This is an optimization exercise on Yosys and OpenROAD, whose aim is small area, not a production implementation.
At most, simulation tests tie the RTL to the original design; equivalence was not proved.
Not every run is shown, and edits may drop behaviour that the tests do not exercise.
For runs 2, 3 and 13, only the layout was checked, not whether the RTL still works.
The flow treats the clock pin as an ideal source, which a real chip does not have.
Power is estimated from default activity; no workload was simulated.

--- flow/design.v ---
`timescale 1ns / 1ps
module BCDToFND_Decoder(
    input [3:0] i_value,
    output [7:0] o_font
    );
    reg [7:0] r_font;
    assign o_font = r_font;
    always @(*) begin
        r_font = 8'hff;
        case (i_value)
            4'h0 : r_font = 8'hc0;
            4'h1 : r_font = 8'hf9;
            4'h2 : r_font = 8'ha4;
            4'h3 : r_font = 8'hb0;
            4'h4 : r_font = 8'h99;
            4'h5 : r_font = 8'h92;
            4'h6 : r_font = 8'h82;
            4'h7 : r_font = 8'hf8;
            4'h8 : r_font = 8'h80;
            4'h9 : r_font = 8'h98;
        endcase
    end
endmodule
`timescale 1ns / 1ps
module ButtonController(
    input i_clk,
    input i_reset,
    input i_button,
    output o_button
    );
    parameter   PUSHED = 1'b1,
                RELEASED = 1'b0,
                TRUE = 1'b1,
                FALSE = 1'b0;
    parameter   DEBOUNCE = 1_000_000;
    reg r_prevState;
    reg [31:0] r_counter;
    reg r_button;
    assign o_button = r_button;
    always @(posedge i_clk or posedge i_reset) begin
        if (i_reset) begin
            r_prevState <= RELEASED;
            r_counter <= 0;
            r_button <= FALSE;
        end
        else begin
            if (i_button == PUSHED && r_prevState == RELEASED && r_counter < DEBOUNCE) begin
                r_counter <= r_counter + 1;
                r_button <= FALSE;
            end
            else if (i_button == PUSHED && r_prevState == RELEASED && r_counter == DEBOUNCE) begin
                r_prevState <= PUSHED;
                r_counter <= 0;
                r_button <= FALSE;
            end
            else if (i_button == RELEASED && r_prevState == PUSHED && r_counter < DEBOUNCE) begin
                r_counter <= r_counter + 1;
                r_button <= FALSE;
            end
            else if (i_button == RELEASED && r_prevState == PUSHED && r_counter == DEBOUNCE) begin
                r_prevState <= RELEASED;
                r_counter <= 0;
                r_button <= TRUE;
            end
            else begin
                r_button <= FALSE;
            end
        end
    end
endmodule
`timescale 1ns / 1ps
module ClockDivider_1KHz(
    input i_clk,
    input i_reset,
    output o_clk,
    output o_tick
    );
    reg r_clk;
    reg [31:0] r_counter;
    assign o_clk = r_clk;
    assign o_tick = (r_counter == 50000 - 1) && !r_clk;
    always @(posedge i_clk or posedge i_reset) begin
        if (i_reset) begin
            r_clk <= 1'b0;
            r_counter <= 0;
        end
        else begin
            if (r_counter == 50000 - 1) begin
                r_clk <= ~r_clk;
                r_counter <= 0;
            end
            else begin
                r_counter <= r_counter + 1;
            end
        end
    end
endmodule
`timescale 1ns / 1ps
module ClockDivider_1MHz(
    input i_clk,
    input i_reset,
    output o_clk,
    output o_tick
    );
    reg r_clk;
    reg [5:0] r_counter;
    assign o_clk = r_clk;
    assign o_tick = (r_counter == 49) && !r_clk;
    always @(posedge i_clk or posedge i_reset) begin
        if(i_reset) begin
            r_clk <= 1'b0;
            r_counter <= 0;
        end
        else begin
            if(r_counter == 49) begin
                r_clk <= ~r_clk;
                r_counter <= 0;
            end
            else begin
                r_counter <= r_counter + 1;
            end
        end
    end
endmodule
`timescale 1ns / 1ps
module Comparator(
    input [9:0] i_counter,
    output o_fan_0, o_fan_1, o_fan_2, o_fan_3
    );
    assign o_fan_0 = (i_counter < 0)   ? 1'b1 : 1'b0;
    assign o_fan_1 = (i_counter < 333) ? 1'b1 : 1'b0;
    assign o_fan_2 = (i_counter < 666) ? 1'b1 : 1'b0;
    assign o_fan_3 = (i_counter < 999) ? 1'b1 : 1'b0;
endmodule
`timescale 1ns / 1ps
module Counter_FND(
    input i_clk,
    input i_reset,
    input i_en,
    output [1:0] o_counter
    );
    reg [1:0] r_counter;
    assign o_counter = r_counter;
    always @(posedge i_clk or posedge i_reset) begin
        if (i_reset) begin
            r_counter <= 0;
        end
        else if (i_en) begin
            r_counter <= r_counter + 1;
        end
    end
endmodule
`timescale 1ns / 1ps
module Counter_Fan(
    input i_clk,
    input i_reset,
    input i_en,
    output [9:0] o_counter
    );
    reg [9:0] r_counter;
    assign o_counter = r_counter;
    always @(posedge i_clk or posedge i_reset) begin
        if(i_reset) begin
            r_counter <= 0;
        end
        else if (i_en) begin
            if(r_counter == 999) begin
                r_counter <= 0;
            end
            else begin
                r_counter <= r_counter + 1;
            end
        end
    end
endmodule
`timescale 1ns / 1ps
module Decoder_2x4(
    input [1:0] i_digitPosition,
    output [3:0] o_Digit
    );
    reg [3:0] r_Digit;
    assign o_Digit = r_Digit;
    always @(*) begin
        case (i_digitPosition)
            2'b00 : r_Digit = 4'b1110;
            2'b01 : r_Digit = 4'b1101;
            2'b10 : r_Digit = 4'b1011;
            2'b11 : r_Digit = 4'b0111;
        endcase
    end
endmodule
`timescale 1ns / 1ps
module FNDValue(
    input [2:0] i_fanState,
    output [3:0] o_1000_value, o_100_value, o_10_value, o_1_value
    );
    reg [3:0] r_1000_value, r_100_value, r_10_value, r_1_value;
    assign o_1000_value = r_1000_value;
    assign o_100_value = r_100_value;
    assign o_10_value = r_10_value;
    assign o_1_value = r_1_value;
    always @(*) begin
        r_1000_value = 4'd0;
        r_100_value = 4'd0;
        r_10_value = 4'd0;
        r_1_value = 4'd0;
        case (i_fanState)
            3'd0 : r_1_value = 4'd0;
            3'd1 : r_1_value = 4'd1;
            3'd2 : r_1_value = 4'd2;
            3'd3 : r_1_value = 4'd3;
        endcase
    end
endmodule
`timescale 1ns / 1ps
module FSM_FanMode(
    input i_clk,
    input i_reset,
    input [3:0] i_button,
    output [2:0] o_fanState
    ); 
    parameter   S_FAN_0 = 3'd0,
                S_FAN_1 = 3'd1,
                S_FAN_2 = 3'd2,
                S_FAN_3 = 3'd3;
    reg [2:0] r_curState;
    reg [2:0] r_nextState;
    reg [2:0] r_fanState;
    assign o_fanState = r_fanState;
    always @(posedge i_clk or posedge i_reset) begin
        if (i_reset)    r_curState <= S_FAN_0;
        else            r_curState <= r_nextState;
    end
    always @(i_button or r_curState) begin
        r_nextState <= S_FAN_0;
        case (r_curState)
            S_FAN_0 : begin
                if     (i_button[1])      r_nextState <= S_FAN_1;
                else if(i_button[2])      r_nextState <= S_FAN_2;
                else if(i_button[3])      r_nextState <= S_FAN_3;
                else                      r_nextState <= S_FAN_0;
            end
            S_FAN_1 : begin
                if     (i_button[0])      r_nextState <= S_FAN_0;
                else if(i_button[2])      r_nextState <= S_FAN_2;
                else if(i_button[3])      r_nextState <= S_FAN_3;
                else                      r_nextState <= S_FAN_1;
            end
            S_FAN_2 : begin
                if     (i_button[0])      r_nextState <= S_FAN_0;
                else if(i_button[1])      r_nextState <= S_FAN_1;
                else if(i_button[3])      r_nextState <= S_FAN_3;
                else                      r_nextState <= S_FAN_2;
            end
            S_FAN_3 : begin
                if     (i_button[0])      r_nextState <= S_FAN_0;
                else if(i_button[1])      r_nextState <= S_FAN_1;
                else if(i_button[2])      r_nextState <= S_FAN_2;
                else                      r_nextState <= S_FAN_3;
            end
        endcase
    end
    always @(r_curState) begin
        case (r_curState)
            S_FAN_0 : r_fanState <= 3'd0;
            S_FAN_1 : r_fanState <= 3'd1;
            S_FAN_2 : r_fanState <= 3'd2;
            S_FAN_3 : r_fanState <= 3'd3;
            default : r_fanState <= 3'd0;
        endcase
    end
endmodule
`timescale 1ns / 1ps
module LightControl(
    input [2:0] i_fanState,
    output [3:0] o_light
    );
    reg [3:0] r_light;
    assign o_light = r_light;
    always @(*) begin
        case (i_fanState)
            3'd0 : r_light = 4'b0000;
            3'd1 : r_light = 4'b0001;
            3'd2 : r_light = 4'b0011;
            3'd3 : r_light = 4'b0111;
            default : r_light = 4'b0000;
        endcase
    end
endmodule
`timescale 1ns / 1ps
module MUX_4x1(
    input [3:0] i_x,
    input [2:0] sel,
    output o_y
    );
    reg r_y;
    assign o_y = r_y;
    always @(*) begin
        r_y = 1'b0;
        case (sel)
            3'b000 : r_y = i_x[0];
            3'b001 : r_y = i_x[1];
            3'b010 : r_y = i_x[2];
            3'b011 : r_y = i_x[3];
        endcase
    end
endmodule
`timescale 1ns / 1ps
module MUX_FNDValueSel(
    input [3:0] i_1000_value, i_100_value, i_10_value, i_1_value,
    input [1:0] i_digitPosition,
    output [3:0] o_value
    );
    reg [3:0] r_value;
    assign o_value = r_value;
    always @(*) begin
        case (i_digitPosition)
            2'b00 : r_value = i_1_value;
            2'b01 : r_value = i_10_value;
            2'b10 : r_value = i_100_value;
            2'b11 : r_value = i_1000_value;
        endcase
    end
endmodule
`timescale 1ns / 1ps
module FSM_Fan(
    input i_clk,
    input i_reset,
    input [3:0] i_button,
    output o_motor,
    output [3:0] o_light,
    output [3:0] o_FND_Digit,
    output [7:0] o_FND_Font
    );
    wire w_1M_clk, w_1M_tick;
    ClockDivider_1MHz clkdiv_1M(
        .i_clk(i_clk),
        .i_reset(i_reset),
        .o_clk(w_1M_clk),
        .o_tick(w_1M_tick)
    );
    wire [9:0] w_counter;
    Counter_Fan count_fan(
        .i_clk(i_clk),
        .i_reset(i_reset),
        .i_en(w_1M_tick),
        .o_counter(w_counter)
    );
    wire [3:0] w_fan;
    Comparator comp(
        .i_counter(w_counter),
        .o_fan_0(w_fan[0]), 
        .o_fan_1(w_fan[1]), 
        .o_fan_2(w_fan[2]), 
        .o_fan_3(w_fan[3])
    );
    wire [3:0] w_button;  
    ButtonController OffBTN(
        .i_clk(i_clk),
        .i_reset(i_reset),
        .i_button(i_button[0]),
        .o_button(w_button[0])
    );
    ButtonController Stage1_BTN(
        .i_clk(i_clk),
        .i_reset(i_reset),
        .i_button(i_button[1]),
        .o_button(w_button[1])
    );
    ButtonController Stage2_BTN(
        .i_clk(i_clk),
        .i_reset(i_reset),
        .i_button(i_button[2]),
        .o_button(w_button[2])
    );
    ButtonController Stage3_BTN(
        .i_clk(i_clk),
        .i_reset(i_reset),
        .i_button(i_button[3]),
        .o_button(w_button[3])
    );
    wire [2:0] w_fanState;
    FSM_FanMode modeSel(
        .i_clk(i_clk),
        .i_reset(i_reset),
        .i_button(w_button),
        .o_fanState(w_fanState)
    ); 
    MUX_4x1 MoterStageSel(
        .i_x(w_fan),
        .sel(w_fanState),
        .o_y(o_motor)
    );
    LightControl light(
        .i_fanState(w_fanState),
        .o_light(o_light)
    );
    wire w_1K_clk, w_1K_tick;
    ClockDivider_1KHz clkDiv_1K(
        .i_clk(i_clk),
        .i_reset(i_reset),
        .o_clk(w_1K_clk),
        .o_tick(w_1K_tick)
    );
    wire [1:0] w_digitPosition;
    Counter_FND count_FND(
        .i_clk(i_clk),
        .i_reset(i_reset),
        .i_en(w_1K_tick),
        .o_counter(w_digitPosition)
    );
    Decoder_2x4 SelDigit(
        .i_digitPosition(w_digitPosition),
        .o_Digit(o_FND_Digit)
    );
    wire [3:0] w_1000_value, w_100_value, w_10_value, w_1_value;
    FNDValue FNDVal(
        .i_fanState(w_fanState),
        .o_1000_value(w_1000_value), 
        .o_100_value(w_100_value), 
        .o_10_value(w_10_value), 
        .o_1_value(w_1_value)
    );
    wire [3:0] w_value;
    MUX_FNDValueSel FNDValSel(
        .i_1000_value(w_1000_value), 
        .i_100_value(w_100_value), 
        .i_10_value(w_10_value), 
        .i_1_value(w_1_value),
        .i_digitPosition(w_digitPosition),
        .o_value(w_value)
    );
    BCDToFND_Decoder Font(
        .i_value(w_value),
        .o_font(o_FND_Font)
    );
endmodule
--- flow/run.sh ---
#!/bin/bash
# synth_recipe.tcl (not shown) runs the flow's synth.tcl, then flattens the netlist and writes it again
# the make line also repeats each setting of config.mk as NAME=value (left out here)
make -C /OpenROAD-flow-scripts/flow DESIGN_CONFIG=/design/flow/config.mk WORK_HOME=/design/flow/orfs CLKGATE_MAP_FILE= SYNTH_SCRIPT=/design/flow/synth_recipe.tcl finish
--- flow/config.mk ---
export PLATFORM = sky130hd
export DESIGN_NAME = FSM_Fan
export DESIGN_NICKNAME = FSM_Fan
export VERILOG_FILES = /design/flow/design.v
export SDC_FILE = /design/flow/constraint.sdc
export NUM_CORES = 4
export LEC_CHECK = 0
export CAP_MARGIN = 20
export CORE_MARGIN = 2
export CORE_UTILIZATION = 40
export SLEW_MARGIN = 20
--- flow/constraint.sdc ---
create_clock -name core_clock -period 10.0 [get_ports {i_clk}]
set_input_delay 2.0000 -clock core_clock [delete_from_list [all_inputs] [get_ports {i_clk}]]
set_output_delay 2.0000 -clock core_clock [all_outputs]
set_load 0.01 [all_outputs]
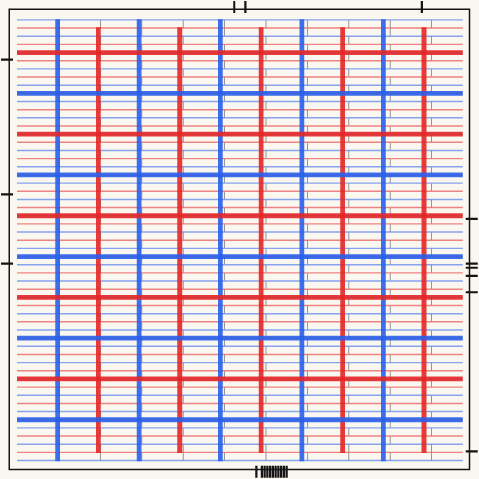
run_1/floorplan.png
Scale: 3 px per um. Pins as bars on the die edge. Tap cells in gray.
red -> VDD
blue -> VSS
met5 straps = 10
met1 rails = 55
met4 straps = 10
tap cells = 280
VDD IR max: 113 uV
die width: 153 um
core area: 21800 um^2
die height: 153 um

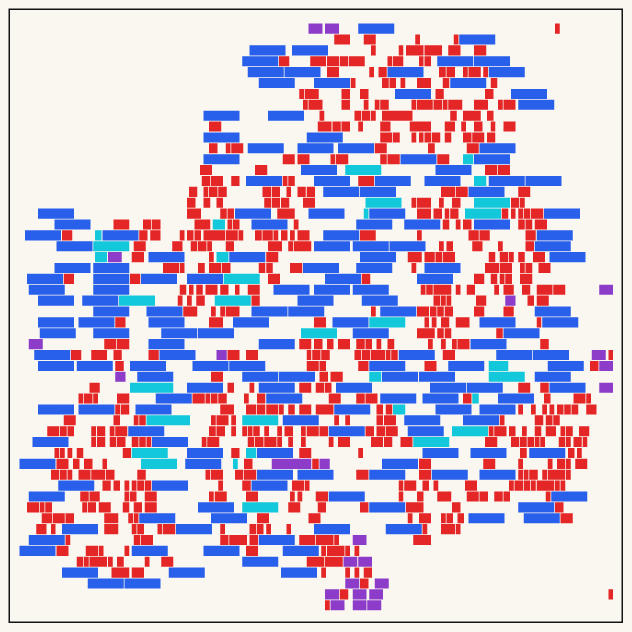
run_1/class_map.png
Scale: 4 px per um.
cyan -> clock drivers and dummy loads  # cells 32
blue -> sequential cells  # cells 190
red -> remaining logic cells  # cells 605
purple -> remaining buffers and delay cells  # cells 24
final core utilization: 0.448
row cnt: 54
design area: 9780 um^2
sequential cell area share: 0.486

==> flow_metrics.env, run 1 <==
export IMPL_status="finished clean"
export IMPL_hold_path_class="flip-flop to flip-flop"
export IMPL_period_minus_slack_ns=4.43
export IMPL_synth_cell_types=59
export IMPL_avgSynthCellArea_um2=10.3
export IMPL_rr_endpoint="Stage1_BTN.r_counter[17]"
export IMPL_cts_resized=0
export IMPL_maxCapViolCount=0
export IMPL_grt_max_degree=112
export IMPL_grt_first_pass_wirelength_mm=26.9
export IMPL_pin_count=23
export IMPL_worstPathRequired_ns=8.00
export IMPL_hpwl_mm=10.3
export IMPL_synth_edff_count=0
export IMPL_worst_slew_pin_slew_ns=0.830
export IMPL_r2r_start="Stage1_BTN.r_counter[26]"
export IMPL_yosys_top_cells_area="dfrtp_1, xnor2_1, xor2_1"
export IMPL_ys_seq_area_frac=0.536
export IMPL_cp_arrival_ns=2.43
export IMPL_clk_pin_slew_worst_paths_ns=0.07
export IMPL_wl_mm=15.3
export IMPL_hold_viol_final=0
export IMPL_rsz0062_at_grt="no"
export IMPL_startpoint="count_fan.r_counter[0]"
export IMPL_first_iter_violations=235
export IMPL_end_kind="output port"
export IMPL_vias_per_cell=5.11
export IMPL_cts_made_buffers=17
export IMPL_relSlewSlack=0.442
export IMPL_gp_congestion=0.779
export IMPL_ant_nets=0
export IMPL_antenna_found_initial=0
export IMPL_cts_num_sinks=190
export IMPL_whs_endpoint="Stage2_BTN.r_counter[24]"
export IMPL_drv_slew=0
export IMPL_layout_nets=861
export IMPL_place_ws_ns=5.84
export IMPL_grt_overflow=0
export IMPL_syn_cell_area_um2=8870
export IMPL_cts_max_path_buffers=2
export IMPL_dieArea_um2=23400
export IMPL_max_freq_mhz=226
export IMPL_cp_max_fo=4
export IMPL_power_density_nw_per_um2=168
export IMPL_ys_ff_latch=190
export IMPL_dp_cells=1098
export IMPL_route_detailed_drc=0
export IMPL_setup_viol=0
export IMPL_cts_tree="yes"
export IMPL_ctsHtreeMaxLevel=4
export IMPL_cts_root_buffer="clkbuf_16"
export IMPL_synthToLayoutAreaGrowth_pct=10.2
export IMPL_ff_latch_area_um2=4750
export IMPL_synth_ff_type="dfrtp_1"
export IMPL_nFillCells=2037
export IMPL_drive_above_1_share=0.0658
export IMPL_multi_input_area_um2=3680
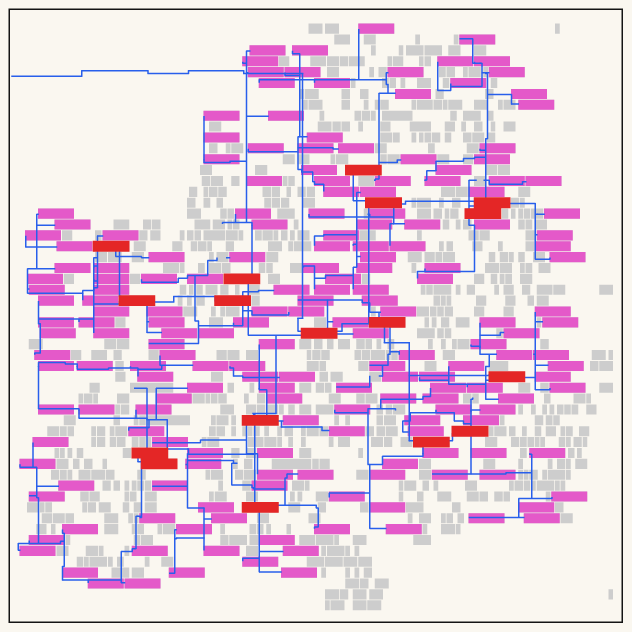
run_1/clock_wires.png
Scale: 4 px per um.
red -> clock-net drivers  # count 17
blue -> clock wires  # length 2240 um
magenta -> flip-flops  # count 190
routed clock nets = 18
clock latency (worst-skew pair): 0.43 ns
Final Skew: 0.0120 ns

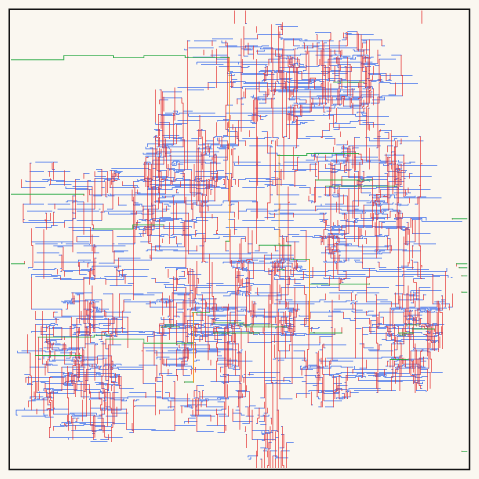
run_1/layers.png
Scale: 3 px per um.
green -> M3  # wire length 438 um
red -> M2  # wire length 6810 um
blue -> M1  # wire length 7920 um
orange -> M4  # wire length 139 um
DR vias: 5779
Total GRT Usage: 0.138

-- run 1: logic make-up after synthesis --
| family | synth area share |
|---|---|
| buf+inv | 0.0488 |
| flops | 0.536 |
| xor+xnor | 0.0909 |
| simple gates | 0.228 |
| fa+ha+maj | 0.0240 |
| compound gates | 0.0499 |
| other cells | 0.000847 |
| mux | 0.0212 |
-- run 1: power by group --
group          switching [mW]  total, mW  internal (mW)
logic                  0.0596      0.109         0.0491
clock network           0.292      0.669          0.377
registers              0.0542      0.865          0.811
total                   0.406       1.64           1.24
-- run 1: per-layer routing --
metal  up-vias  part of all wire  wire length (um)  global-route usage
li1       2933                 -                 -                   -
met1      2775              0.52              7920               0.200
met2        61              0.45              6810               0.210
met3        10             0.029               437              0.0298
met4         0            0.0090               138              0.0419
met5         -                 0                 0                   0
-- run 1: registers in the layout, indices dropped and copies added (netlist names), 2 cells and up --
name,cells
OffBTN.r_counter,32
Stage1_BTN.r_counter,32
Stage2_BTN.r_counter,32
Stage3_BTN.r_counter,32
clkDiv_1K.r_counter,32
clkdiv_1M.r_counter,6
count_FND.r_counter,2
count_fan.r_counter,10
modeSel.r_curState,2
-- run 1: layout make-up --
cell class,instances,area share
sequential,190,0.486
tap,280,0.0358
clock buffer,20,0.0457
inverter,39,0.0157
clock inverter,12,0.0141
timing repair buffer,24,0.0253
multi-input combinational,566,0.377
-- run 1: stage by stage --
stage	hold slack [ns]	util	power (mW)	instance area, um^2
after floorplan	0.421	-	0.955	8870
after global placement	0.358	0.420	0.986	9160
after detailed placement	0.358	0.420	0.989	9160
after CTS	0.372	0.447	1.66	9750
after global routing	0.385	0.448	1.73	9780
final	0.366	0.448	1.64	9780
-- run 1: worst max path at each step --
stage / to / cells past startpoint / slack [ns]
after floorplan: OffBTN.r_button / 1 / 2.83
after global placement: Stage2_BTN.r_counter[0] / 3 / 5.85
after detailed placement: Stage2_BTN.r_counter[8] / 3 / 5.84
after CTS: o_motor / 6 / 5.51
after global routing: o_motor / 6 / 5.38
final: o_motor / 6 / 5.57
-- run 1: placed cells by master (no fill, tap or decap), drive strengths merged, types with 5 or more instances in the layout --
master and n:
xor2 38, buf 5, and3 15, and2 12, nand3 57, o31ai 8, o21ai 22, clkinv 6
mux2 6, clkbuf 20, nor4bb 8, a21oi 6, clkdlybuf4s50 19, nor3 25, nor4 28, xnor2 54
or3 5, or4 17, inv 41, mux2i 12, nand4 39, ha 17, dfrtp 190, and4 9
nor2 63, nand2 73
-- run 1: critical path, cell delays in order, from the launching register on --
cell and delay [ns]:
dfrtp_1 0.41, ha_1 0.23, and2_1 0.17, o311ai_0 0.33, o311ai_0 0.20, o31ai_1 0.10, clkdlybuf4s50_1 0.57
-- run 1: Yosys cell counts (9+ instances only) --
cell type	n
mux2i_1	12
dfrtp_1	190
clkbuf_1	58
o21ai_0	21
nand4_1	39
nor4_1	26
xnor2_1	54
and3_1	15
and2_1	12
inv_1	39
and4_1	9
nor3_1	25
ha_1	17
or4_1	14
nand2_1	73
nor2_1	63
nand3_1	57
xor2_1	38
--- run 2 (diff from run 1) ---
==> flow/design.v (replaced) <==
`timescale 1ns / 1ps
module FSM_Fan(
    input i_clk,
    input i_reset,
    input [3:0] i_button,
    output o_motor,
    output [3:0] o_light,
    output [3:0] o_FND_Digit,
    output [7:0] o_FND_Font
    );
    wire [3:0] w_event;
    genvar g;
    generate
        for (g = 0; g < 4; g = g + 1) begin : deb
            reg         r_state;
            reg  [19:0] r_cnt;
            wire        en = i_button[g] ^ r_state;
            wire [20:0] c;
            wire [19:0] sum = r_cnt ^ c[19:0];
            assign c[0] = en;
            assign c[20:1] = r_cnt & c[19:0];
            wire        full = &(r_cnt | ~20'hF4240);
            wire        flip = en & full;
            assign w_event[g] = flip & r_state;
            always @(posedge i_clk or posedge i_reset) begin
                if (i_reset) begin
                    r_state <= 1'b0;
                    r_cnt   <= 20'd0;
                end else begin
                    r_state <= r_state ^ flip;
                    r_cnt   <= sum & ~(20'hF4241 & {20{flip}});
                end
            end
        end
    endgenerate
    reg [1:0] r_stage, r_next;
    wire [3:0] w_own = 4'b0001 << r_next;
    wire [3:0] w_cand = w_event & ~w_own;
    wire [1:0] w_sel = w_cand[0] ? 2'd0 : w_cand[1] ? 2'd1 : w_cand[2] ? 2'd2 : 2'd3;
    always @(posedge i_clk or posedge i_reset) begin
        if (i_reset) begin
            r_stage <= 2'd0;
            r_next  <= 2'd0;
        end else begin
            r_stage <= r_next;
            if (|w_cand) r_next <= w_sel;
        end
    end
    reg [6:0] r_p;
    reg [9:0] r_f;
    reg [1:0] r_pos;
    wire w_tick = (r_p == 7'd99);
    always @(posedge i_clk or posedge i_reset) begin
        if (i_reset) begin
            r_p   <= 7'd50;
            r_f   <= 10'd0;
            r_pos <= 2'd0;
        end else begin
            r_p <= w_tick ? 7'd0 : r_p + 7'd1;
            if (w_tick) r_f <= (r_f == 10'd999) ? 10'd0 : r_f + 10'd1;
            if (r_p == 7'd49 && r_f == 10'd500) r_pos <= r_pos + 2'd1;
        end
    end
    assign o_motor = (r_stage == 2'd1) ? (r_f < 10'd333) :
                     (r_stage == 2'd2) ? (r_f < 10'd666) :
                     (r_stage == 2'd3) ? (r_f < 10'd999) : 1'b0;
    assign o_light = {1'b0, r_stage == 2'd3, r_stage[1], r_stage != 2'd0};
    assign o_FND_Digit = ~(4'b0001 << r_pos);
    reg [7:0] r_font;
    always @(*) begin
        case (r_pos == 2'd0 ? r_stage : 2'd0)
            2'd0: r_font = 8'hc0;
            2'd1: r_font = 8'hf9;
            2'd2: r_font = 8'ha4;
            default: r_font = 8'hb0;
        endcase
    end
    assign o_FND_Font = r_font;
endmodule
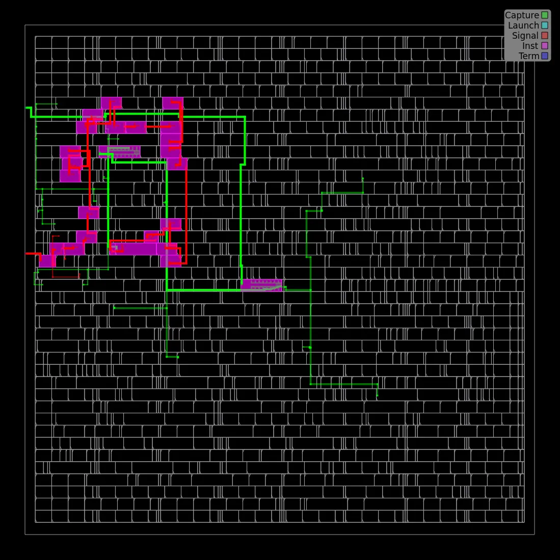
run_2/critical_path.png
Layout Cells excl Fill: 542
TNS Setup: 0 ns
Final min period: 6.09 ns

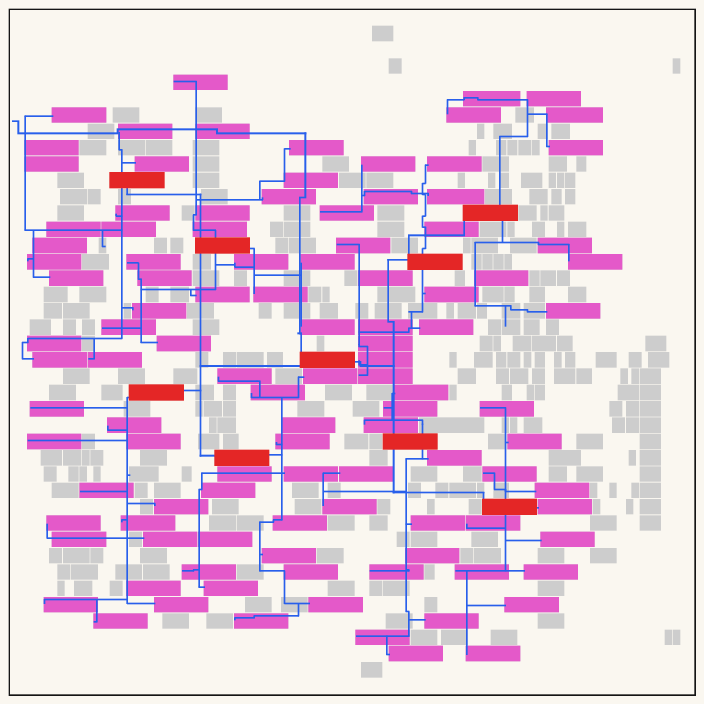
run_2/clock_wires.png
Scale: 6 px per um.
magenta -> flip-flops  # count 107
red -> clock-net drivers  # count 9
blue -> clock wires  # length 1200 um
routed clock nets = 10
flops lie = all over the die
clock-net power: 0.355 mW
Final Skew: 0.00444 ns
clock latency (worst-skew pair): 0.34 ns
clock power share: 0.382

==> run 2 against run 1 <==
  * Non-clock buffer count is 4 lower
  * Register-to-register slack lost 1.8 ns
  * Core utilization up 1.1 points
  * Design area shrank 44%
  * Clock skew shrank 0.0075 ns
  * Via count decreased by 53%
  * Die area decreased by 44%
  * Maximum frequency down 27%
  * Highest routed layer unchanged
  * Clock-buffer cell count decreased by 8
==> flow_metrics.env, run 2 <==
export IMPL_fp_dieH_um=114
export IMPL_setup_viol=0
export IMPL_final_area_um2=5470
export IMPL_largest_reg_flops=80
export IMPL_gp_congestion=0.859
export IMPL_p_total_mw=0.929
export IMPL_ys_seq_area_frac=0.553
export IMPL_syn_cell_area_um2=4850
export IMPL_cts_made_buffers=9
export IMPL_crit_chain="clkdlybuf4s50_1 > xor2_1 > ha_1 > ha_1 > ha_1 > ha_1 > ha_1 > ha_1 > ha_1 > ha_1 > ha_1 > ha_1 > ha_1 > ha_1 > ha_1 > ha_1 > ha_1 > ha_1 > ha_1 > ha_1 > ha_1 > xnor2_1 > nor2_1"
export IMPL_maxCapViolCount=0
export IMPL_cp_slowest_cell="clkdlybuf4s50_1"
export IMPL_cts_resized=0
export IMPL_worstPathRequired_ns=10.20
export IMPL_max_freq_mhz=164
export IMPL_grt_max_degree=59
export IMPL_hpwl_mm=4.90
export IMPL_cts_root_buffer="clkbuf_16"
export IMPL_die_w_um=114
export IMPL_antenna_found_initial=0
export IMPL_ctsHtreeMaxLevel=3
export IMPL_avgSynthCellArea_um2=13.1
export IMPL_route_detailed_drc=0
export IMPL_vias_per_cell=4.99
export IMPL_clk_pin_slew_worst_paths_ns=0.07
export IMPL_worst_slew_pin_slew_ns=0.698
export IMPL_dp_cells=527
export IMPL_cp_max_fo=3
export IMPL_cts_max_path_buffers=2
export IMPL_grt_overflow=0
export IMPL_synth_cell_types=44
export IMPL_grt_first_pass_wirelength_mm=12.1
export IMPL_post_dp_cell_area_um2=5170
export IMPL_power_density_nw_per_um2=170
export IMPL_fin_util=0.459
export IMPL_status="finished clean"
export IMPL_end_kind="flip-flop"
export IMPL_ys_ff_latch=107
export IMPL_coreArea_um2=11900
export IMPL_ir_worst_vdd_uv=115
export IMPL_startpoint="i_button[2]"
export IMPL_synth_edff_count=0
export IMPL_relSlewSlack=0.535
export IMPL_largest_register="deb.r_cnt"
export IMPL_mostFrequentLayoutCells="dfrtp_1, ha_1, nor2b_1, nor2_1, clkdlybuf4s50_1"
export IMPL_hold_path_class="flip-flop to flip-flop"
export IMPL_mostFrequentLayoutCell="dfrtp_1"
export IMPL_synth_ff_type="dfrtp_1"
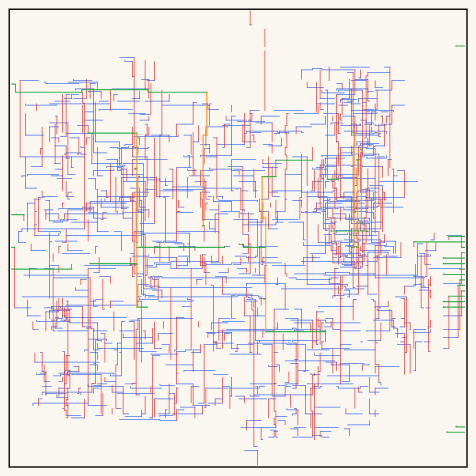
run_2/layers.png
Scale: 4 px per um.
orange -> M4  # wire length 186 um
green -> M3  # wire length 229 um
red -> M2  # wire length 3150 um
blue -> M1  # wire length 3190 um
DR vias: 2707
routed len/inst: 12.4 um
Total GRT Usage: 0.117

[run 2: cell count changes in the layout (fill, tap and decap cells not counted), moves of 34 or more]
cell	before	now
dfrtp_1	190	104
ha_1	17	85
nand2_1	73	6
nand3_1	57	11
nor2_1	63	20
xnor2_1	54	15
xor2_1	38	4
[run 2: cells by family (layout without fill, tap and decap cells)]
logic type,Yosys count,after routing,synth area share
mux,5,5,0.0121
buf+inv,27,50,0.0250
flops,107,107,0.553
compound gates,21,21,0.0287
xor+xnor,19,19,0.0343
fa+ha+maj,85,85,0.219
other cells,2,3,0.00155
simple gates,105,105,0.125
[run 2: area by class of cell]
| cell class | count | area (um^2) | share of cell area |
|---|---|---|---|
| Timing Repair Buffer | 20 | 198 | 0.0361 |
| Sequential cell | 107 | 2680 | 0.490 |
| Multi-Input combinational cell | 238 | 2050 | 0.374 |
| Tap cell | 147 | 184 | 0.0336 |
| Clock inverter | 3 | 46.3 | 0.00846 |
| Inverter | 15 | 58.8 | 0.0107 |
| Clock buffer | 12 | 256 | 0.0469 |
[run 2: where the power goes]
group | leakage (nW) | switching (mW) | total [mW] | internal, mW
sequential | 1.42 | 0.0190 | 0.506 | 0.487
clock | 0.145 | 0.148 | 0.355 | 0.207
combinational | 1.34 | 0.0347 | 0.0686 | 0.0339
total | 2.90 | 0.201 | 0.929 | 0.728
[run 2: final timing paths]
check,end,slack [ns],cells past startpoint
worst max-delay path,deb[2].r_cnt[19],3.91,23
worst min-delay path,r_stage[1],0.47,0
worst max register to register,deb[2].r_cnt[19],5.65,22
worst min register to register,r_stage[1],0.47,0
max in group asynchronous,deb[1].r_cnt[10],6.78,3
min in group asynchronous,deb[0].r_cnt[15],2.13,2
[run 2: layer usage]
layer / share of wire / global-route usage
met5: 0 / 0
met4: 0.028 / 0.0561
met3: 0.034 / 0.0318
met2: 0.47 / 0.191
met1: 0.47 / 0.146
[run 2: critical path, delay by kind of cell]
kind / cells / cell delay [ns]
buffers and inverters: 1 / 0.45
adder cells (fa/ha/maj): 19 / 3.44
XOR/XNOR: 2 / 0.35
AND/OR/NAND/NOR: 1 / 0.06
--- run 3 (diff from run 2) ---
--- a/flow/design.v
+++ b/flow/design.v
@@ -49,16 +49,17 @@
     reg [6:0] r_p;
     reg [9:0] r_f;
     reg [1:0] r_pos;
-    wire w_tick = (r_p == 7'd99);
+    wire w_tick = (r_p == 7'd38);
+    wire w_p49  = (r_p == 7'd68);
     always @(posedge i_clk or posedge i_reset) begin
         if (i_reset) begin
-            r_p   <= 7'd50;
+            r_p   <= 7'd9;
             r_f   <= 10'd0;
             r_pos <= 2'd0;
         end else begin
-            r_p <= w_tick ? 7'd0 : r_p + 7'd1;
+            r_p <= {r_p[5:0], ~(r_p[6] ^ r_p[2]) ^ w_tick};
             if (w_tick) r_f <= (r_f == 10'd999) ? 10'd0 : r_f + 10'd1;
-            if (r_p == 7'd49 && r_f == 10'd500) r_pos <= r_pos + 2'd1;
+            if (w_p49 && r_f == 10'd500) r_pos <= r_pos + 2'd1;
         end
     end
     assign o_motor = (r_stage == 2'd1) ? (r_f < 10'd333) :
==> flow/flow/run.sh (new file) <==
#!/bin/bash
# The standard layout (standard.sh), with two changes made through ORFS's own
# variables: the port buffers are sky130_fd_sc_hd__buf_1, and clock tree
# synthesis inserts no dummy loads and builds the tree from clkbuf_4.
set -euo pipefail
export BUFFER_PORTS_ARGS="-buffer_cell sky130_fd_sc_hd__buf_1"
export CTS_ARGS="-sink_clustering_enable -repair_clock_nets -dont_use_dummy_load -buf_list sky130_fd_sc_hd__clkbuf_8"
bash standard.sh > standard.log 2>&1
==> flow/standard.sh (new file) <==
#!/bin/bash
# synth_recipe.tcl (not shown) runs the flow's synth.tcl, then flattens the netlist and writes it again
# the make line also repeats each setting of config.mk as NAME=value (left out here)
make -C /OpenROAD-flow-scripts/flow DESIGN_CONFIG=/design/flow/config.mk WORK_HOME=/design/flow/orfs CLKGATE_MAP_FILE= SYNTH_SCRIPT=/design/flow/synth_recipe.tcl "${@:-finish}"
--- a/flow/config.mk
+++ b/flow/config.mk
@@ -7,5 +7,5 @@
 export LEC_CHECK = 0
 export CAP_MARGIN = 20
 export CORE_MARGIN = 2
-export CORE_UTILIZATION = 40
+export CORE_UTILIZATION = 80
 export SLEW_MARGIN = 20
removed: flow/run.sh
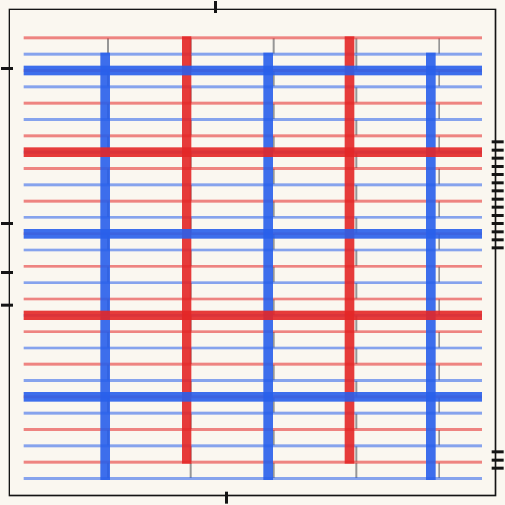
run_3/floorplan.png
Scale: 6 px per um. Pins as bars on the die edge. Tap cells in gray.
blue -> VSS
red -> VDD
met4 straps = 5
tap cells = 72
rows = 27
met1 rails = 28
die width: 80.8 um
die height: 80.8 um
VDD IR max: 158 uV

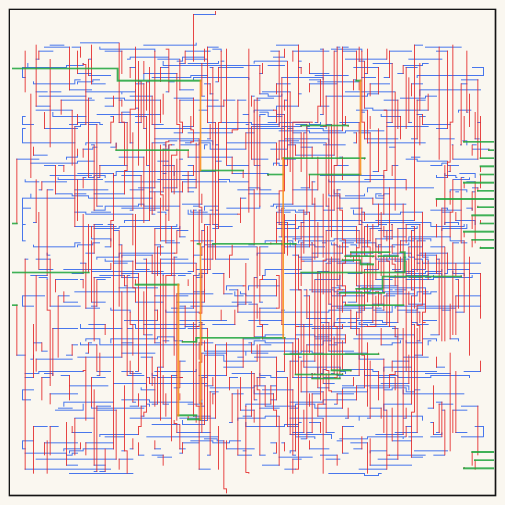
run_3/layers.png
Scale: 6 px per um.
blue -> M1  # wire length 3100 um
green -> M3  # wire length 311 um
red -> M2  # wire length 3900 um
orange -> M4  # wire length 112 um
routed len/inst: 16.8 um
total routed wirelength: 7.41 mm

==> run 3 against run 2 <==
  * Still clean
  * Combinational power is 3.8% lower
  * Clock-buffer cell count decreased by 3
  * Die area decreased by 50%
  * Core utilization rose by 42 points
  * Design area down 9.4%
  * Clock skew is 0.028 ns higher
  * Sequential power about the same
  * Global-route usage is 15 points higher
  * Non-clock buffer count is the same
  * Flip-flop and latch count unchanged
  * Critical path depth unchanged
  * Critical path type unchanged
==> flow_metrics.env, run 3 <==
export IMPL_status="finished clean"
export IMPL_largest_reg_flops=80
export IMPL_synth_ff_type="dfrtp_1"
export IMPL_cts_tree="yes"
export IMPL_max_freq_mhz=172
export IMPL_ys_ff_latch=107
export IMPL_cts_num_sinks=107
export IMPL_rrSetupSlack_ns=5.55
export IMPL_path_common_cell="ha_1"
export IMPL_grt_overflow=0
export IMPL_synth_cell_types=42
export IMPL_crit_path_max_incr_delay_ns=0.22
export IMPL_cts_max_path_buffers=2
export IMPL_cts_resized=0
export IMPL_finClkSkew_ns=0.0326
export IMPL_cp_slowest_cell="ha_1"
export IMPL_track_usage=0.263
export IMPL_hold_path_class="flip-flop to flip-flop"
export IMPL_first_iter_violations=154
export IMPL_cp_arrival_ns=6.04
export IMPL_clock_latency_ns=0.36
export IMPL_cp_max_fo=3
export IMPL_crit_chain="buf_1 > xor2_1 > ha_1 > ha_1 > ha_1 > ha_1 > ha_1 > ha_1 > ha_1 > ha_1 > ha_1 > ha_1 > ha_1 > ha_1 > ha_1 > ha_1 > ha_1 > ha_1 > ha_1 > ha_1 > ha_1 > xnor2_1 > nor2_1"
export IMPL_setup_viol=0
export IMPL_hold_path_depth=0
export IMPL_grt_max_degree=63
export IMPL_synth_edff_count=0
export IMPL_reg2reg_depth=22
export IMPL_pin_count=23
export IMPL_synth_most_common_cell="dfrtp_1"
export IMPL_maxCapViolCount=0
export IMPL_tns_ns=0
export IMPL_nFillCells=250
export IMPL_largest_register="deb.r_cnt"
export IMPL_worst_slew_pin_slew_ns=0.740
export IMPL_worstPathRequired_ns=10.22
export IMPL_dieArea_um2=6530
export IMPL_hpwl_mm=5.32
export IMPL_ctsHtreeMaxLevel=3
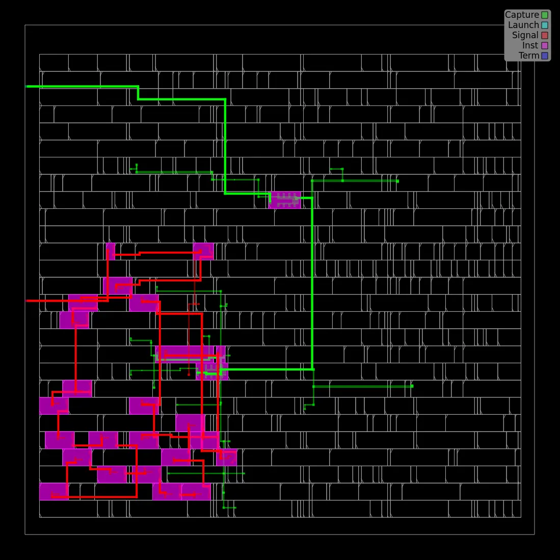
run_3/critical_path.png
Worst Setup Slack, final: 4.18 ns
Final min period: 5.82 ns
Layout Cells excl Fill: 441
final core utilization: 0.884

run 3: how the worst max path moves through the flow:
stage,startpoint,endpoint,cells past startpoint
after CTS,i_button[0],deb[0].r_cnt[19],23
after global placement,i_button[0],deb[0].r_cnt[18],22
after floorplan,i_button[2],deb[2].r_cnt[18],21
final,i_button[0],deb[0].r_cnt[19],23
after detailed placement,i_button[1],deb[1].r_cnt[18],22
after global routing,i_button[0],deb[0].r_cnt[19],23
run 3: kinds of logic after synthesis:
family                     share of synthesized area
other                                        0.00159
AOI/OAI and AO/OA                             0.0262
buffers and inverters                         0.0223
adders and majority gates                      0.220
DFF                                            0.568
muxes                                         0.0119
xor gates and xnor gates                      0.0297
and+or+nand+nor                                0.120
run 3: stage by stage:
step                      std cells  instance area, um^2  hold slack, ns  setup slack (ns)  power (mW)
after floorplan                 350                 4720           0.356              4.25       0.554
after global placement          432                 4830           0.362              3.94       0.568
after detailed placement        432                 4830           0.365              3.82       0.583
after CTS                       441                 4950           0.390              4.15       0.780
after global routing            441                 4950           0.407              3.96       0.816
final                           441                 4950           0.385              4.18       0.774
run 3: routing by layer:
| metal | routed length, um | part of all wire | vias to the layer above | global-route usage |
|---|---|---|---|---|
| met5 | 0 | 0 | - | 0 |
| met4 | 111 | 0.015 | 0 | 0.0695 |
| met3 | 310 | 0.042 | 11 | 0.0622 |
| met2 | 3900 | 0.53 | 64 | 0.465 |
| met1 | 3100 | 0.42 | 1274 | 0.327 |
| li1 | - | - | 1234 | - |
run 3: layout make-up:
class / count / area [um^2] / area share
clock buffers: 9 / 124 / 0.0250
inverters: 11 / 43.8 / 0.00884
multi-input cells: 222 / 1940 / 0.391
flip-flops and latches: 107 / 2680 / 0.541
well taps: 72 / 90.1 / 0.0182
repair buffers: 20 / 78.8 / 0.0159
run 3: where the power goes:
part	internal, mW	switching, mW	total, mW
Sequential	0.485	0.0195	0.505
Clock	0.0812	0.122	0.203
Combinational	0.0304	0.0356	0.0660
Total	0.597	0.177	0.774
run 3: critical path, delay by kind of cell:
family                     cells  cell delay [ns]
xor gates and xnor gates       2             0.37
adders and majority gates     19             3.49
and+or+nand+nor                1             0.06
buffers and inverters          1             0.12
--- run 4 (diff from run 3) ---
--- a/flow/design.v
+++ b/flow/design.v
@@ -19,16 +19,16 @@
             wire [19:0] sum = r_cnt ^ c[19:0];
             assign c[0] = en;
             assign c[20:1] = r_cnt & c[19:0];
-            wire        full = &(r_cnt | ~20'hF4240);
+            wire        full = r_cnt[6] & r_cnt[9] & r_cnt[14] & ~|r_cnt[19:16];
             wire        flip = en & full;
             assign w_event[g] = flip & r_state;
             always @(posedge i_clk or posedge i_reset) begin
                 if (i_reset) begin
                     r_state <= 1'b0;
-                    r_cnt   <= 20'd0;
+                    r_cnt   <= 20'h10000;
                 end else begin
                     r_state <= r_state ^ flip;
-                    r_cnt   <= sum & ~(20'hF4241 & {20{flip}});
+                    r_cnt   <= (sum & ~(20'h04241 & {20{flip}})) | {3'd0, flip, 16'd0};
                 end
             end
         end
@@ -51,20 +51,24 @@
     reg [1:0] r_pos;
     wire w_tick = (r_p == 7'd38);
     wire w_p49  = (r_p == 7'd68);
+    wire [10:0] w_fc;
+    wire [9:0]  w_fsum = r_f ^ w_fc[9:0];
+    assign w_fc[0] = w_tick;
+    assign w_fc[10:1] = r_f & w_fc[9:0];
     always @(posedge i_clk or posedge i_reset) begin
         if (i_reset) begin
             r_p   <= 7'd9;
-            r_f   <= 10'd0;
+            r_f   <= 10'd24;
             r_pos <= 2'd0;
         end else begin
             r_p <= {r_p[5:0], ~(r_p[6] ^ r_p[2]) ^ w_tick};
-            if (w_tick) r_f <= (r_f == 10'd999) ? 10'd0 : r_f + 10'd1;
-            if (w_p49 && r_f == 10'd500) r_pos <= r_pos + 2'd1;
+            r_f <= w_fsum | (10'd24 & {10{w_fc[10]}});
+            if (w_p49 && r_f == 10'd524) r_pos <= r_pos + 2'd1;
         end
     end
-    assign o_motor = (r_stage == 2'd1) ? (r_f < 10'd333) :
-                     (r_stage == 2'd2) ? (r_f < 10'd666) :
-                     (r_stage == 2'd3) ? (r_f < 10'd999) : 1'b0;
+    assign o_motor = (r_stage == 2'd1) ? (r_f < 10'd357) :
+                     (r_stage == 2'd2) ? (r_f < 10'd690) :
+                     (r_stage == 2'd3) ? ~&r_f : 1'b0;
     assign o_light = {1'b0, r_stage == 2'd3, r_stage[1], r_stage != 2'd0};
     assign o_FND_Digit = ~(4'b0001 << r_pos);
     reg [7:0] r_font;
==> flow/flow/run.sh (replaced) <==
#!/bin/bash
# The standard layout (standard.sh), with two changes made through ORFS's own
# variables: the port buffers are sky130_fd_sc_hd__buf_1, and clock tree
# synthesis inserts no dummy loads and builds the tree from clkbuf_8.
set -euo pipefail
export BUFFER_PORTS_ARGS="-buffer_cell sky130_fd_sc_hd__buf_1"
export CTS_ARGS="-sink_clustering_enable -repair_clock_nets -dont_use_dummy_load -buf_list sky130_fd_sc_hd__clkbuf_8"
bash standard.sh > standard.log 2>&1
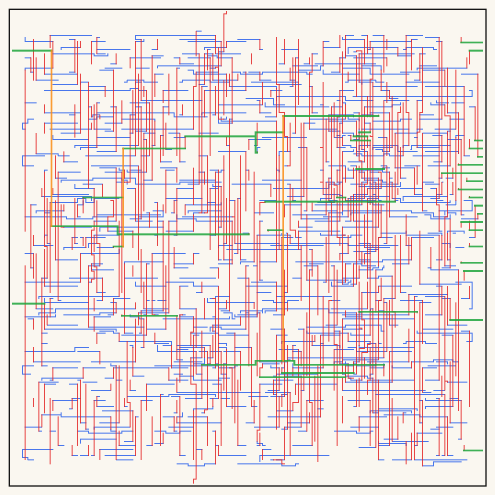
run_4/layers.png
Scale: 6 px per um.
red -> M2  # wire length 3630 um
green -> M3  # wire length 267 um
orange -> M4  # wire length 86.4 um
blue -> M1  # wire length 2880 um
routed len/inst: 17.0 um
total routed wirelength: 6.86 mm
DR vias: 2393
Total GRT Usage: 0.250

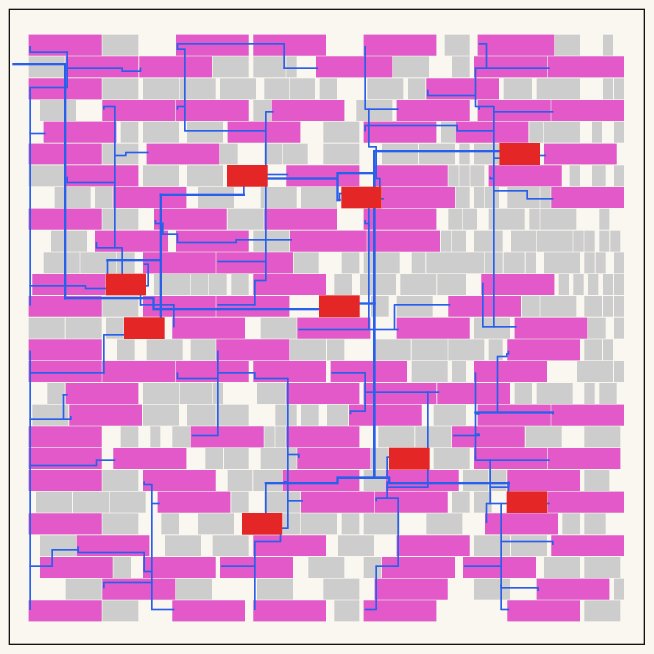
run_4/clock_wires.png
Scale: 8 px per um.
magenta -> flip-flops  # count 107
blue -> clock wires  # length 982 um
red -> clock-net drivers  # count 9
routed clock nets = 10
flops lie = all over the die
clock power share: 0.257
Final Skew: 0.0304 ns
clock latency (worst-skew pair): 0.36 ns

==> run 4 against run 3 <==
  * Still clean on timing, DRC and antenna
  * Clock skew shrank 0.0021 ns
  * Worst setup slack gained 0.0071 ns
  * Maximum frequency grew 0.12%
  * Design area shrank 3.0%
  * Non-clock buffer count grew 1
  * Core utilization shrank 0.54 points
  * Wire length shrank 7.4%
==> flow_metrics.env, run 4 <==
export IMPL_ys_ff_latch=107
export IMPL_grt_overflow=0
export IMPL_synth_cell_types=39
export IMPL_power_density_nw_per_um2=162
export IMPL_rsz0062_at_grt="no"
export IMPL_reg_top3="deb.r_cnt x80, r_f x10, r_p x7"
export IMPL_cts_resized=0
export IMPL_tns_ns=0
export IMPL_drv_slew=0
export IMPL_largest_register="deb.r_cnt"
export IMPL_period_minus_slack_ns=5.82
export IMPL_status="finished clean"
export IMPL_cts_root_buffer="clkbuf_8"
export IMPL_setup_ws_ns=4.18
export IMPL_worstPathRequired_ns=10.24
export IMPL_grt_first_pass_wirelength_mm=11.6
export IMPL_ys_seq_area_frac=0.594
export IMPL_clk_pin_slew_worst_paths_ns=0.08
export IMPL_place_ws_ns=3.87
export IMPL_gp_congestion=0.810
export IMPL_grt_max_degree=82
export IMPL_syn_cell_area_um2=4520
export IMPL_final_area_um2=4810
export IMPL_route_detailed_drc=0
export IMPL_mostFrequentLayoutCell="dfrtp_1"
export IMPL_post_dp_cell_area_um2=4660
export IMPL_worst_slew_pin_slew_ns=0.514
export IMPL_mostFrequentLayoutCells="dfrtp_1, ha_1, buf_1, nor2b_1, clkbuf_8"
export IMPL_hold_path_class="flip-flop to flip-flop"
export IMPL_end_kind="flip-flop"
export IMPL_avgSynthCellArea_um2=14.8
export IMPL_vias_per_cell=5.94
export IMPL_maxCapViolCount=0
export IMPL_synthToLayoutAreaGrowth_pct=6.22
export IMPL_cts_made_buffers=9
export IMPL_cts_max_path_buffers=2
export IMPL_synth_most_common_cell="dfrtp_1"
export IMPL_dieArea_um2=6270
export IMPL_yosys_top_cells_count="dfrtp_1, ha_1, nor2b_1"
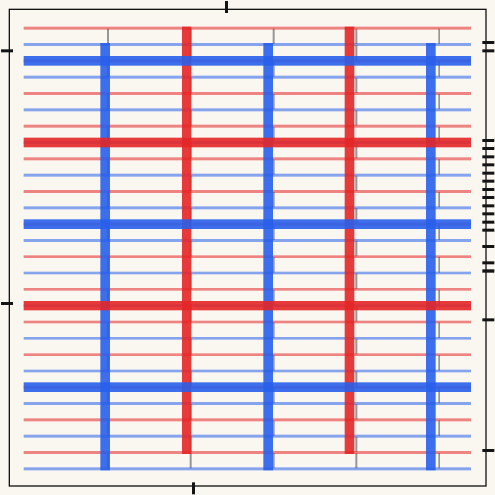
run_4/floorplan.png
Scale: 6 px per um. Pins as bars on the die edge. Tap cells in gray.
red -> VDD
blue -> VSS
signal pins = 23
met1 rails = 28
met5 straps = 5
core area: 5470 um^2
die width: 79.2 um
VDD IR max: 156 uV
die height: 79.2 um

[run 4: logic make-up (layout without fill, tap and decap cells)]
family,after synthesis,in the layout,share of synthesized area
other cells,2,3,0.00166
buf+inv,13,38,0.0149
xor+xnor,9,9,0.0174
mux,6,6,0.0147
fa+ha+maj,90,90,0.249
flops,107,107,0.594
compound gates,12,12,0.0185
simple gates,66,66,0.0899
[run 4: per-layer routing]
metal  track usage  vias up  share of wire  routed length, um
li1              -     1106              -                  -
met1         0.304     1226           0.42               2880
met2         0.440       52           0.53               3630
met3        0.0625        9          0.039                267
met4        0.0828        0          0.013                 86
met5             0        -              0                  0
[run 4: worst paths after layout]
check                       startpoint          endpoint  slack, ns
hold reg to reg                 r_p[0]            r_p[1]       0.41
setup / recovery           i_button[2]  deb[2].r_cnt[19]       4.18
hold / removal                  r_p[0]            r_p[1]       0.41
setup reg to reg             flip-flop  deb[2].r_cnt[19]       5.56
min in group asynchronous      i_reset  deb[0].r_cnt[11]       1.59
max in group asynchronous      i_reset  deb[1].r_cnt[16]       7.29
[run 4: critical path, cell delays in order]
cell,delay (ns)
buf_1,0.14
xor2_1,0.20
ha_1,0.19
ha_1,0.18
ha_1,0.19
ha_1,0.20
ha_1,0.18
ha_1,0.18
ha_1,0.20
ha_1,0.18
ha_1,0.18
ha_1,0.18
ha_1,0.18
ha_1,0.18
ha_1,0.18
ha_1,0.18
ha_1,0.19
ha_1,0.20
ha_1,0.20
ha_1,0.18
ha_1,0.19
xor2_1,0.15
[run 4: power by group]
group | switching, mW | internal (mW) | leakage (nW)
sequential | 0.0206 | 0.487 | 1.40
clock | 0.119 | 0.0810 | 0.0647
combinational | 0.0387 | 0.0334 | 1.32
[run 4: per-stage QoR]
stage	power (mW)	hold slack, ns	cells	utilization
3_3_place_gp	0.573	0.389	393	0.852
5_1_grt	0.819	0.416	403	0.878
4_1_cts	0.787	0.414	402	0.874
3_5_place_dp	0.589	0.400	393	0.852
6_report	0.780	0.415	403	0.878
2_1_floorplan	0.558	0.373	306	-
[run 4: area by class of cell]
type,count,area [um^2]
Tap cell,72,90.1
Fill cell,246,667
Clock buffer,9,124
Inverter,8,32.5
Sequential cell,107,2690
Timing Repair Buffer,21,98.8
Multi-Input combinational cell,186,1770
--- run 5 (diff from run 4) ---
--- a/flow/config.mk
+++ b/flow/config.mk
@@ -5,7 +5,7 @@
 export SDC_FILE = /design/flow/constraint.sdc
 export NUM_CORES = 4
 export LEC_CHECK = 0
-export CAP_MARGIN = 20
+export CAP_MARGIN = 0
 export CORE_MARGIN = 2
 export CORE_UTILIZATION = 80
-export SLEW_MARGIN = 20
+export SLEW_MARGIN = 0
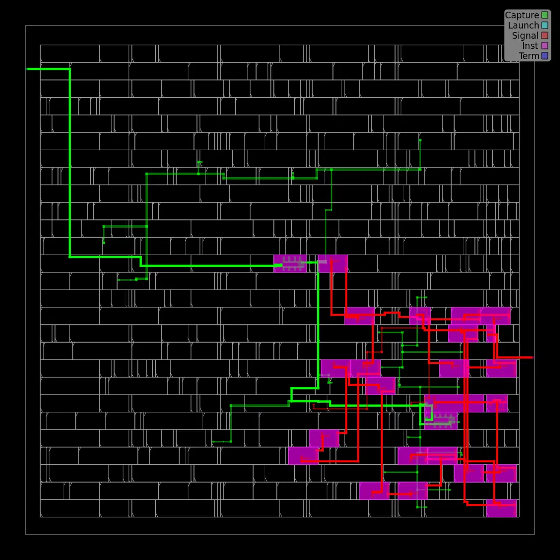
run_5/critical_path.png
Layout Cells excl Fill: 402
Final min period: 5.79 ns
final core utilization: 0.874

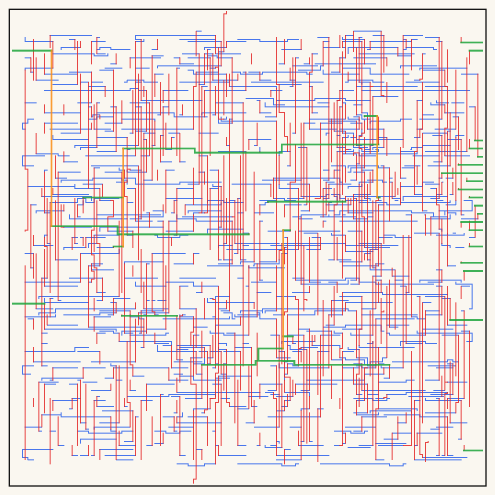
run_5/layers.png
Scale: 6 px per um.
green -> M3  # wire length 218 um
blue -> M1  # wire length 2870 um
red -> M2  # wire length 3480 um
orange -> M4  # wire length 78.9 um
DR vias: 2351
total routed wirelength: 6.64 mm
routed len/inst: 16.5 um

==> run 5 against run 4 <==
  * Largest cell class unchanged
  * Register-to-register slack improved by 0.02 ns
  * Design area down 0.42%
  * Via count fell by 1.8%
  * Worst setup slack improved by 0.023 ns
  * Power is 0.44% lower
  * Wire length shrank 3.2%
  * Critical path type unchanged
  * Hold slack got worse by 0.0013 ns
  * Clock-buffer cell count unchanged
  * Synthesized cell count unchanged
  * Maximum frequency up 0.40%
  * Still clean
  * Clock power is essentially flat
==> flow_metrics.env, run 5 <==
export IMPL_status="finished clean"
export IMPL_largest_reg_flops=80
export IMPL_drv_slew=0
export IMPL_clk_pin_slew_worst_paths_ns=0.08
export IMPL_clock_latency_ns=0.36
export IMPL_mostFrequentLayoutCells="dfrtp_1, ha_1, buf_1, nor2b_1, clkbuf_8"
export IMPL_ir_worst_vdd_uv=155
export IMPL_cts_resized=0
export IMPL_largest_register="deb.r_cnt"
export IMPL_rrSetupSlack_ns=5.58
export IMPL_cts_tree="yes"
export IMPL_hold_path_depth=0
export IMPL_grt_overflow=0
export IMPL_reg2reg_depth=21
export IMPL_ant_nets=0
export IMPL_synth_cell_types=39
export IMPL_grt_first_pass_wirelength_mm=11.6
export IMPL_synthToLayoutAreaGrowth_pct=5.78
export IMPL_route_detailed_drc=0
export IMPL_yosys_top_cells_count="dfrtp_1, ha_1, nor2b_1"
export IMPL_hpwl_mm=4.69
export IMPL_track_usage=0.250
export IMPL_end_kind="flip-flop"
export IMPL_cts_num_sinks=107
export IMPL_drive_above_1_share=0.103
export IMPL_cts_made_buffers=9
export IMPL_max_freq_mhz=173
export IMPL_worst_slew_pin_slew_ns=0.980
export IMPL_mostFrequentLayoutCell="dfrtp_1"
export IMPL_relSlewSlack=0.347
export IMPL_grt_max_degree=82
export IMPL_nFillCells=253
export IMPL_die_w_um=79.2
export IMPL_yosys_top_cells_area="dfrtp_1, ha_1, dfstp_2"
export IMPL_dieArea_um2=6270
export IMPL_cts_root_buffer="clkbuf_8"
export IMPL_cp_max_fo=3
export IMPL_power_density_nw_per_um2=162
export IMPL_coreArea_um2=5470
export IMPL_synth_edff_count=0
export IMPL_ctsHtreeMaxLevel=3
export IMPL_reg_top3="deb.r_cnt x80, r_f x10, r_p x7"
export IMPL_gp_congestion=0.810
export IMPL_avgSynthCellArea_um2=14.8
export IMPL_tns_ns=0
export IMPL_syn_cell_area_um2=4520
export IMPL_worstPathRequired_ns=10.24
export IMPL_ys_seq_area_frac=0.594
export IMPL_synth_most_common_cell="dfrtp_1"
export IMPL_vias_per_cell=5.85
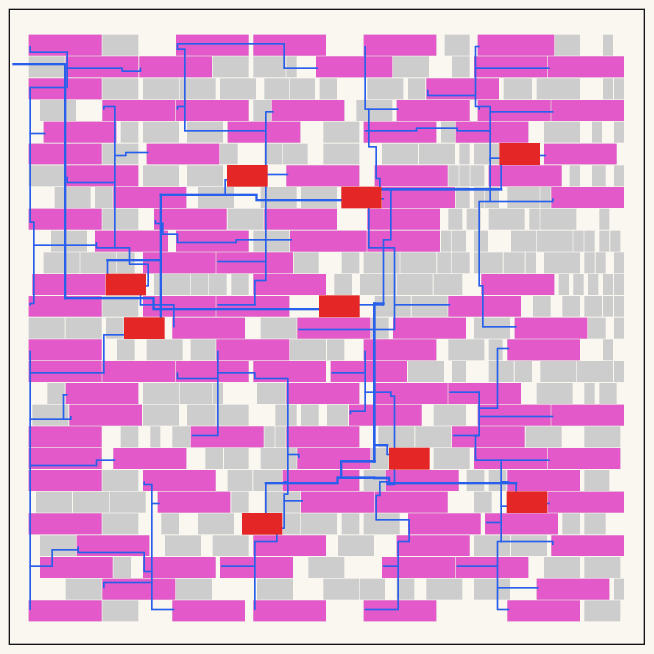
run_5/clock_wires.png
Scale: 8 px per um.
red -> clock-net drivers  # count 9
blue -> clock wires  # length 976 um
magenta -> flip-flops  # count 107
flops lie = all over the die
clock power share: 0.256
Final Skew: 0.0302 ns
clock-net power: 0.199 mW

==> run 5: cell counts after synthesis <==
No cell type changed its count.
==> run 5: logic make-up after synthesis <==
group                    share of synthesized area
AO/OA/AOI/OAI                               0.0185
AND/OR/NAND/NOR                             0.0899
other                                      0.00166
XOR/XNOR                                    0.0174
flip-flops                                   0.594
buffers and inverters                       0.0149
adder cells (fa/ha/maj)                      0.249
multiplexers                                0.0147
==> run 5: where the power goes <==
part	switching (mW)	leakage, nW	internal [mW]
Sequential	0.0199	1.40	0.487
Clock	0.118	0.0647	0.0810
Combinational	0.0383	1.31	0.0324
Total	0.176	2.78	0.600
==> run 5: worst paths after layout <==
| check | start | to |
|---|---|---|
| setup reg to reg | flip-flop | deb[3].r_cnt[19] |
| setup / recovery | i_button[2] | deb[2].r_cnt[19] |
| min in group asynchronous | i_reset | deb[0].r_cnt[11] |
| max in group asynchronous | i_reset | deb[1].r_cnt[17] |
| hold / removal | r_p[2] | r_p[3] |
| hold reg to reg | r_p[2] | r_p[3] |
==> run 5: per-layer routing <==
| metal | global-route usage | part of all wire |
|---|---|---|
| met5 | 0 | 0 |
| met4 | 0.0828 | 0.012 |
| met3 | 0.0625 | 0.033 |
| met2 | 0.440 | 0.52 |
| met1 | 0.304 | 0.43 |
==> run 5: cell type report <==
cell class              count  area (um^2)  share of cell area
well taps                  72         90.1              0.0188
clock buffers               9          124              0.0259
repair buffers             20         78.8              0.0165
flip-flops and latches    107         2690               0.562
multi-input cells         186         1770               0.370
inverters                   8         32.5             0.00680
==> run 5: through the flow <==
stage | instances | power (mW) | setup WS, ns | hold slack, ns | area (um^2)
6_report | 402 | 0.776 | 4.21 | 0.413 | 4790
5_1_grt | 402 | 0.818 | 4.03 | 0.416 | 4790
4_1_cts | 402 | 0.787 | 4.17 | 0.414 | 4790
3_5_place_dp | 393 | 0.589 | 3.87 | 0.400 | 4660
3_3_place_gp | 393 | 0.573 | 4.02 | 0.389 | 4660
2_1_floorplan | 306 | 0.558 | 4.33 | 0.373 | 4530
==> run 5: critical path: stages <==
cell	delay [ns]
buf_1	0.12
xor2_1	0.19
ha_1	0.19
ha_1	0.18
ha_1	0.18
ha_1	0.20
ha_1	0.19
ha_1	0.18
ha_1	0.20
ha_1	0.18
ha_1	0.18
ha_1	0.18
ha_1	0.19
ha_1	0.18
ha_1	0.18
ha_1	0.18
ha_1	0.19
ha_1	0.21
ha_1	0.20
ha_1	0.18
ha_1	0.19
xor2_1	0.14
--- run 6 (diff from run 5) ---
==> flow/flow/run.sh (replaced) <==
#!/bin/bash
# The standard layout (standard.sh), with changes made through ORFS's own
# variables and hooks: the port buffers are sky130_fd_sc_hd__buf_1; clock
# tree synthesis inserts no dummy loads and builds the tree from clkbuf_4;
# after it, post_cts.tcl upsizes to clkbuf_8 the clock buffers whose
# estimated clock-pin slew is over LEAF_SLEW_PS.
set -euo pipefail
export BUFFER_PORTS_ARGS="-buffer_cell sky130_fd_sc_hd__buf_1"
export CTS_ARGS="-sink_clustering_enable -repair_clock_nets -dont_use_dummy_load -buf_list sky130_fd_sc_hd__clkbuf_4"
export POST_CTS_TCL="$(pwd)/flow/post_cts.tcl"
export LEAF_SLEW_PS=78
bash standard.sh > standard.log 2>&1
==> flow/flow/post_cts.tcl (new file) <==
# Upsize clock leaf buffers whose estimated clock-pin slew is high, then
# legalize the placement again.
estimate_parasitics -placement
set big [get_lib_cells sky130_fd_sc_hd__clkbuf_8]
foreach net [get_nets clknet_*] {
  set worst 0
  foreach pin [get_pins -of_objects $net -filter "direction == input"] {
    foreach edge {rise fall} {
      foreach a {min max} {
        set s [sta::time_ui_sta [get_property $pin slew_${a}_$edge]]
        set worst [expr {max($worst, $s * 1e12)}]
      }
    }
  }
  set drv [get_cells -of_objects [get_pins -of_objects $net -filter "direction == output"]]
  if {$worst > $::env(LEAF_SLEW_PS)} {
    puts "upsizing [get_full_name $drv] (estimated slew [format %.1f $worst] ps)"
    replace_cell $drv $big
  }
}
detailed_placement
check_placement -verbose
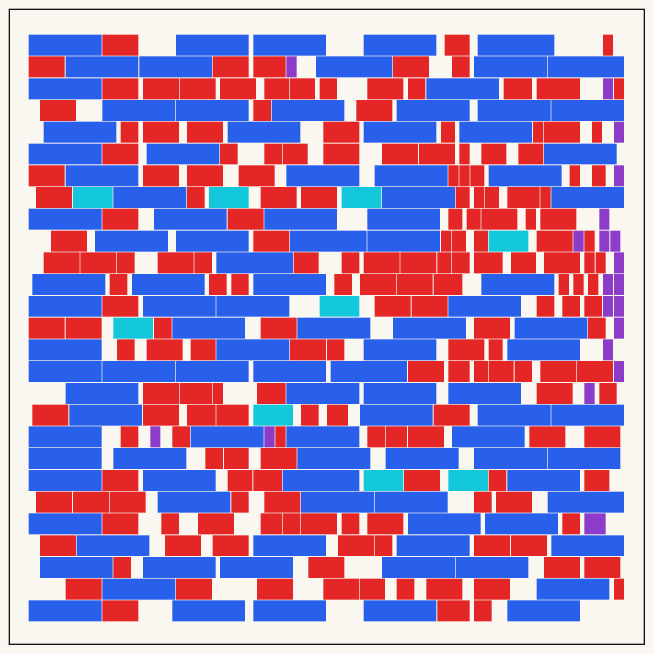
run_6/class_map.png
Scale: 8 px per um.
purple -> remaining buffers and delay cells  # cells 20
red -> remaining logic cells  # cells 194
cyan -> clock-net drivers  # cells 9
blue -> sequential cells  # cells 107
design area: 4790 um^2
sequential cell area share: 0.562
row cnt: 27

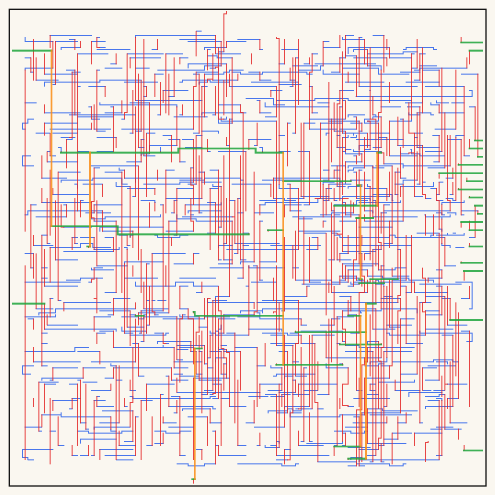
run_6/layers.png
Scale: 6 px per um.
orange -> M4  # wire length 174 um
green -> M3  # wire length 230 um
blue -> M1  # wire length 2730 um
red -> M2  # wire length 3420 um
DR vias: 2392
total routed wirelength: 6.55 mm
Total GRT Usage: 0.248

==> run 6 against run 5 <==
  * Final cell count did not move
  * Combinational power barely moved
  * Global-route usage fell by 0.18 points
  * Sequential power barely moved
  * Via count rose by 1.7%
  * First-iteration DRC count rose by 1.7%
  * Largest power group unchanged
==> flow_metrics.env, run 6 <==
export IMPL_grt_first_pass_wirelength_mm=11.5
export IMPL_maxCapViolCount=0
export IMPL_hold_viol_final=0
export IMPL_hpwl_mm=4.69
export IMPL_hold_path_class="flip-flop to flip-flop"
export IMPL_mostFrequentLayoutCell="dfrtp_1"
export IMPL_drv_slew=0
export IMPL_relSlewSlack=0.346
export IMPL_antenna_found_initial=0
export IMPL_first_iter_violations=117
export IMPL_synth_cell_types=39
export IMPL_cp_max_fo=3
export IMPL_reg_top3="deb.r_cnt x80, r_f x10, r_p x7"
export IMPL_switching_share=0.226
export IMPL_wl_per_cell_um=16.3
export IMPL_p_int_mw=0.600
export IMPL_dp_cells=393
export IMPL_fp_dieH_um=79.2
export IMPL_period_minus_slack_ns=5.80
export IMPL_p_sw_mw=0.175
export IMPL_grt_max_degree=82
export IMPL_ant_nets=0
export IMPL_clk_pin_slew_worst_paths_ns=0.08
export IMPL_synth_most_common_cell="dfrtp_1"
export IMPL_coreArea_um2=5470
export IMPL_power_share_sequential=0.654
export IMPL_grt_overflow=0
export IMPL_ys_ff_latch=107
export IMPL_cts_tree="yes"
export IMPL_tns_ns=0
export IMPL_pin_count=23
export IMPL_worstPathRequired_ns=10.23
export IMPL_synth_edff_count=0
export IMPL_p_total_mw=0.776
export IMPL_cp_arrival_ns=6.04
export IMPL_finClkSkew_ns=0.0328
export IMPL_max_freq_mhz=172
export IMPL_worst_slew_pin_slew_ns=0.980
export IMPL_comb_power_share=0.091
export IMPL_p_leak_nw=2.78
export IMPL_gp_congestion=0.810
export IMPL_route_detailed_drc=0
export IMPL_layout_nets=428
export IMPL_yosys_top_cells_count="dfrtp_1, ha_1, nor2b_1"
export IMPL_fin_util=0.874
export IMPL_setup_viol=0
export IMPL_status="finished clean"
export IMPL_stdcell_count=402
export IMPL_mostFrequentLayoutCells="dfrtp_1, ha_1, buf_1, nor2b_1, clkbuf_8"
export IMPL_rsz0062_at_grt="no"
export IMPL_hold_worst_slack_ns=0.413
export IMPL_power_density_nw_per_um2=162
export IMPL_ir_worst_vdd_uv=178
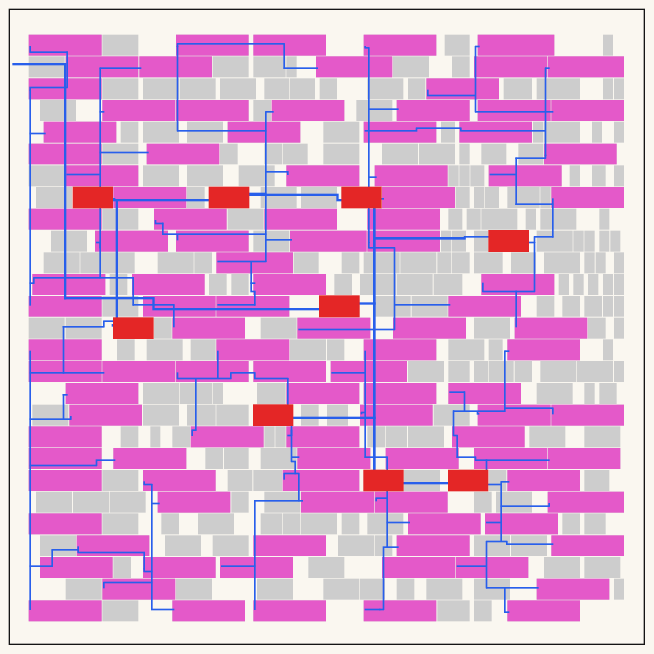
run_6/clock_wires.png
Scale: 8 px per um.
blue -> clock wires  # length 936 um
magenta -> flip-flops  # count 107
red -> clock-net drivers  # count 9
flops lie = all over the die
routed clock nets = 10
clock latency (worst-skew pair): 0.35 ns
clock-net power: 0.198 mW
clock power share: 0.255

-- run 6: path summary, 6_finish.rpt --
path / from / end / slack [ns] / cells after the start
hold / removal: r_p[0] / r_p[1] / 0.41 / 0
hold reg to reg: r_p[0] / r_p[1] / 0.41 / 0
max in group asynchronous: i_reset / deb[1].r_cnt[17] / 7.09 / 3
setup reg to reg: flip-flop / deb[2].r_cnt[19] / 5.58 / 21
setup / recovery: i_button[2] / deb[2].r_cnt[19] / 4.20 / 22
min in group asynchronous: i_reset / deb[0].r_cnt[11] / 1.60 / 2
-- run 6: cell families after synthesis --
kind of cell	Yosys count	share of synthesized area
muxes	6	0.0147
DFF	107	0.594
other	2	0.00166
buffers and inverters	13	0.0149
adders and majority gates	90	0.249
and+or+nand+nor	66	0.0899
AOI/OAI and AO/OA	12	0.0185
xor gates and xnor gates	9	0.0174
-- run 6: per-layer routing --
metal | vias to the layer above | share of wire | track usage
met4 | 0 | 0.027 | 0.102
met1 | 1214 | 0.42 | 0.300
met3 | 20 | 0.035 | 0.0545
met5 | - | 0 | 0
met2 | 51 | 0.52 | 0.435
li1 | 1107 | - | -
-- run 6: worst max-delay path, cell delays in order --
cell and delay, ns:
buf_1 0.14, xor2_1 0.20, ha_1 0.20, ha_1 0.18, ha_1 0.18, ha_1 0.21, ha_1 0.19, ha_1 0.18
ha_1 0.20, ha_1 0.18, ha_1 0.18, ha_1 0.18, ha_1 0.19, ha_1 0.18, ha_1 0.18, ha_1 0.18
ha_1 0.18, ha_1 0.19, ha_1 0.19, ha_1 0.18, ha_1 0.19, xor2_1 0.14
-- run 6: final cells by class --
type,instances,area (um^2)
Clock buffer,9,124
Fill cell,255,687
Inverter,8,32.5
Multi-Input combinational cell,186,1770
Sequential cell,107,2690
Tap cell,72,90.1
Timing Repair Buffer,20,78.8
-- run 6: metrics by stage --
stage	worst slack (ns)	instance area [um^2]
after floorplan	4.33	4530
after detailed placement	3.87	4660
after global routing	4.05	4790
after global placement	4.02	4660
final	4.20	4790
-- run 6: power groups by stage --
stage	registers (mW)	logic, mW	clock network (mW)
2_1_floorplan	0.509	0.0486	0
5_1_grt	0.512	0.0862	0.219
3_5_place_dp	0.516	0.0734	0
3_3_place_gp	0.512	0.0604	0
6_report	0.507	0.0708	0.198
--- run 7 (diff from run 6) ---
--- a/flow/flow/run.sh
+++ b/flow/flow/run.sh
@@ -8,5 +8,5 @@
 export BUFFER_PORTS_ARGS="-buffer_cell sky130_fd_sc_hd__buf_1"
 export CTS_ARGS="-sink_clustering_enable -repair_clock_nets -dont_use_dummy_load -buf_list sky130_fd_sc_hd__clkbuf_4"
 export POST_CTS_TCL="$(pwd)/flow/post_cts.tcl"
-export LEAF_SLEW_PS=78
+export LEAF_SLEW_PS=115
 bash standard.sh > standard.log 2>&1
==> flow/flow/post_cts.tcl (replaced) <==
# Upsize to clkbuf_8 each clock buffer that drives flip-flops and whose
# estimated clock-pin slew is over LEAF_SLEW_PS, repeating until none is, then
# legalize the placement again.
set big [get_lib_cells sky130_fd_sc_hd__clkbuf_8]
set changed 1
while {$changed} {
  set changed 0
  estimate_parasitics -placement
  foreach net [get_nets clknet_*] {
    set worst 0
    set flops 0
    foreach pin [get_pins -of_objects $net -filter "direction == input"] {
      if {[get_property $pin name] eq "CLK"} { incr flops }
      foreach edge {rise fall} {
        foreach a {min max} {
          set s [sta::time_ui_sta [get_property $pin slew_${a}_$edge]]
          set worst [expr {max($worst, $s * 1e12)}]
        }
      }
    }
    set drv [get_cells -of_objects [get_pins -of_objects $net -filter "direction == output"]]
    puts "clock net [get_full_name $net]: [get_property $drv ref_name], $flops flip-flops, estimated slew [format %.1f $worst] ps"
    if {$flops > 0 && $worst > $::env(LEAF_SLEW_PS) && [get_property $drv ref_name] ne "sky130_fd_sc_hd__clkbuf_8"} {
      puts "upsizing [get_full_name $drv]"
      replace_cell $drv $big
      set changed 1
    }
  }
}
detailed_placement
check_placement -verbose
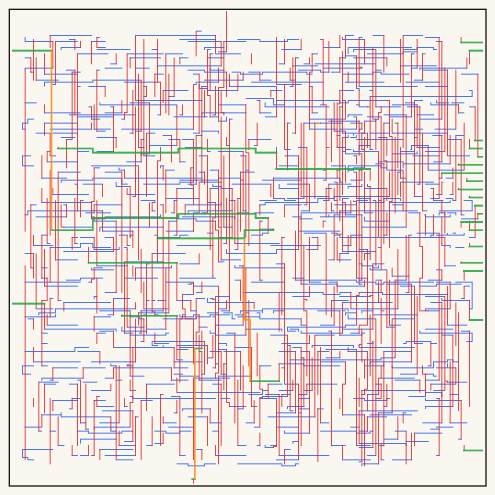
run_7/layers.png
Scale: 6 px per um.
green -> M3  # wire length 206 um
red -> M2  # wire length 3440 um
blue -> M1  # wire length 2750 um
orange -> M4  # wire length 76.4 um
routed len/inst: 16.1 um
total routed wirelength: 6.47 mm
Total GRT Usage: 0.244

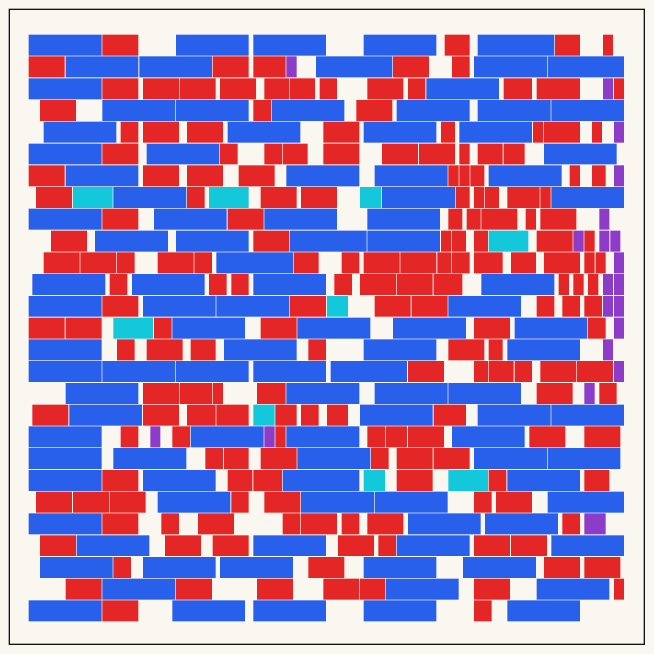
run_7/class_map.png
Scale: 8 px per um.
blue -> sequential cells  # cells 107
red -> remaining logic cells  # cells 194
cyan -> clock-net drivers  # cells 9
purple -> remaining buffers and delay cells  # cells 20
design area: 4760 um^2
final core utilization: 0.870
sequential cell area share: 0.565

==> run 7 against run 6 <==
  * Still clean on timing, DRC and antenna
  * Hold slack about the same
  * Core utilization down 0.46 points
  * Wire length is 1.3% lower
  * Global-route usage shrank 0.40 points
  * Synthesized area unchanged
  * Flip-flop and latch count did not move
  * Worst setup slack improved by 0.094 ns
  * Final cell count stayed put
  * Design area shrank 0.52%
  * Critical path type unchanged
  * Critical endpoint unchanged
  * Largest power group unchanged
==> flow_metrics.env, run 7 <==
export IMPL_status="finished clean"
export IMPL_largest_reg_flops=80
export IMPL_ant_nets=0
export IMPL_hold_worst_slack_ns=0.413
export IMPL_cp_max_fo=3
export IMPL_crit_path_max_incr_delay_ns=0.20
export IMPL_hpwl_mm=4.69
export IMPL_die_w_um=79.2
export IMPL_relSlewSlack=0.347
export IMPL_ys_ff_latch=107
export IMPL_synth_ff_type="dfrtp_1"
export IMPL_cp_arrival_ns=6.01
export IMPL_setup_viol=0
export IMPL_synth_mux_area_frac=0.0147
export IMPL_min_from="r_p[0]"
export IMPL_gp_congestion=0.810
export IMPL_synth_compound_area_frac=0.0185
export IMPL_route_detailed_drc=0
export IMPL_reg_top3="deb.r_cnt x80, r_f x10, r_p x7"
export IMPL_crit_chain="buf_1 > xor2_1 > ha_1 > ha_1 > ha_1 > ha_1 > ha_1 > ha_1 > ha_1 > ha_1 > ha_1 > ha_1 > ha_1 > ha_1 > ha_1 > ha_1 > ha_1 > ha_1 > ha_1 > ha_1 > ha_1 > xor2_1"
export IMPL_tns_ns=0
export IMPL_cp_slowest_cell="ha_1"
export IMPL_largest_register="deb.r_cnt"
export IMPL_hold_viol_final=0
export IMPL_startpoint="i_button[2]"
export IMPL_mostFrequentLayoutCell="dfrtp_1"
export IMPL_synth_top_family_by_area="adder cells"
export IMPL_grt_overflow=0
export IMPL_hold_path_class="flip-flop to flip-flop"
export IMPL_yosys_top_cells_count="dfrtp_1, ha_1, nor2b_1"
export IMPL_p_leak_nw=2.77
export IMPL_vias_per_cell=5.81
export IMPL_worstPathRequired_ns=10.30
export IMPL_ir_worst_vdd_uv=176
export IMPL_yosys_top_cells_area="dfrtp_1, ha_1, dfstp_2"
export IMPL_drive_above_1_share=0.103
export IMPL_synth_xor_area_frac=0.0174
export IMPL_cts_num_sinks=107
export IMPL_end_kind="flip-flop"
export IMPL_synth_cell_types=39
export IMPL_period_minus_slack_ns=5.71
export IMPL_ys_seq_area_frac=0.594
export IMPL_max_freq_mhz=175
export IMPL_cts_tree="yes"
export IMPL_worst_slew_pin_slew_ns=0.980
export IMPL_synth_most_common_cell="dfrtp_1"
export IMPL_synthSimpleGateAreaFrac=0.0899
export IMPL_antenna_found_initial=0
export IMPL_vias=2336
export IMPL_maxCapViolCount=0
export IMPL_rsz0062_at_grt="no"
export IMPL_num_rows=27
export IMPL_grt_max_degree=82
export IMPL_grt_first_pass_wirelength_mm=11.4
export IMPL_syn_cell_area_um2=4520
export IMPL_pin_count=23
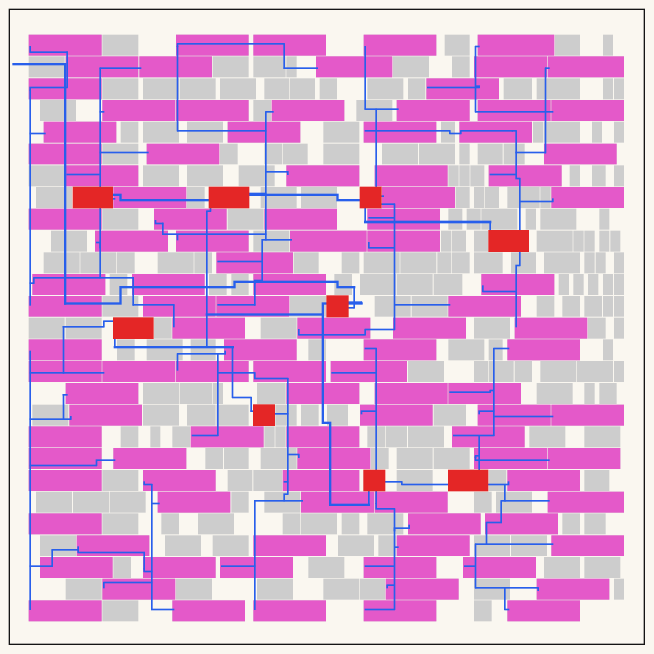
run_7/clock_wires.png
Scale: 8 px per um.
blue -> clock wires  # length 992 um
magenta -> flip-flops  # count 107
red -> clock-net drivers  # count 9
routed clock nets = 10
flops lie = all over the die
clock-net power: 0.179 mW
Final Skew: 0.0294 ns
clock power share: 0.237
clock latency (worst-skew pair): 0.43 ns

==> run 7: path summary, 6_finish.rpt <==
| check | cells after the start | slack (ns) | end |
|---|---|---|---|
| min in group asynchronous | 2 | 1.52 | deb[0].r_cnt[13] |
| max in group asynchronous | 3 | 7.18 | r_p[5] |
| worst min-delay path | 0 | 0.41 | r_p[1] |
| worst max-delay path | 22 | 4.29 | deb[2].r_cnt[19] |
| worst min register to register | 0 | 0.41 | r_p[1] |
| worst max register to register | 21 | 5.61 | deb[2].r_cnt[19] |
==> run 7: layer usage <==
metal  GRT usage  part of all wire
met1       0.293              0.42
met2       0.431              0.53
met3      0.0716             0.032
met4      0.0707             0.012
met5           0                 0
==> run 7: report_power, final <==
group | total (mW) | internal [mW] | switching (mW)
registers | 0.507 | 0.487 | 0.0201
logic | 0.0707 | 0.0324 | 0.0382
clock network | 0.179 | 0.0633 | 0.116
==> run 7: critical path: cells and delay by family <==
kind | cells | cell delay, ns
fa+ha+maj | 19 | 3.53
buf+inv | 1 | 0.12
xor+xnor | 2 | 0.34
==> run 7: layout make-up <==
cell class,count,area (um^2)
Sequential cell,107,2690
Multi-Input combinational cell,186,1770
Fill cell,261,712
Clock buffer,9,98.8
Tap cell,72,90.1
Timing Repair Buffer,20,78.8
Inverter,8,32.5
==> run 7: metrics by stage <==
| step | total power [mW] | area, um^2 | utilization | std cells | worst slack (ns) |
|---|---|---|---|---|---|
| 2_1_floorplan | 0.558 | 4530 | - | 306 | 4.33 |
| 3_3_place_gp | 0.573 | 4660 | 0.852 | 393 | 4.02 |
| 3_5_place_dp | 0.589 | 4660 | 0.852 | 393 | 3.87 |
| 5_1_grt | 0.798 | 4760 | 0.870 | 402 | 4.16 |
| 6_report | 0.756 | 4760 | 0.870 | 402 | 4.29 |
==> run 7: kinds of logic after synthesis <==
logic type | count (synthesis)
fa+ha+maj | 90
compound gates | 12
flops | 107
simple gates | 66
other cells | 2
xor+xnor | 9
mux | 6
buf+inv | 13
--- run 8 (diff from run 7) ---
--- a/flow/flow/run.sh
+++ b/flow/flow/run.sh
@@ -3,7 +3,8 @@
 # variables and hooks: the port buffers are sky130_fd_sc_hd__buf_1; clock
 # tree synthesis inserts no dummy loads and builds the tree from clkbuf_4;
 # after it, post_cts.tcl upsizes to clkbuf_8 the clock buffers whose
-# estimated clock-pin slew is over LEAF_SLEW_PS.
+# estimated clock-pin slew is over LEAF_SLEW_PS, and swaps lightly loaded
+# logic cells to their drive-strength-1 variants when those are smaller.
 set -euo pipefail
 export BUFFER_PORTS_ARGS="-buffer_cell sky130_fd_sc_hd__buf_1"
 export CTS_ARGS="-sink_clustering_enable -repair_clock_nets -dont_use_dummy_load -buf_list sky130_fd_sc_hd__clkbuf_4"
--- a/flow/flow/post_cts.tcl
+++ b/flow/flow/post_cts.tcl
@@ -1,6 +1,6 @@
 # Upsize to clkbuf_8 each clock buffer that drives flip-flops and whose
 # estimated clock-pin slew is over LEAF_SLEW_PS, repeating until none is, then
-# legalize the placement again.
+# legalize the placement again. Before that, downsize lightly loaded logic.
 set big [get_lib_cells sky130_fd_sc_hd__clkbuf_8]
 set changed 1
 while {$changed} {
@@ -27,5 +27,24 @@
     }
   }
 }
+# Swap each logic cell that has a smaller variant of the same function
+# (drive strength 1) and drives fewer than 8 pins to that variant.
+foreach inst [get_cells *] {
+  set ref [get_property $inst ref_name]
+  if {![regexp {^(sky130_fd_sc_hd__[a-z0-9]+)_([0-9]+)$} $ref -> base drive]} { continue }
+  if {$drive == 1 || [string match *clkbuf* $base] || [string match *df* $base]} { continue }
+  set small [get_lib_cells -quiet ${base}_1]
+  if {$small eq ""} { continue }
+  if {[get_property $small area] >= [get_property [get_lib_cells $ref] area]} { continue }
+  set loads 0
+  foreach pin [get_pins -of_objects $inst -filter "direction == output"] {
+    set net [get_nets -of_objects $pin]
+    if {$net ne ""} { incr loads [llength [get_pins -of_objects $net -filter "direction == input"]] }
+  }
+  if {$loads >= 8} { continue }
+  puts "downsizing [get_full_name $inst] from $ref to ${base}_1"
+  replace_cell $inst $small
+}
+
 detailed_placement
 check_placement -verbose
--- a/flow/config.mk
+++ b/flow/config.mk
@@ -7,5 +7,5 @@
 export LEC_CHECK = 0
 export CAP_MARGIN = 0
 export CORE_MARGIN = 2
-export CORE_UTILIZATION = 80
+export CORE_UTILIZATION = 60
 export SLEW_MARGIN = 0
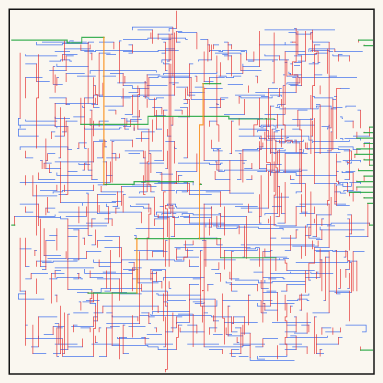
run_8/layers.png
Scale: 4 px per um.
blue -> M1  # wire length 2660 um
red -> M2  # wire length 2520 um
green -> M3  # wire length 203 um
orange -> M4  # wire length 90.0 um
DR vias: 2243
Total GRT Usage: 0.156
total routed wirelength: 5.47 mm
routed len/inst: 12.8 um

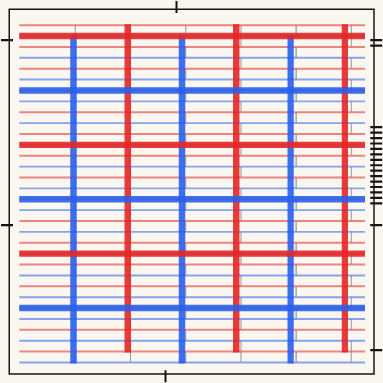
run_8/floorplan.png
Scale: 4 px per um. Pins as bars on the die edge. Tap cells in gray.
blue -> VSS
red -> VDD
met5 straps = 6
signal pins = 23
met1 rails = 32
VDD IR max: 136 uV
die width: 90.8 um
die height: 90.8 um
core area: 7290 um^2

==> run 8 against run 7 <==
  * Sequential share of layout area decreased by 0.46 points
  * Register-to-register slack improved by 0.16 ns
  * Design area grew 0.81%
  * Maximum frequency is 3.1% higher
  * Core utilization fell by 21 points
  * Clock power rose by 8%
  * Synthesized cell count unchanged
  * Worst setup slack better by 0.17 ns
  * Clock-buffer cell count stayed put
  * Critical endpoint unchanged
  * Critical path type unchanged
  * Non-clock buffer count is the same
==> flow_metrics.env, run 8 <==
export IMPL_grt_max_degree=80
export IMPL_mostFrequentLayoutCell="dfrtp_1"
export IMPL_synth_most_common_cell="dfrtp_1"
export IMPL_dp_cells=420
export IMPL_syn_cell_area_um2=4520
export IMPL_maxCapViolCount=0
export IMPL_grt_overflow=0
export IMPL_stdcell_count=429
export IMPL_cp_arrival_ns=5.85
export IMPL_cp_max_fo=3
export IMPL_avgSynthCellArea_um2=14.8
export IMPL_multi_input_area_um2=1770
export IMPL_rsz0062_at_grt="no"
export IMPL_ys_seq_area_frac=0.594
export IMPL_max_freq_mhz=181
export IMPL_reg2reg_depth=21
export IMPL_synthToLayoutAreaGrowth_pct=6.08
export IMPL_hold_path_class="flip-flop to flip-flop"
export IMPL_worstPathRequired_ns=10.31
export IMPL_setup_ws_ns=4.46
export IMPL_cts_num_sinks=107
export IMPL_status="finished clean"
export IMPL_rr_endpoint="deb[2].r_cnt[19]"
export IMPL_place_ws_ns=3.97
export IMPL_ys_ff_latch=107
export IMPL_worst_slew_pin_slew_ns=0.953
export IMPL_ff_latch_area_um2=2690
export IMPL_largest_reg_flops=80
export IMPL_antenna_found_initial=0
export IMPL_pin_count=23
export IMPL_fin_util=0.658
export IMPL_first_iter_violations=59
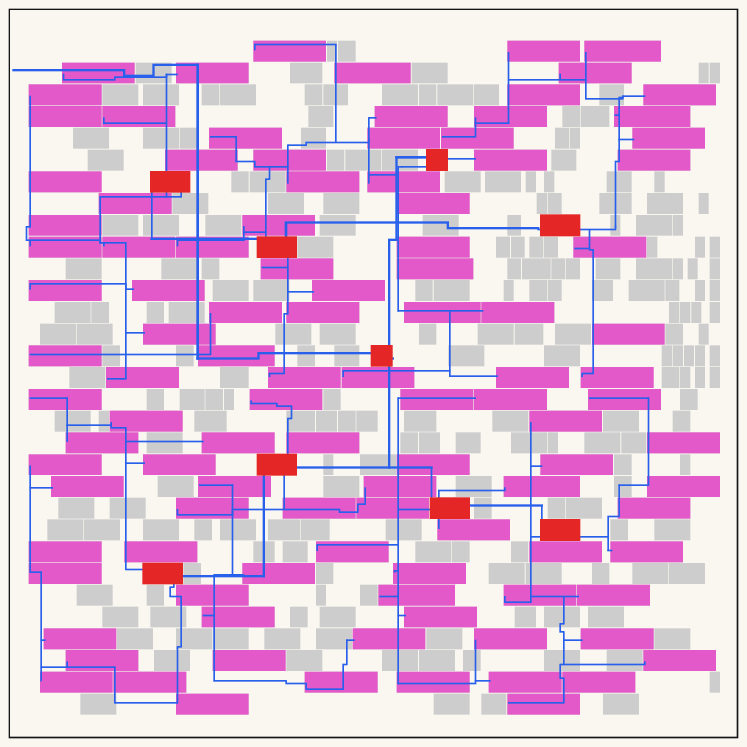
run_8/clock_wires.png
Scale: 8 px per um.
blue -> clock wires  # length 1130 um
magenta -> flip-flops  # count 107
red -> clock-net drivers  # count 9
flops lie = all over the die
routed clock nets = 10
Final Skew: 0.0249 ns
clock latency (worst-skew pair): 0.44 ns
clock power share: 0.254
clock-net power: 0.193 mW

-- run 8: how the worst min path moves through the flow --
stage / start / cells past startpoint / to
detailed placement: r_p[4] / 0 / r_p[5]
finish: r_p[4] / 0 / r_p[5]
floorplan: r_p[4] / 0 / r_p[5]
global placement: r_p[4] / 0 / r_p[5]
global route: r_p[4] / 0 / r_p[5]
-- run 8: logic make-up (layout without fill, tap and decap cells) --
| logic type | after synthesis | count (layout) | synth area share |
|---|---|---|---|
| AO/OA/AOI/OAI | 12 | 12 | 0.0185 |
| buffers and inverters | 13 | 37 | 0.0149 |
| multiplexers | 6 | 6 | 0.0147 |
| flip-flops | 107 | 107 | 0.594 |
| other | 2 | 3 | 0.00166 |
| adder cells (fa/ha/maj) | 90 | 90 | 0.249 |
| AND/OR/NAND/NOR | 66 | 66 | 0.0899 |
| XOR/XNOR | 9 | 9 | 0.0174 |
-- run 8: metrics by stage --
stage | hold WS, ns | power (mW) | cell area [um^2]
after floorplan | 0.373 | 0.558 | 4530
after global placement | 0.389 | 0.573 | 4700
after detailed placement | 0.393 | 0.582 | 4700
after global routing | 0.412 | 0.812 | 4800
final | 0.400 | 0.762 | 4800
-- run 8: power breakdown --
group	total [mW]	internal [mW]	switching (mW)
Sequential	0.504	0.486	0.0180
Clock	0.193	0.0717	0.121
Combinational	0.0640	0.0303	0.0337
-- run 8: critical path, cell delays in order --
cell	delay [ns]
buf_1	0.10
xor2_1	0.18
ha_1	0.19
ha_1	0.18
ha_1	0.18
ha_1	0.18
ha_1	0.18
ha_1	0.18
ha_1	0.18
ha_1	0.18
ha_1	0.18
ha_1	0.18
ha_1	0.18
ha_1	0.18
ha_1	0.18
ha_1	0.18
ha_1	0.18
ha_1	0.19
ha_1	0.18
ha_1	0.17
ha_1	0.18
xor2_1	0.13
-- run 8: cell type report --
class                      count  share of cell area
clock buffer                   9              0.0232
inverter                       8             0.00678
multi-input combinational    186               0.368
sequential                   107               0.560
tap                           99              0.0258
timing repair buffer          20              0.0164
-- run 8: metal layers --
layer  global-route usage  up-vias  wire [um]
li1                     -     1104          -
met1                0.191     1100       2660
met2                0.258       31       2520
met3               0.0501        8        202
met4               0.0606        0         90
met5                    0        -          0
--- run 9 (diff from run 8) ---
--- a/flow/config.mk
+++ b/flow/config.mk
@@ -7,5 +7,6 @@
 export LEC_CHECK = 0
 export CAP_MARGIN = 0
 export CORE_MARGIN = 2
-export CORE_UTILIZATION = 60
+export CORE_UTILIZATION = 90
+export PLACE_DENSITY = 0.9
 export SLEW_MARGIN = 0
==> run 9 against run 8 <==
  * Synthesized cell count did not move
  * Synthesized area is the same
  * The flow now stops in global placement without I/O (3_1_place_gp_skip_io)
==> flow_metrics.env, run 9 <==
export IMPL_status="did not finish"
export IMPL_haltStage="global placement without I/O (3_1_place_gp_skip_io)"
export IMPL_error="[ERROR GPL-0301] Utilization 102.216 % exceeds 100%."
export IMPL_synth_xor_area_frac=0.0174
export IMPL_synthArstFlopShare=1.00
export IMPL_yosys_top_cells_count="dfrtp_1, ha_1, nor2b_1"
export IMPL_synth_edff_count=0
export IMPL_fp_dieH_um=74.9
export IMPL_ys_seq_area_frac=0.594
export IMPL_yosys_top_cells_area="dfrtp_1, ha_1, dfstp_2"
export IMPL_synth_most_common_cell="dfrtp_1"
export IMPL_synthesis_instances=305
export IMPL_yosysWarnings=1
export IMPL_synth_top_cell_by_area="dfrtp_1"
export IMPL_synth_ff_type="dfrtp_1"
export IMPL_die_w_um=74.9
export IMPL_synth_adder_area_share=0.249
export IMPL_synth_compound_area_frac=0.0185
export IMPL_num_rows=25
export IMPL_synth_top_cell_area_share=0.548
export IMPL_avgSynthCellArea_um2=14.8
export IMPL_synth_mux_area_frac=0.0147
export IMPL_ys_ff_latch=107
export IMPL_synth_cell_types=39
export IMPL_synth_top_family_by_area="adder cells"
export IMPL_syn_cell_area_um2=4520
export IMPL_synthSimpleGateAreaFrac=0.0899
export IMPL_start_util=0.945
## run 9: cell counts after synthesis
No cell type changed its count.
## run 9: logic make-up after synthesis
group,Yosys count
buf+inv,13
mux,6
other cells,2
simple gates,66
fa+ha+maj,90
xor+xnor,9
flops,107
compound gates,12
--- run 10 (diff from run 9) ---
--- a/flow/config.mk
+++ b/flow/config.mk
@@ -7,6 +7,5 @@
 export LEC_CHECK = 0
 export CAP_MARGIN = 0
 export CORE_MARGIN = 2
-export CORE_UTILIZATION = 90
-export PLACE_DENSITY = 0.9
+export CORE_UTILIZATION = 80
 export SLEW_MARGIN = 0
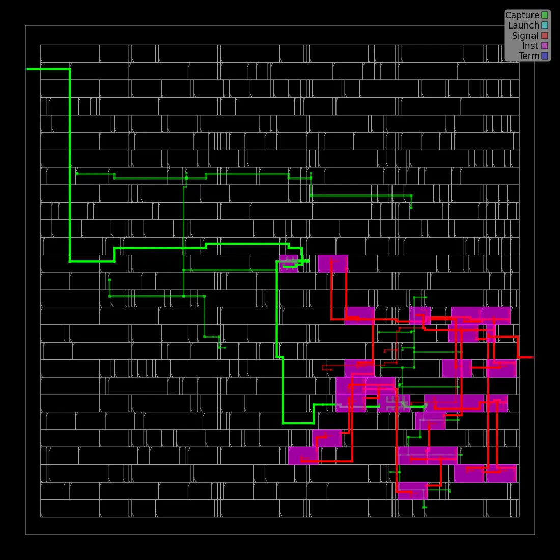
run_10/critical_path.png
final core utilization: 0.869
Worst Setup Slack, final: 4.29 ns
Final min period: 5.71 ns

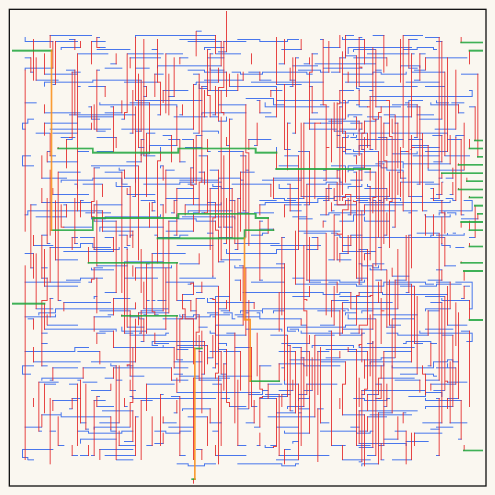
run_10/layers.png
Scale: 6 px per um.
green -> M3  # wire length 206 um
orange -> M4  # wire length 76.4 um
red -> M2  # wire length 3450 um
blue -> M1  # wire length 2740 um
DR vias: 2334
total routed wirelength: 6.47 mm
routed len/inst: 16.1 um

==> run 10 against run 9 <==
  * Synthesized cell count did not move
  * Synthesized area did not move
  * The run now finishes clean
==> flow_metrics.env, run 10 <==
export IMPL_max_freq_mhz=175
export IMPL_largest_reg_flops=80
export IMPL_status="finished clean"
export IMPL_p_int_mw=0.582
export IMPL_synthToLayoutAreaGrowth_pct=5.06
export IMPL_cp_slowest_cell="ha_1"
export IMPL_p_sw_mw=0.174
export IMPL_reg_top3="deb.r_cnt x80, r_f x10, r_p x7"
export IMPL_synth_top_cell_area_share=0.548
export IMPL_synth_edff_count=0
export IMPL_synthArstFlopShare=1.00
export IMPL_crit_path_max_incr_delay_ns=0.20
export IMPL_synth_most_common_cell="dfrtp_1"
export IMPL_cts_tree="yes"
export IMPL_grt_first_pass_wirelength_mm=11.4
export IMPL_num_rows=27
export IMPL_drv_slew=0
export IMPL_tns_ns=0
export IMPL_fp_dieH_um=79.2
export IMPL_met2_usage=0.431
export IMPL_stdcell_count=402
export IMPL_coreArea_um2=5470
export IMPL_start_util=0.827
export IMPL_switching_share=0.230
export IMPL_comb_power_share=0.093
export IMPL_pin_count=23
export IMPL_yosys_top_cells_count="dfrtp_1, ha_1, nor2b_1"
export IMPL_die_w_um=79.2
export IMPL_ys_seq_area_frac=0.594
export IMPL_first_iter_violations=92
export IMPL_gr_max_usage_layer="met2"
export IMPL_track_usage=0.244
export IMPL_crit_chain="buf_1 > xor2_1 > ha_1 > ha_1 > ha_1 > ha_1 > ha_1 > ha_1 > ha_1 > ha_1 > ha_1 > ha_1 > ha_1 > ha_1 > ha_1 > ha_1 > ha_1 > ha_1 > ha_1 > ha_1 > ha_1 > xor2_1"
export IMPL_vias_per_cell=5.81
export IMPL_path_common_cell="ha_1"
export IMPL_cp_num_buf_inv=1
export IMPL_power_share_sequential=0.670
export IMPL_ys_ff_latch=107
export IMPL_largest_register="deb.r_cnt"
export IMPL_layout_nets=428
export IMPL_antenna_found_initial=0
export IMPL_maxCapViolCount=0
export IMPL_grt_util_met1=0.293
export IMPL_p_total_mw=0.756
export IMPL_cts_num_sinks=107
export IMPL_end_kind="flip-flop"
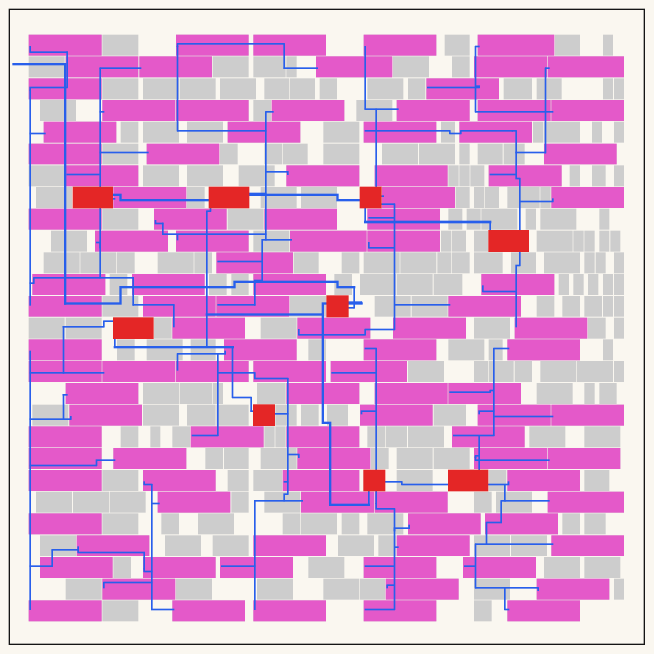
run_10/clock_wires.png
Scale: 8 px per um.
blue -> clock wires  # length 992 um
red -> clock-net drivers  # count 9
magenta -> flip-flops  # count 107
flops lie = all over the die
routed clock nets = 10
clock-net power: 0.179 mW
Final Skew: 0.0295 ns
clock power share: 0.237
clock latency (worst-skew pair): 0.43 ns

## run 10: layout make-up
type / count / area [um^2] / share of cell area
Sequential cell: 107 / 2690 / 0.565
Multi-Input combinational cell: 186 / 1770 / 0.371
Clock buffer: 9 / 98.8 / 0.0208
Tap cell: 72 / 90.1 / 0.0190
Timing Repair Buffer: 20 / 78.8 / 0.0166
Inverter: 8 / 32.5 / 0.00684
## run 10: power by group through the flow
stage	sequential (mW)	combinational (mW)	clock [mW]
floorplan	0.509	0.0486	0
global route	0.512	0.0858	0.201
global placement	0.512	0.0604	0
detailed placement	0.516	0.0734	0
finish	0.507	0.0707	0.179
## run 10: per-stage QoR
stage / instance area [um^2] / setup slack [ns] / hold WS, ns / utilization
floorplan: 4530 / 4.33 / 0.373 / -
detailed placement: 4660 / 3.87 / 0.400 / 0.852
global placement: 4660 / 4.02 / 0.389 / 0.852
global route: 4750 / 4.16 / 0.411 / 0.869
finish: 4750 / 4.29 / 0.406 / 0.869
## run 10: worst reg2reg max path, stage by stage, from the launching register on
cell and delay, ns:
dfrtp_1 0.42, xor2_1 0.17, ha_1 0.19, ha_1 0.18, ha_1 0.18, ha_1 0.20, ha_1 0.19, ha_1 0.18
ha_1 0.20, ha_1 0.18, ha_1 0.18, ha_1 0.18, ha_1 0.18, ha_1 0.19, ha_1 0.18, ha_1 0.18
ha_1 0.18, ha_1 0.19, ha_1 0.20, ha_1 0.18, ha_1 0.19, xor2_1 0.15
## run 10: worst paths after layout
kind,startpoint,to,slack (ns),depth (start not counted)
worst min-delay path,r_p[0],r_p[1],0.41,0
worst min register to register,r_p[0],r_p[1],0.41,0
max in group asynchronous,i_reset,r_p[5],7.18,3
min in group asynchronous,i_reset,deb[0].r_cnt[13],1.52,2
worst max register to register,flip-flop,deb[2].r_cnt[19],5.60,21
worst max-delay path,i_button[2],deb[2].r_cnt[19],4.29,22
## run 10: cells by family (layout without fill, tap and decap cells)
logic type | Yosys count | after routing | synth area share
XOR/XNOR | 9 | 9 | 0.0174
AND/OR/NAND/NOR | 66 | 66 | 0.0899
flip-flops | 107 | 107 | 0.594
buffers and inverters | 13 | 37 | 0.0149
AO/OA/AOI/OAI | 12 | 12 | 0.0185
adder cells (fa/ha/maj) | 90 | 90 | 0.249
other | 2 | 3 | 0.00166
multiplexers | 6 | 6 | 0.0147
## run 10: per-layer routing
layer  up-vias  part of all wire
met3         6             0.032
met1      1185              0.42
li1       1107                 -
met4         0             0.012
met2        36              0.53
met5         -                 0
--- run 11 (diff from run 10) ---
--- a/flow/flow/run.sh
+++ b/flow/flow/run.sh
@@ -7,7 +7,7 @@
 # logic cells to their drive-strength-1 variants when those are smaller.
 set -euo pipefail
 export BUFFER_PORTS_ARGS="-buffer_cell sky130_fd_sc_hd__buf_1"
-export CTS_ARGS="-sink_clustering_enable -repair_clock_nets -dont_use_dummy_load -buf_list sky130_fd_sc_hd__clkbuf_4"
+export CTS_ARGS="-sink_clustering_enable -repair_clock_nets -dont_use_dummy_load -buf_list sky130_fd_sc_hd__clkbuf_4 -sink_clustering_size 10 -sink_clustering_max_diameter 30"
 export POST_CTS_TCL="$(pwd)/flow/post_cts.tcl"
 export LEAF_SLEW_PS=115
 bash standard.sh > standard.log 2>&1
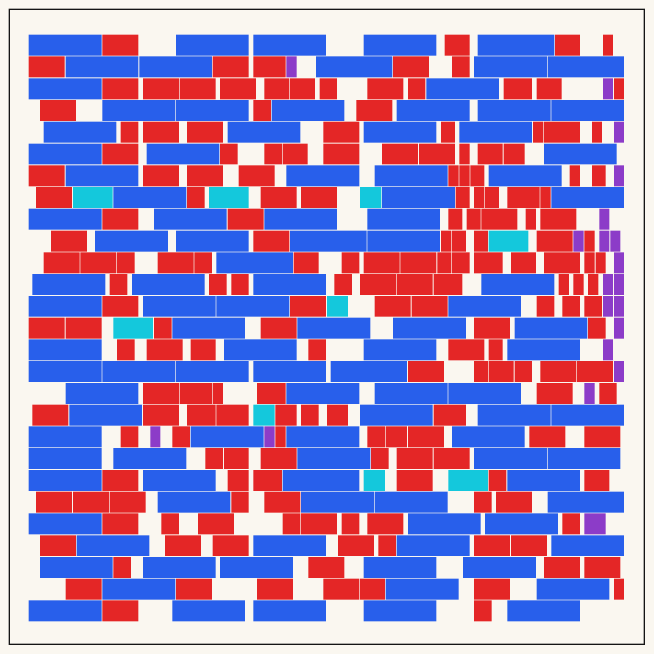
run_11/class_map.png
Scale: 8 px per um.
red -> remaining logic cells  # cells 194
blue -> sequential cells  # cells 107
cyan -> clock-net drivers  # cells 9
purple -> remaining buffers and delay cells  # cells 20
sequential cell area share: 0.565
core area: 5470 um^2
design area: 4750 um^2

==> run 11 against run 10 <==
  * Sequential power about the same
  * Power unchanged
  * Critical path type unchanged
  * Design area unchanged
  * Worst setup slack unchanged
  * Synthesized area unchanged
  * Largest cell class unchanged
  * Final cell count unchanged
  * Critical path depth unchanged
==> flow_metrics.env, run 11 <==
export IMPL_status="finished clean"
export IMPL_wl_per_cell_um=16.1
export IMPL_wl_mm=6.47
export IMPL_synth_top_cell_by_area="dfrtp_1"
export IMPL_avgSynthCellArea_um2=14.8
export IMPL_relSlewSlack=0.347
export IMPL_yosys_top_cells_count="dfrtp_1, ha_1, nor2b_1"
export IMPL_synthesis_instances=305
export IMPL_nFillCells=264
export IMPL_synth_edff_count=0
export IMPL_track_usage=0.244
export IMPL_ys_seq_area_frac=0.594
export IMPL_maxCapViolCount=0
export IMPL_antenna_found_initial=0
export IMPL_synth_ff_type="dfrtp_1"
export IMPL_tns_ns=0
export IMPL_ant_nets=0
export IMPL_period_minus_slack_ns=5.71
export IMPL_yosys_top_cells_area="dfrtp_1, ha_1, dfstp_2"
export IMPL_pin_count=23
export IMPL_finClkSkew_ns=0.0295
export IMPL_drive_above_1_share=0.0970
export IMPL_mostFrequentLayoutCells="dfrtp_1, ha_1, buf_1, nor2b_1"
export IMPL_setup_ws_ns=4.29
export IMPL_end_kind="flip-flop"
export IMPL_rsz0062_at_grt="no"
export IMPL_fp_dieH_um=79.2
export IMPL_clock_latency_ns=0.43
export IMPL_worstPathRequired_ns=10.30
export IMPL_cp_num_buf_inv=1
export IMPL_setup_viol=0
export IMPL_synthToLayoutAreaGrowth_pct=5.06
## run 11: cell counts in the layout (fill, tap and decap cells not counted)
No cell type changed its count.
## run 11: layout make-up
cell class / instances / area share
Multi-Input combinational cell: 186 / 0.371
Clock buffer: 9 / 0.0208
Sequential cell: 107 / 0.565
Tap cell: 72 / 0.0190
Timing Repair Buffer: 20 / 0.0166
Inverter: 8 / 0.00684
## run 11: cell families (layout without fill, tap and decap cells)
family,Yosys count,in the layout,share of synthesized area
flops,107,107,0.594
fa+ha+maj,90,90,0.249
simple gates,66,66,0.0899
buf+inv,13,37,0.0149
compound gates,12,12,0.0185
xor+xnor,9,9,0.0174
mux,6,6,0.0147
other cells,2,3,0.00166
## run 11: metal layers
layer	track usage	up-vias	wire [um]
met3	0.0716	6	205
li1	-	1107	-
met4	0.0707	0	76
met5	0	-	0
met1	0.293	1185	2740
met2	0.431	36	3450
## run 11: path summary, 6_finish.rpt
check	startpoint	cells after the start	slack [ns]	endpoint
worst max-delay path	i_button[2]	22	4.29	deb[2].r_cnt[19]
worst min-delay path	r_p[0]	0	0.41	r_p[1]
worst max register to register	flip-flop	21	5.60	deb[2].r_cnt[19]
worst min register to register	r_p[0]	0	0.41	r_p[1]
max in group asynchronous	i_reset	3	7.18	r_p[5]
min in group asynchronous	i_reset	2	1.52	deb[0].r_cnt[13]
## run 11: per-stage QoR
| step | hold WS, ns | instance area [um^2] | std cells | utilization |
|---|---|---|---|---|
| 2_1_floorplan | 0.373 | 4530 | 306 | - |
| 3_3_place_gp | 0.389 | 4660 | 393 | 0.852 |
| 3_5_place_dp | 0.400 | 4660 | 393 | 0.852 |
| 5_1_grt | 0.411 | 4750 | 402 | 0.869 |
| 6_report | 0.406 | 4750 | 402 | 0.869 |
## run 11: power by group
group          total, mW  switching, mW  internal (mW)
logic             0.0707         0.0382         0.0325
registers          0.507         0.0201          0.487
clock network      0.179          0.116         0.0633
--- run 12 (diff from run 11) ---
--- a/flow/flow/run.sh
+++ b/flow/flow/run.sh
@@ -7,7 +7,7 @@
 # logic cells to their drive-strength-1 variants when those are smaller.
 set -euo pipefail
 export BUFFER_PORTS_ARGS="-buffer_cell sky130_fd_sc_hd__buf_1"
-export CTS_ARGS="-sink_clustering_enable -repair_clock_nets -dont_use_dummy_load -buf_list sky130_fd_sc_hd__clkbuf_4 -sink_clustering_size 10 -sink_clustering_max_diameter 30"
+export CTS_ARGS="-sink_clustering_enable -repair_clock_nets -dont_use_dummy_load -buf_list sky130_fd_sc_hd__clkbuf_4 -sink_clustering_size 12 -sink_clustering_max_diameter 40 -sink_clustering_buffer sky130_fd_sc_hd__clkbuf_4"
 export POST_CTS_TCL="$(pwd)/flow/post_cts.tcl"
 export LEAF_SLEW_PS=115
 bash standard.sh > standard.log 2>&1
==> run 12 against run 11 <==
  * Non-clock buffer count did not move
  * Sequential share of layout area did not move
  * Hold slack did not move
  * Register-to-register slack barely moved
  * Largest cell class unchanged
  * Core utilization did not move
  * Flip-flop and latch count did not move
  * Global-route usage did not move
  * Via count did not move
  * Clock-buffer cell count did not move
  * Power did not move
  * Die area did not move
  * Clock skew did not move
  * Highest routed layer unchanged
==> flow_metrics.env, run 12 <==
export IMPL_status="finished clean"
export IMPL_reg2reg_depth=21
export IMPL_place_ws_ns=3.87
export IMPL_tns_ns=0
export IMPL_cp_max_fo=3
export IMPL_layout_nets=428
export IMPL_grt_max_degree=82
export IMPL_synth_top_cell_area_share=0.548
export IMPL_dieArea_um2=6270
export IMPL_max_freq_mhz=175
export IMPL_hpwl_mm=4.69
export IMPL_rsz0062_at_grt="no"
export IMPL_clk_pin_slew_worst_paths_ns=0.08
export IMPL_antenna_found_initial=0
export IMPL_synth_edff_count=0
export IMPL_yosysWarnings=1
export IMPL_first_iter_violations=92
export IMPL_hold_path_class="flip-flop to flip-flop"
export IMPL_synthToLayoutAreaGrowth_pct=5.06
export IMPL_vias_per_cell=5.81
export IMPL_startpoint="i_button[2]"
export IMPL_reg_top3="deb.r_cnt x80, r_f x10, r_p x7"
export IMPL_ir_worst_vdd_uv=176
export IMPL_ys_ff_latch=107
export IMPL_grt_first_pass_wirelength_mm=11.4
export IMPL_min_from="r_p[0]"
export IMPL_maxCapViolCount=0
export IMPL_power_density_nw_per_um2=159
export IMPL_gp_congestion=0.810
export IMPL_hold_viol_final=0
export IMPL_clock_latency_ns=0.43
export IMPL_wl_per_cell_um=16.1
export IMPL_syn_cell_area_um2=4520
export IMPL_synth_ff_type="dfrtp_1"
export IMPL_mostFrequentLayoutCell="dfrtp_1"
export IMPL_cp_arrival_ns=6.01
## run 12: cell counts in the layout (fill, tap and decap cells not counted)
No cell type changed its count.
## run 12: cell type report
class                   count  area [um^2]
flip-flops and latches    107         2690
repair buffers             20         78.8
inverters                   8         32.5
fillers                   264          719
well taps                  72         90.1
clock buffers               9         98.8
multi-input cells         186         1770
## run 12: kinds of logic (layout without fill, tap and decap cells)
logic type      Yosys count  in the layout  share of synthesized area
compound gates           12             12                     0.0185
xor+xnor                  9              9                     0.0174
fa+ha+maj                90             90                      0.249
buf+inv                  13             37                     0.0149
flops                   107            107                      0.594
mux                       6              6                     0.0147
other cells               2              3                    0.00166
simple gates             66             66                     0.0899
## run 12: report_power, final
| group | switching (mW) | internal (mW) | total, mW | leakage (nW) |
|---|---|---|---|---|
| Sequential | 0.0201 | 0.487 | 0.507 | 1.40 |
| Combinational | 0.0382 | 0.0325 | 0.0707 | 1.31 |
| Clock | 0.116 | 0.0633 | 0.179 | 0.0544 |
| Total | 0.174 | 0.582 | 0.756 | 2.77 |
## run 12: worst paths after layout
kind	endpoint
hold / removal	r_p[1]
hold reg to reg	r_p[1]
min in group asynchronous	deb[0].r_cnt[13]
setup / recovery	deb[2].r_cnt[19]
setup reg to reg	deb[2].r_cnt[19]
max in group asynchronous	r_p[5]
## run 12: per-layer routing
metal / share of wire / vias to the layer above / wire [um] / global-route usage
met4: 0.012 / 0 / 76 / 0.0707
met5: 0 / - / 0 / 0
met3: 0.032 / 6 / 205 / 0.0716
li1: - / 1107 / - / -
met1: 0.42 / 1185 / 2740 / 0.293
met2: 0.53 / 36 / 3450 / 0.431
## run 12: per-stage QoR
stage / cell area, um^2 / instances / power (mW) / util
global placement: 4660 / 393 / 0.573 / 0.852
finish: 4750 / 402 / 0.756 / 0.869
floorplan: 4530 / 306 / 0.558 / -
global route: 4750 / 402 / 0.798 / 0.869
detailed placement: 4660 / 393 / 0.589 / 0.852
## run 12: worst max-delay path: stages
cell	delay, ns
buf_1	0.12
xor2_1	0.19
ha_1	0.19
ha_1	0.18
ha_1	0.18
ha_1	0.20
ha_1	0.19
ha_1	0.18
ha_1	0.20
ha_1	0.18
ha_1	0.18
ha_1	0.18
ha_1	0.18
ha_1	0.19
ha_1	0.18
ha_1	0.18
ha_1	0.18
ha_1	0.19
ha_1	0.20
ha_1	0.18
ha_1	0.19
xor2_1	0.15
--- run 13 (diff from run 12) ---
--- a/flow/design.v
+++ b/flow/design.v
@@ -49,19 +49,19 @@
     reg [6:0] r_p;
     reg [9:0] r_f;
     reg [1:0] r_pos;
-    wire w_tick = (r_p == 7'd38);
-    wire w_p49  = (r_p == 7'd68);
+    wire w_tick = (r_p == 7'd89);
+    wire w_p49  = (r_p == 7'd72);
     wire [10:0] w_fc;
     wire [9:0]  w_fsum = r_f ^ w_fc[9:0];
     assign w_fc[0] = w_tick;
     assign w_fc[10:1] = r_f & w_fc[9:0];
     always @(posedge i_clk or posedge i_reset) begin
         if (i_reset) begin
-            r_p   <= 7'd9;
+            r_p   <= 7'd17;
             r_f   <= 10'd24;
             r_pos <= 2'd0;
         end else begin
-            r_p <= {r_p[5:0], ~(r_p[6] ^ r_p[2]) ^ w_tick};
+            r_p <= {r_p[5:0], ~(r_p[6] ^ r_p[3]) ^ w_tick};
             r_f <= w_fsum | (10'd24 & {10{w_fc[10]}});
             if (w_p49 && r_f == 10'd524) r_pos <= r_pos + 2'd1;
         end
--- a/flow/flow/run.sh
+++ b/flow/flow/run.sh
@@ -7,7 +7,7 @@
 # logic cells to their drive-strength-1 variants when those are smaller.
 set -euo pipefail
 export BUFFER_PORTS_ARGS="-buffer_cell sky130_fd_sc_hd__buf_1"
-export CTS_ARGS="-sink_clustering_enable -repair_clock_nets -dont_use_dummy_load -buf_list sky130_fd_sc_hd__clkbuf_4 -sink_clustering_size 12 -sink_clustering_max_diameter 40 -sink_clustering_buffer sky130_fd_sc_hd__clkbuf_4"
+export CTS_ARGS="-sink_clustering_enable -repair_clock_nets -dont_use_dummy_load -buf_list sky130_fd_sc_hd__clkbuf_4"
 export POST_CTS_TCL="$(pwd)/flow/post_cts.tcl"
 export LEAF_SLEW_PS=115
 bash standard.sh > standard.log 2>&1
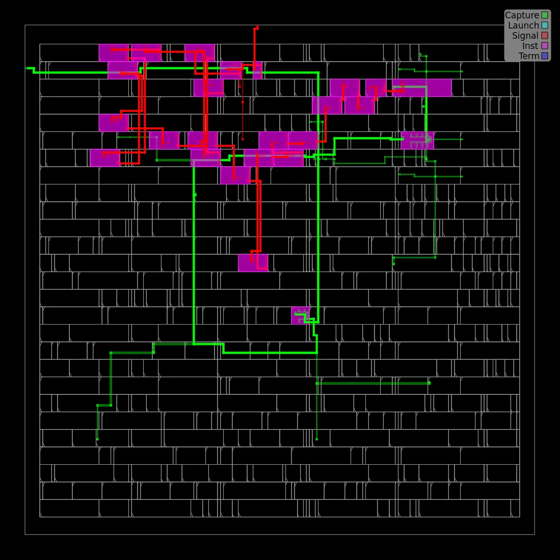
run_13/critical_path.png
Final min period: 5.63 ns
Worst Setup Slack, final: 4.37 ns

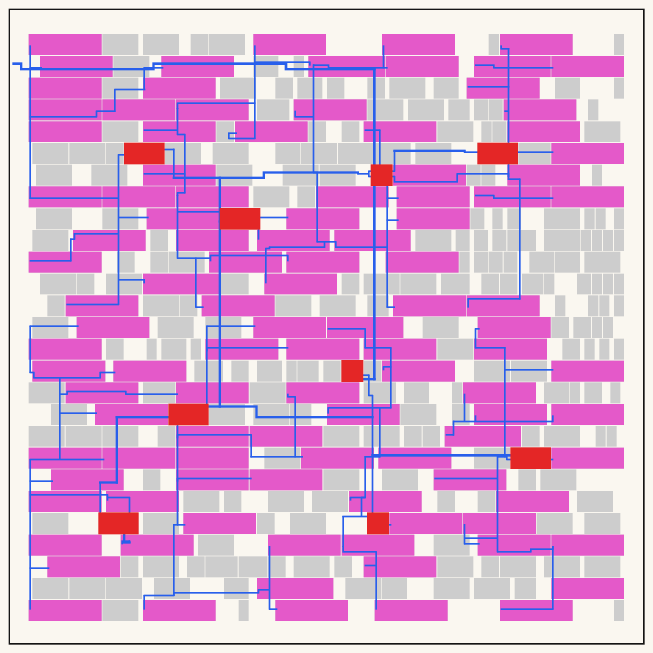
run_13/clock_wires.png
Scale: 8 px per um.
blue -> clock wires  # length 1040 um
magenta -> flip-flops  # count 107
red -> clock-net drivers  # count 9
routed clock nets = 10
clock-net power: 0.187 mW
Final Skew: 0.0208 ns
clock power share: 0.244

==> run 13 against run 12 <==
  * Largest power group unchanged
  * Critical path type unchanged
  * Final cell count is the same
  * First-iteration DRC count shrank 13%
  * Wire length shrank 0.59%
  * Hold slack lost 0.021 ns
==> flow_metrics.env, run 13 <==
export IMPL_status="finished clean"
export IMPL_reg_top3="deb.r_cnt x80, r_f x10, r_p x7"
export IMPL_route_detailed_drc=0
export IMPL_num_rows=27
export IMPL_dieArea_um2=6260
export IMPL_worst_slew_pin_slew_ns=1.12
export IMPL_synth_top_family_by_area="adder cells"
export IMPL_synth_cell_types=38
export IMPL_crit_path_max_incr_delay_ns=0.20
export IMPL_first_iter_violations=80
export IMPL_dr_wl_met2_mm=3.30
export IMPL_ant_nets=0
export IMPL_ys_ff_latch=107
export IMPL_cts_num_sinks=107
export IMPL_start_util=0.825
export IMPL_crit_chain="buf_1 > xor2_1 > ha_1 > ha_1 > ha_1 > ha_1 > ha_1 > ha_1 > ha_1 > ha_1 > ha_1 > ha_1 > ha_1 > ha_1 > ha_1 > ha_1 > ha_1 > ha_1 > ha_1 > ha_1 > ha_1 > xor2_1"
export IMPL_synthSimpleGateAreaFrac=0.0898
export IMPL_synthToLayoutAreaGrowth_pct=5.26
export IMPL_reg2reg_depth=21
export IMPL_synthesis_instances=305
export IMPL_grt_first_pass_wirelength_mm=11.3
export IMPL_ys_seq_area_frac=0.595
export IMPL_synth_top_cell_by_area="dfrtp_1"
export IMPL_gp_congestion=0.780
export IMPL_cts_tree="yes"
export IMPL_nFillCells=264
export IMPL_dr_wl_met3_um=249
export IMPL_synth_compound_area_frac=0.0183
export IMPL_rrSetupSlack_ns=5.66
export IMPL_coreArea_um2=5470
export IMPL_wl_met1_mm=2.78
export IMPL_pin_count=23
export IMPL_hold_worst_slack_ns=0.386
export IMPL_drive_above_1_share=0.0909
export IMPL_tns_ns=0
export IMPL_power_density_nw_per_um2=161
export IMPL_yosysWarnings=1
export IMPL_mostFrequentLayoutCells="dfrtp_1, ha_1, buf_1, nor2b_1"
export IMPL_rr_endpoint="deb[3].r_cnt[19]"
export IMPL_syn_cell_area_um2=4520
export IMPL_cp_slowest_cell="ha_1"
export IMPL_synth_xor_area_frac=0.0175
export IMPL_avgSynthCellArea_um2=14.8
export IMPL_wl_mm=6.44
export IMPL_maxCapViolCount=0
export IMPL_synth_adder_area_share=0.249
export IMPL_grt_max_degree=95
export IMPL_synth_most_common_cell="dfrtp_1"
export IMPL_yosys_top_cells_area="dfrtp_1, ha_1, dfstp_2"
export IMPL_yosys_top_cells_count="dfrtp_1, ha_1, nor2b_1"
export IMPL_multi_input_area_um2=1760
export IMPL_clk_pin_slew_worst_paths_ns=0.08
export IMPL_track_usage=0.243
export IMPL_synth_edff_count=0
export IMPL_wl_per_cell_um=16.0
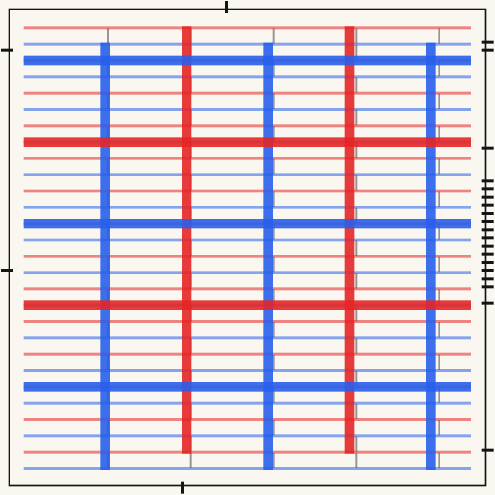
run_13/floorplan.png
Scale: 6 px per um. Pins as bars on the die edge. Tap cells in gray.
blue -> VSS
red -> VDD
signal pins = 23
met1 rails = 28
die width: 79.1 um
die height: 79.1 um
VDD IR max: 159 uV

## run 13: power breakdown
| group | total (mW) | internal (mW) | switching, mW | leakage (nW) |
|---|---|---|---|---|
| Sequential | 0.507 | 0.487 | 0.0203 | 1.40 |
| Combinational | 0.0703 | 0.0325 | 0.0377 | 1.30 |
| Clock | 0.187 | 0.0676 | 0.119 | 0.0569 |
## run 13: stage by stage
step | instances | worst slack, ns | area [um^2] | power (mW)
after global routing | 402 | 4.18 | 4750 | 0.806
after floorplan | 306 | 4.33 | 4520 | 0.558
final | 402 | 4.37 | 4750 | 0.764
after detailed placement | 393 | 3.93 | 4650 | 0.589
after global placement | 393 | 4.07 | 4650 | 0.573
## run 13: metal layers
layer / vias up / track usage
li1: 1110 / -
met1: 1138 / 0.292
met2: 58 / 0.416
met3: 13 / 0.0739
met4: 0 / 0.0931
met5: - / 0
## run 13: area by class of cell
class / instances / share of cell area
sequential: 107 / 0.565
tap: 72 / 0.0190
multi-input combinational: 185 / 0.369
inverter: 9 / 0.00763
clock buffer: 9 / 0.0221
timing repair buffer: 20 / 0.0166
## run 13: how the worst max path moves through the flow
stage                      startpoint               end  depth (start not counted)
after floorplan           i_button[1]  deb[1].r_cnt[19]                         21
final                     i_button[1]  deb[1].r_cnt[19]                         22
after detailed placement  i_button[3]  deb[3].r_cnt[19]                         22
after global placement    i_button[3]  deb[3].r_cnt[19]                         22
after global routing      i_button[0]  deb[0].r_cnt[19]                         22
## run 13: logic make-up (layout without fill, tap and decap cells)
family	count (synthesis)	after routing
adders and majority gates	90	90
AOI/OAI and AO/OA	12	12
buffers and inverters	14	38
DFF	107	107
muxes	5	5
xor gates and xnor gates	9	9
other	2	3
and+or+nand+nor	66	66
## run 13: critical path: cells and delay by family
kind       cells  cell delay, ns
fa+ha+maj     19            3.50
buf+inv        1            0.10
xor+xnor       2            0.31

## separate check: timing with driven ports
No port has a modelled driver above. Below, the same layouts with a new extraction and two added sets of constraints. Step 1 (the two cells are an assumption about what drives the block):
set clk [get_ports {i_clk}]
set_driving_cell -lib_cell sky130_fd_sc_hd__clkbuf_16 $clk
set_driving_cell -lib_cell sky130_fd_sc_hd__buf_2 [delete_from_list [all_inputs] $clk]
Step 2, shift: input delay + t, output delay - t, t = (earliest + latest rising clock arrival at the registers) / 2. This alone moves slack from input paths to output paths. Three values: ideal, step 1, step 2; two values: the first two.
run	t (ns)	setup slack, ns	worst setup path at the end	latest minus earliest clock arrival (ns)	worst slew at a driven data input, ns
run 1	0.465	5.567 / 5.522 / 5.916	input to register	0.013 / 0.012	0.04
run 2	0.370	3.912 / 3.923 / 3.553	input to register	0.008 / 0.007	0.03
run 3	0.367	4.178 / 4.175 / 3.808	input to register	0.033 / 0.033	0.04
run 4	0.378	4.185 / 4.190 / 3.812	input to register	0.032 / 0.033	0.04
run 5	0.376	4.208 / 4.213 / 3.837	input to register	0.033 / 0.032	0.04
run 6	0.367	4.196 / 4.202 / 3.834	input to register	0.033 / 0.033	0.05
run 7	0.447	4.291 / 4.296 / 3.850	input to register	0.029 / 0.029	0.05
run 8	0.453	4.465 / 4.460 / 4.007	input to register	0.025 / 0.026	0.04
run 10	0.447	4.285 / 4.291 / 3.844	input to register	0.029 / 0.030	0.05
run 11	0.447	4.285 / 4.291 / 3.844	input to register	0.029 / 0.030	0.05
run 12	0.447	4.285 / 4.291 / 3.844	input to register	0.029 / 0.030	0.05
run 13	0.450	4.366 / 4.376 / 3.927	input to register	0.022 / 0.021	0.04
After both steps setup and hold are still met in every run listed. For run 8, which loses most, drivers alone change the setup slack by -0.005 ns; drivers and shift together by -0.458 ns.
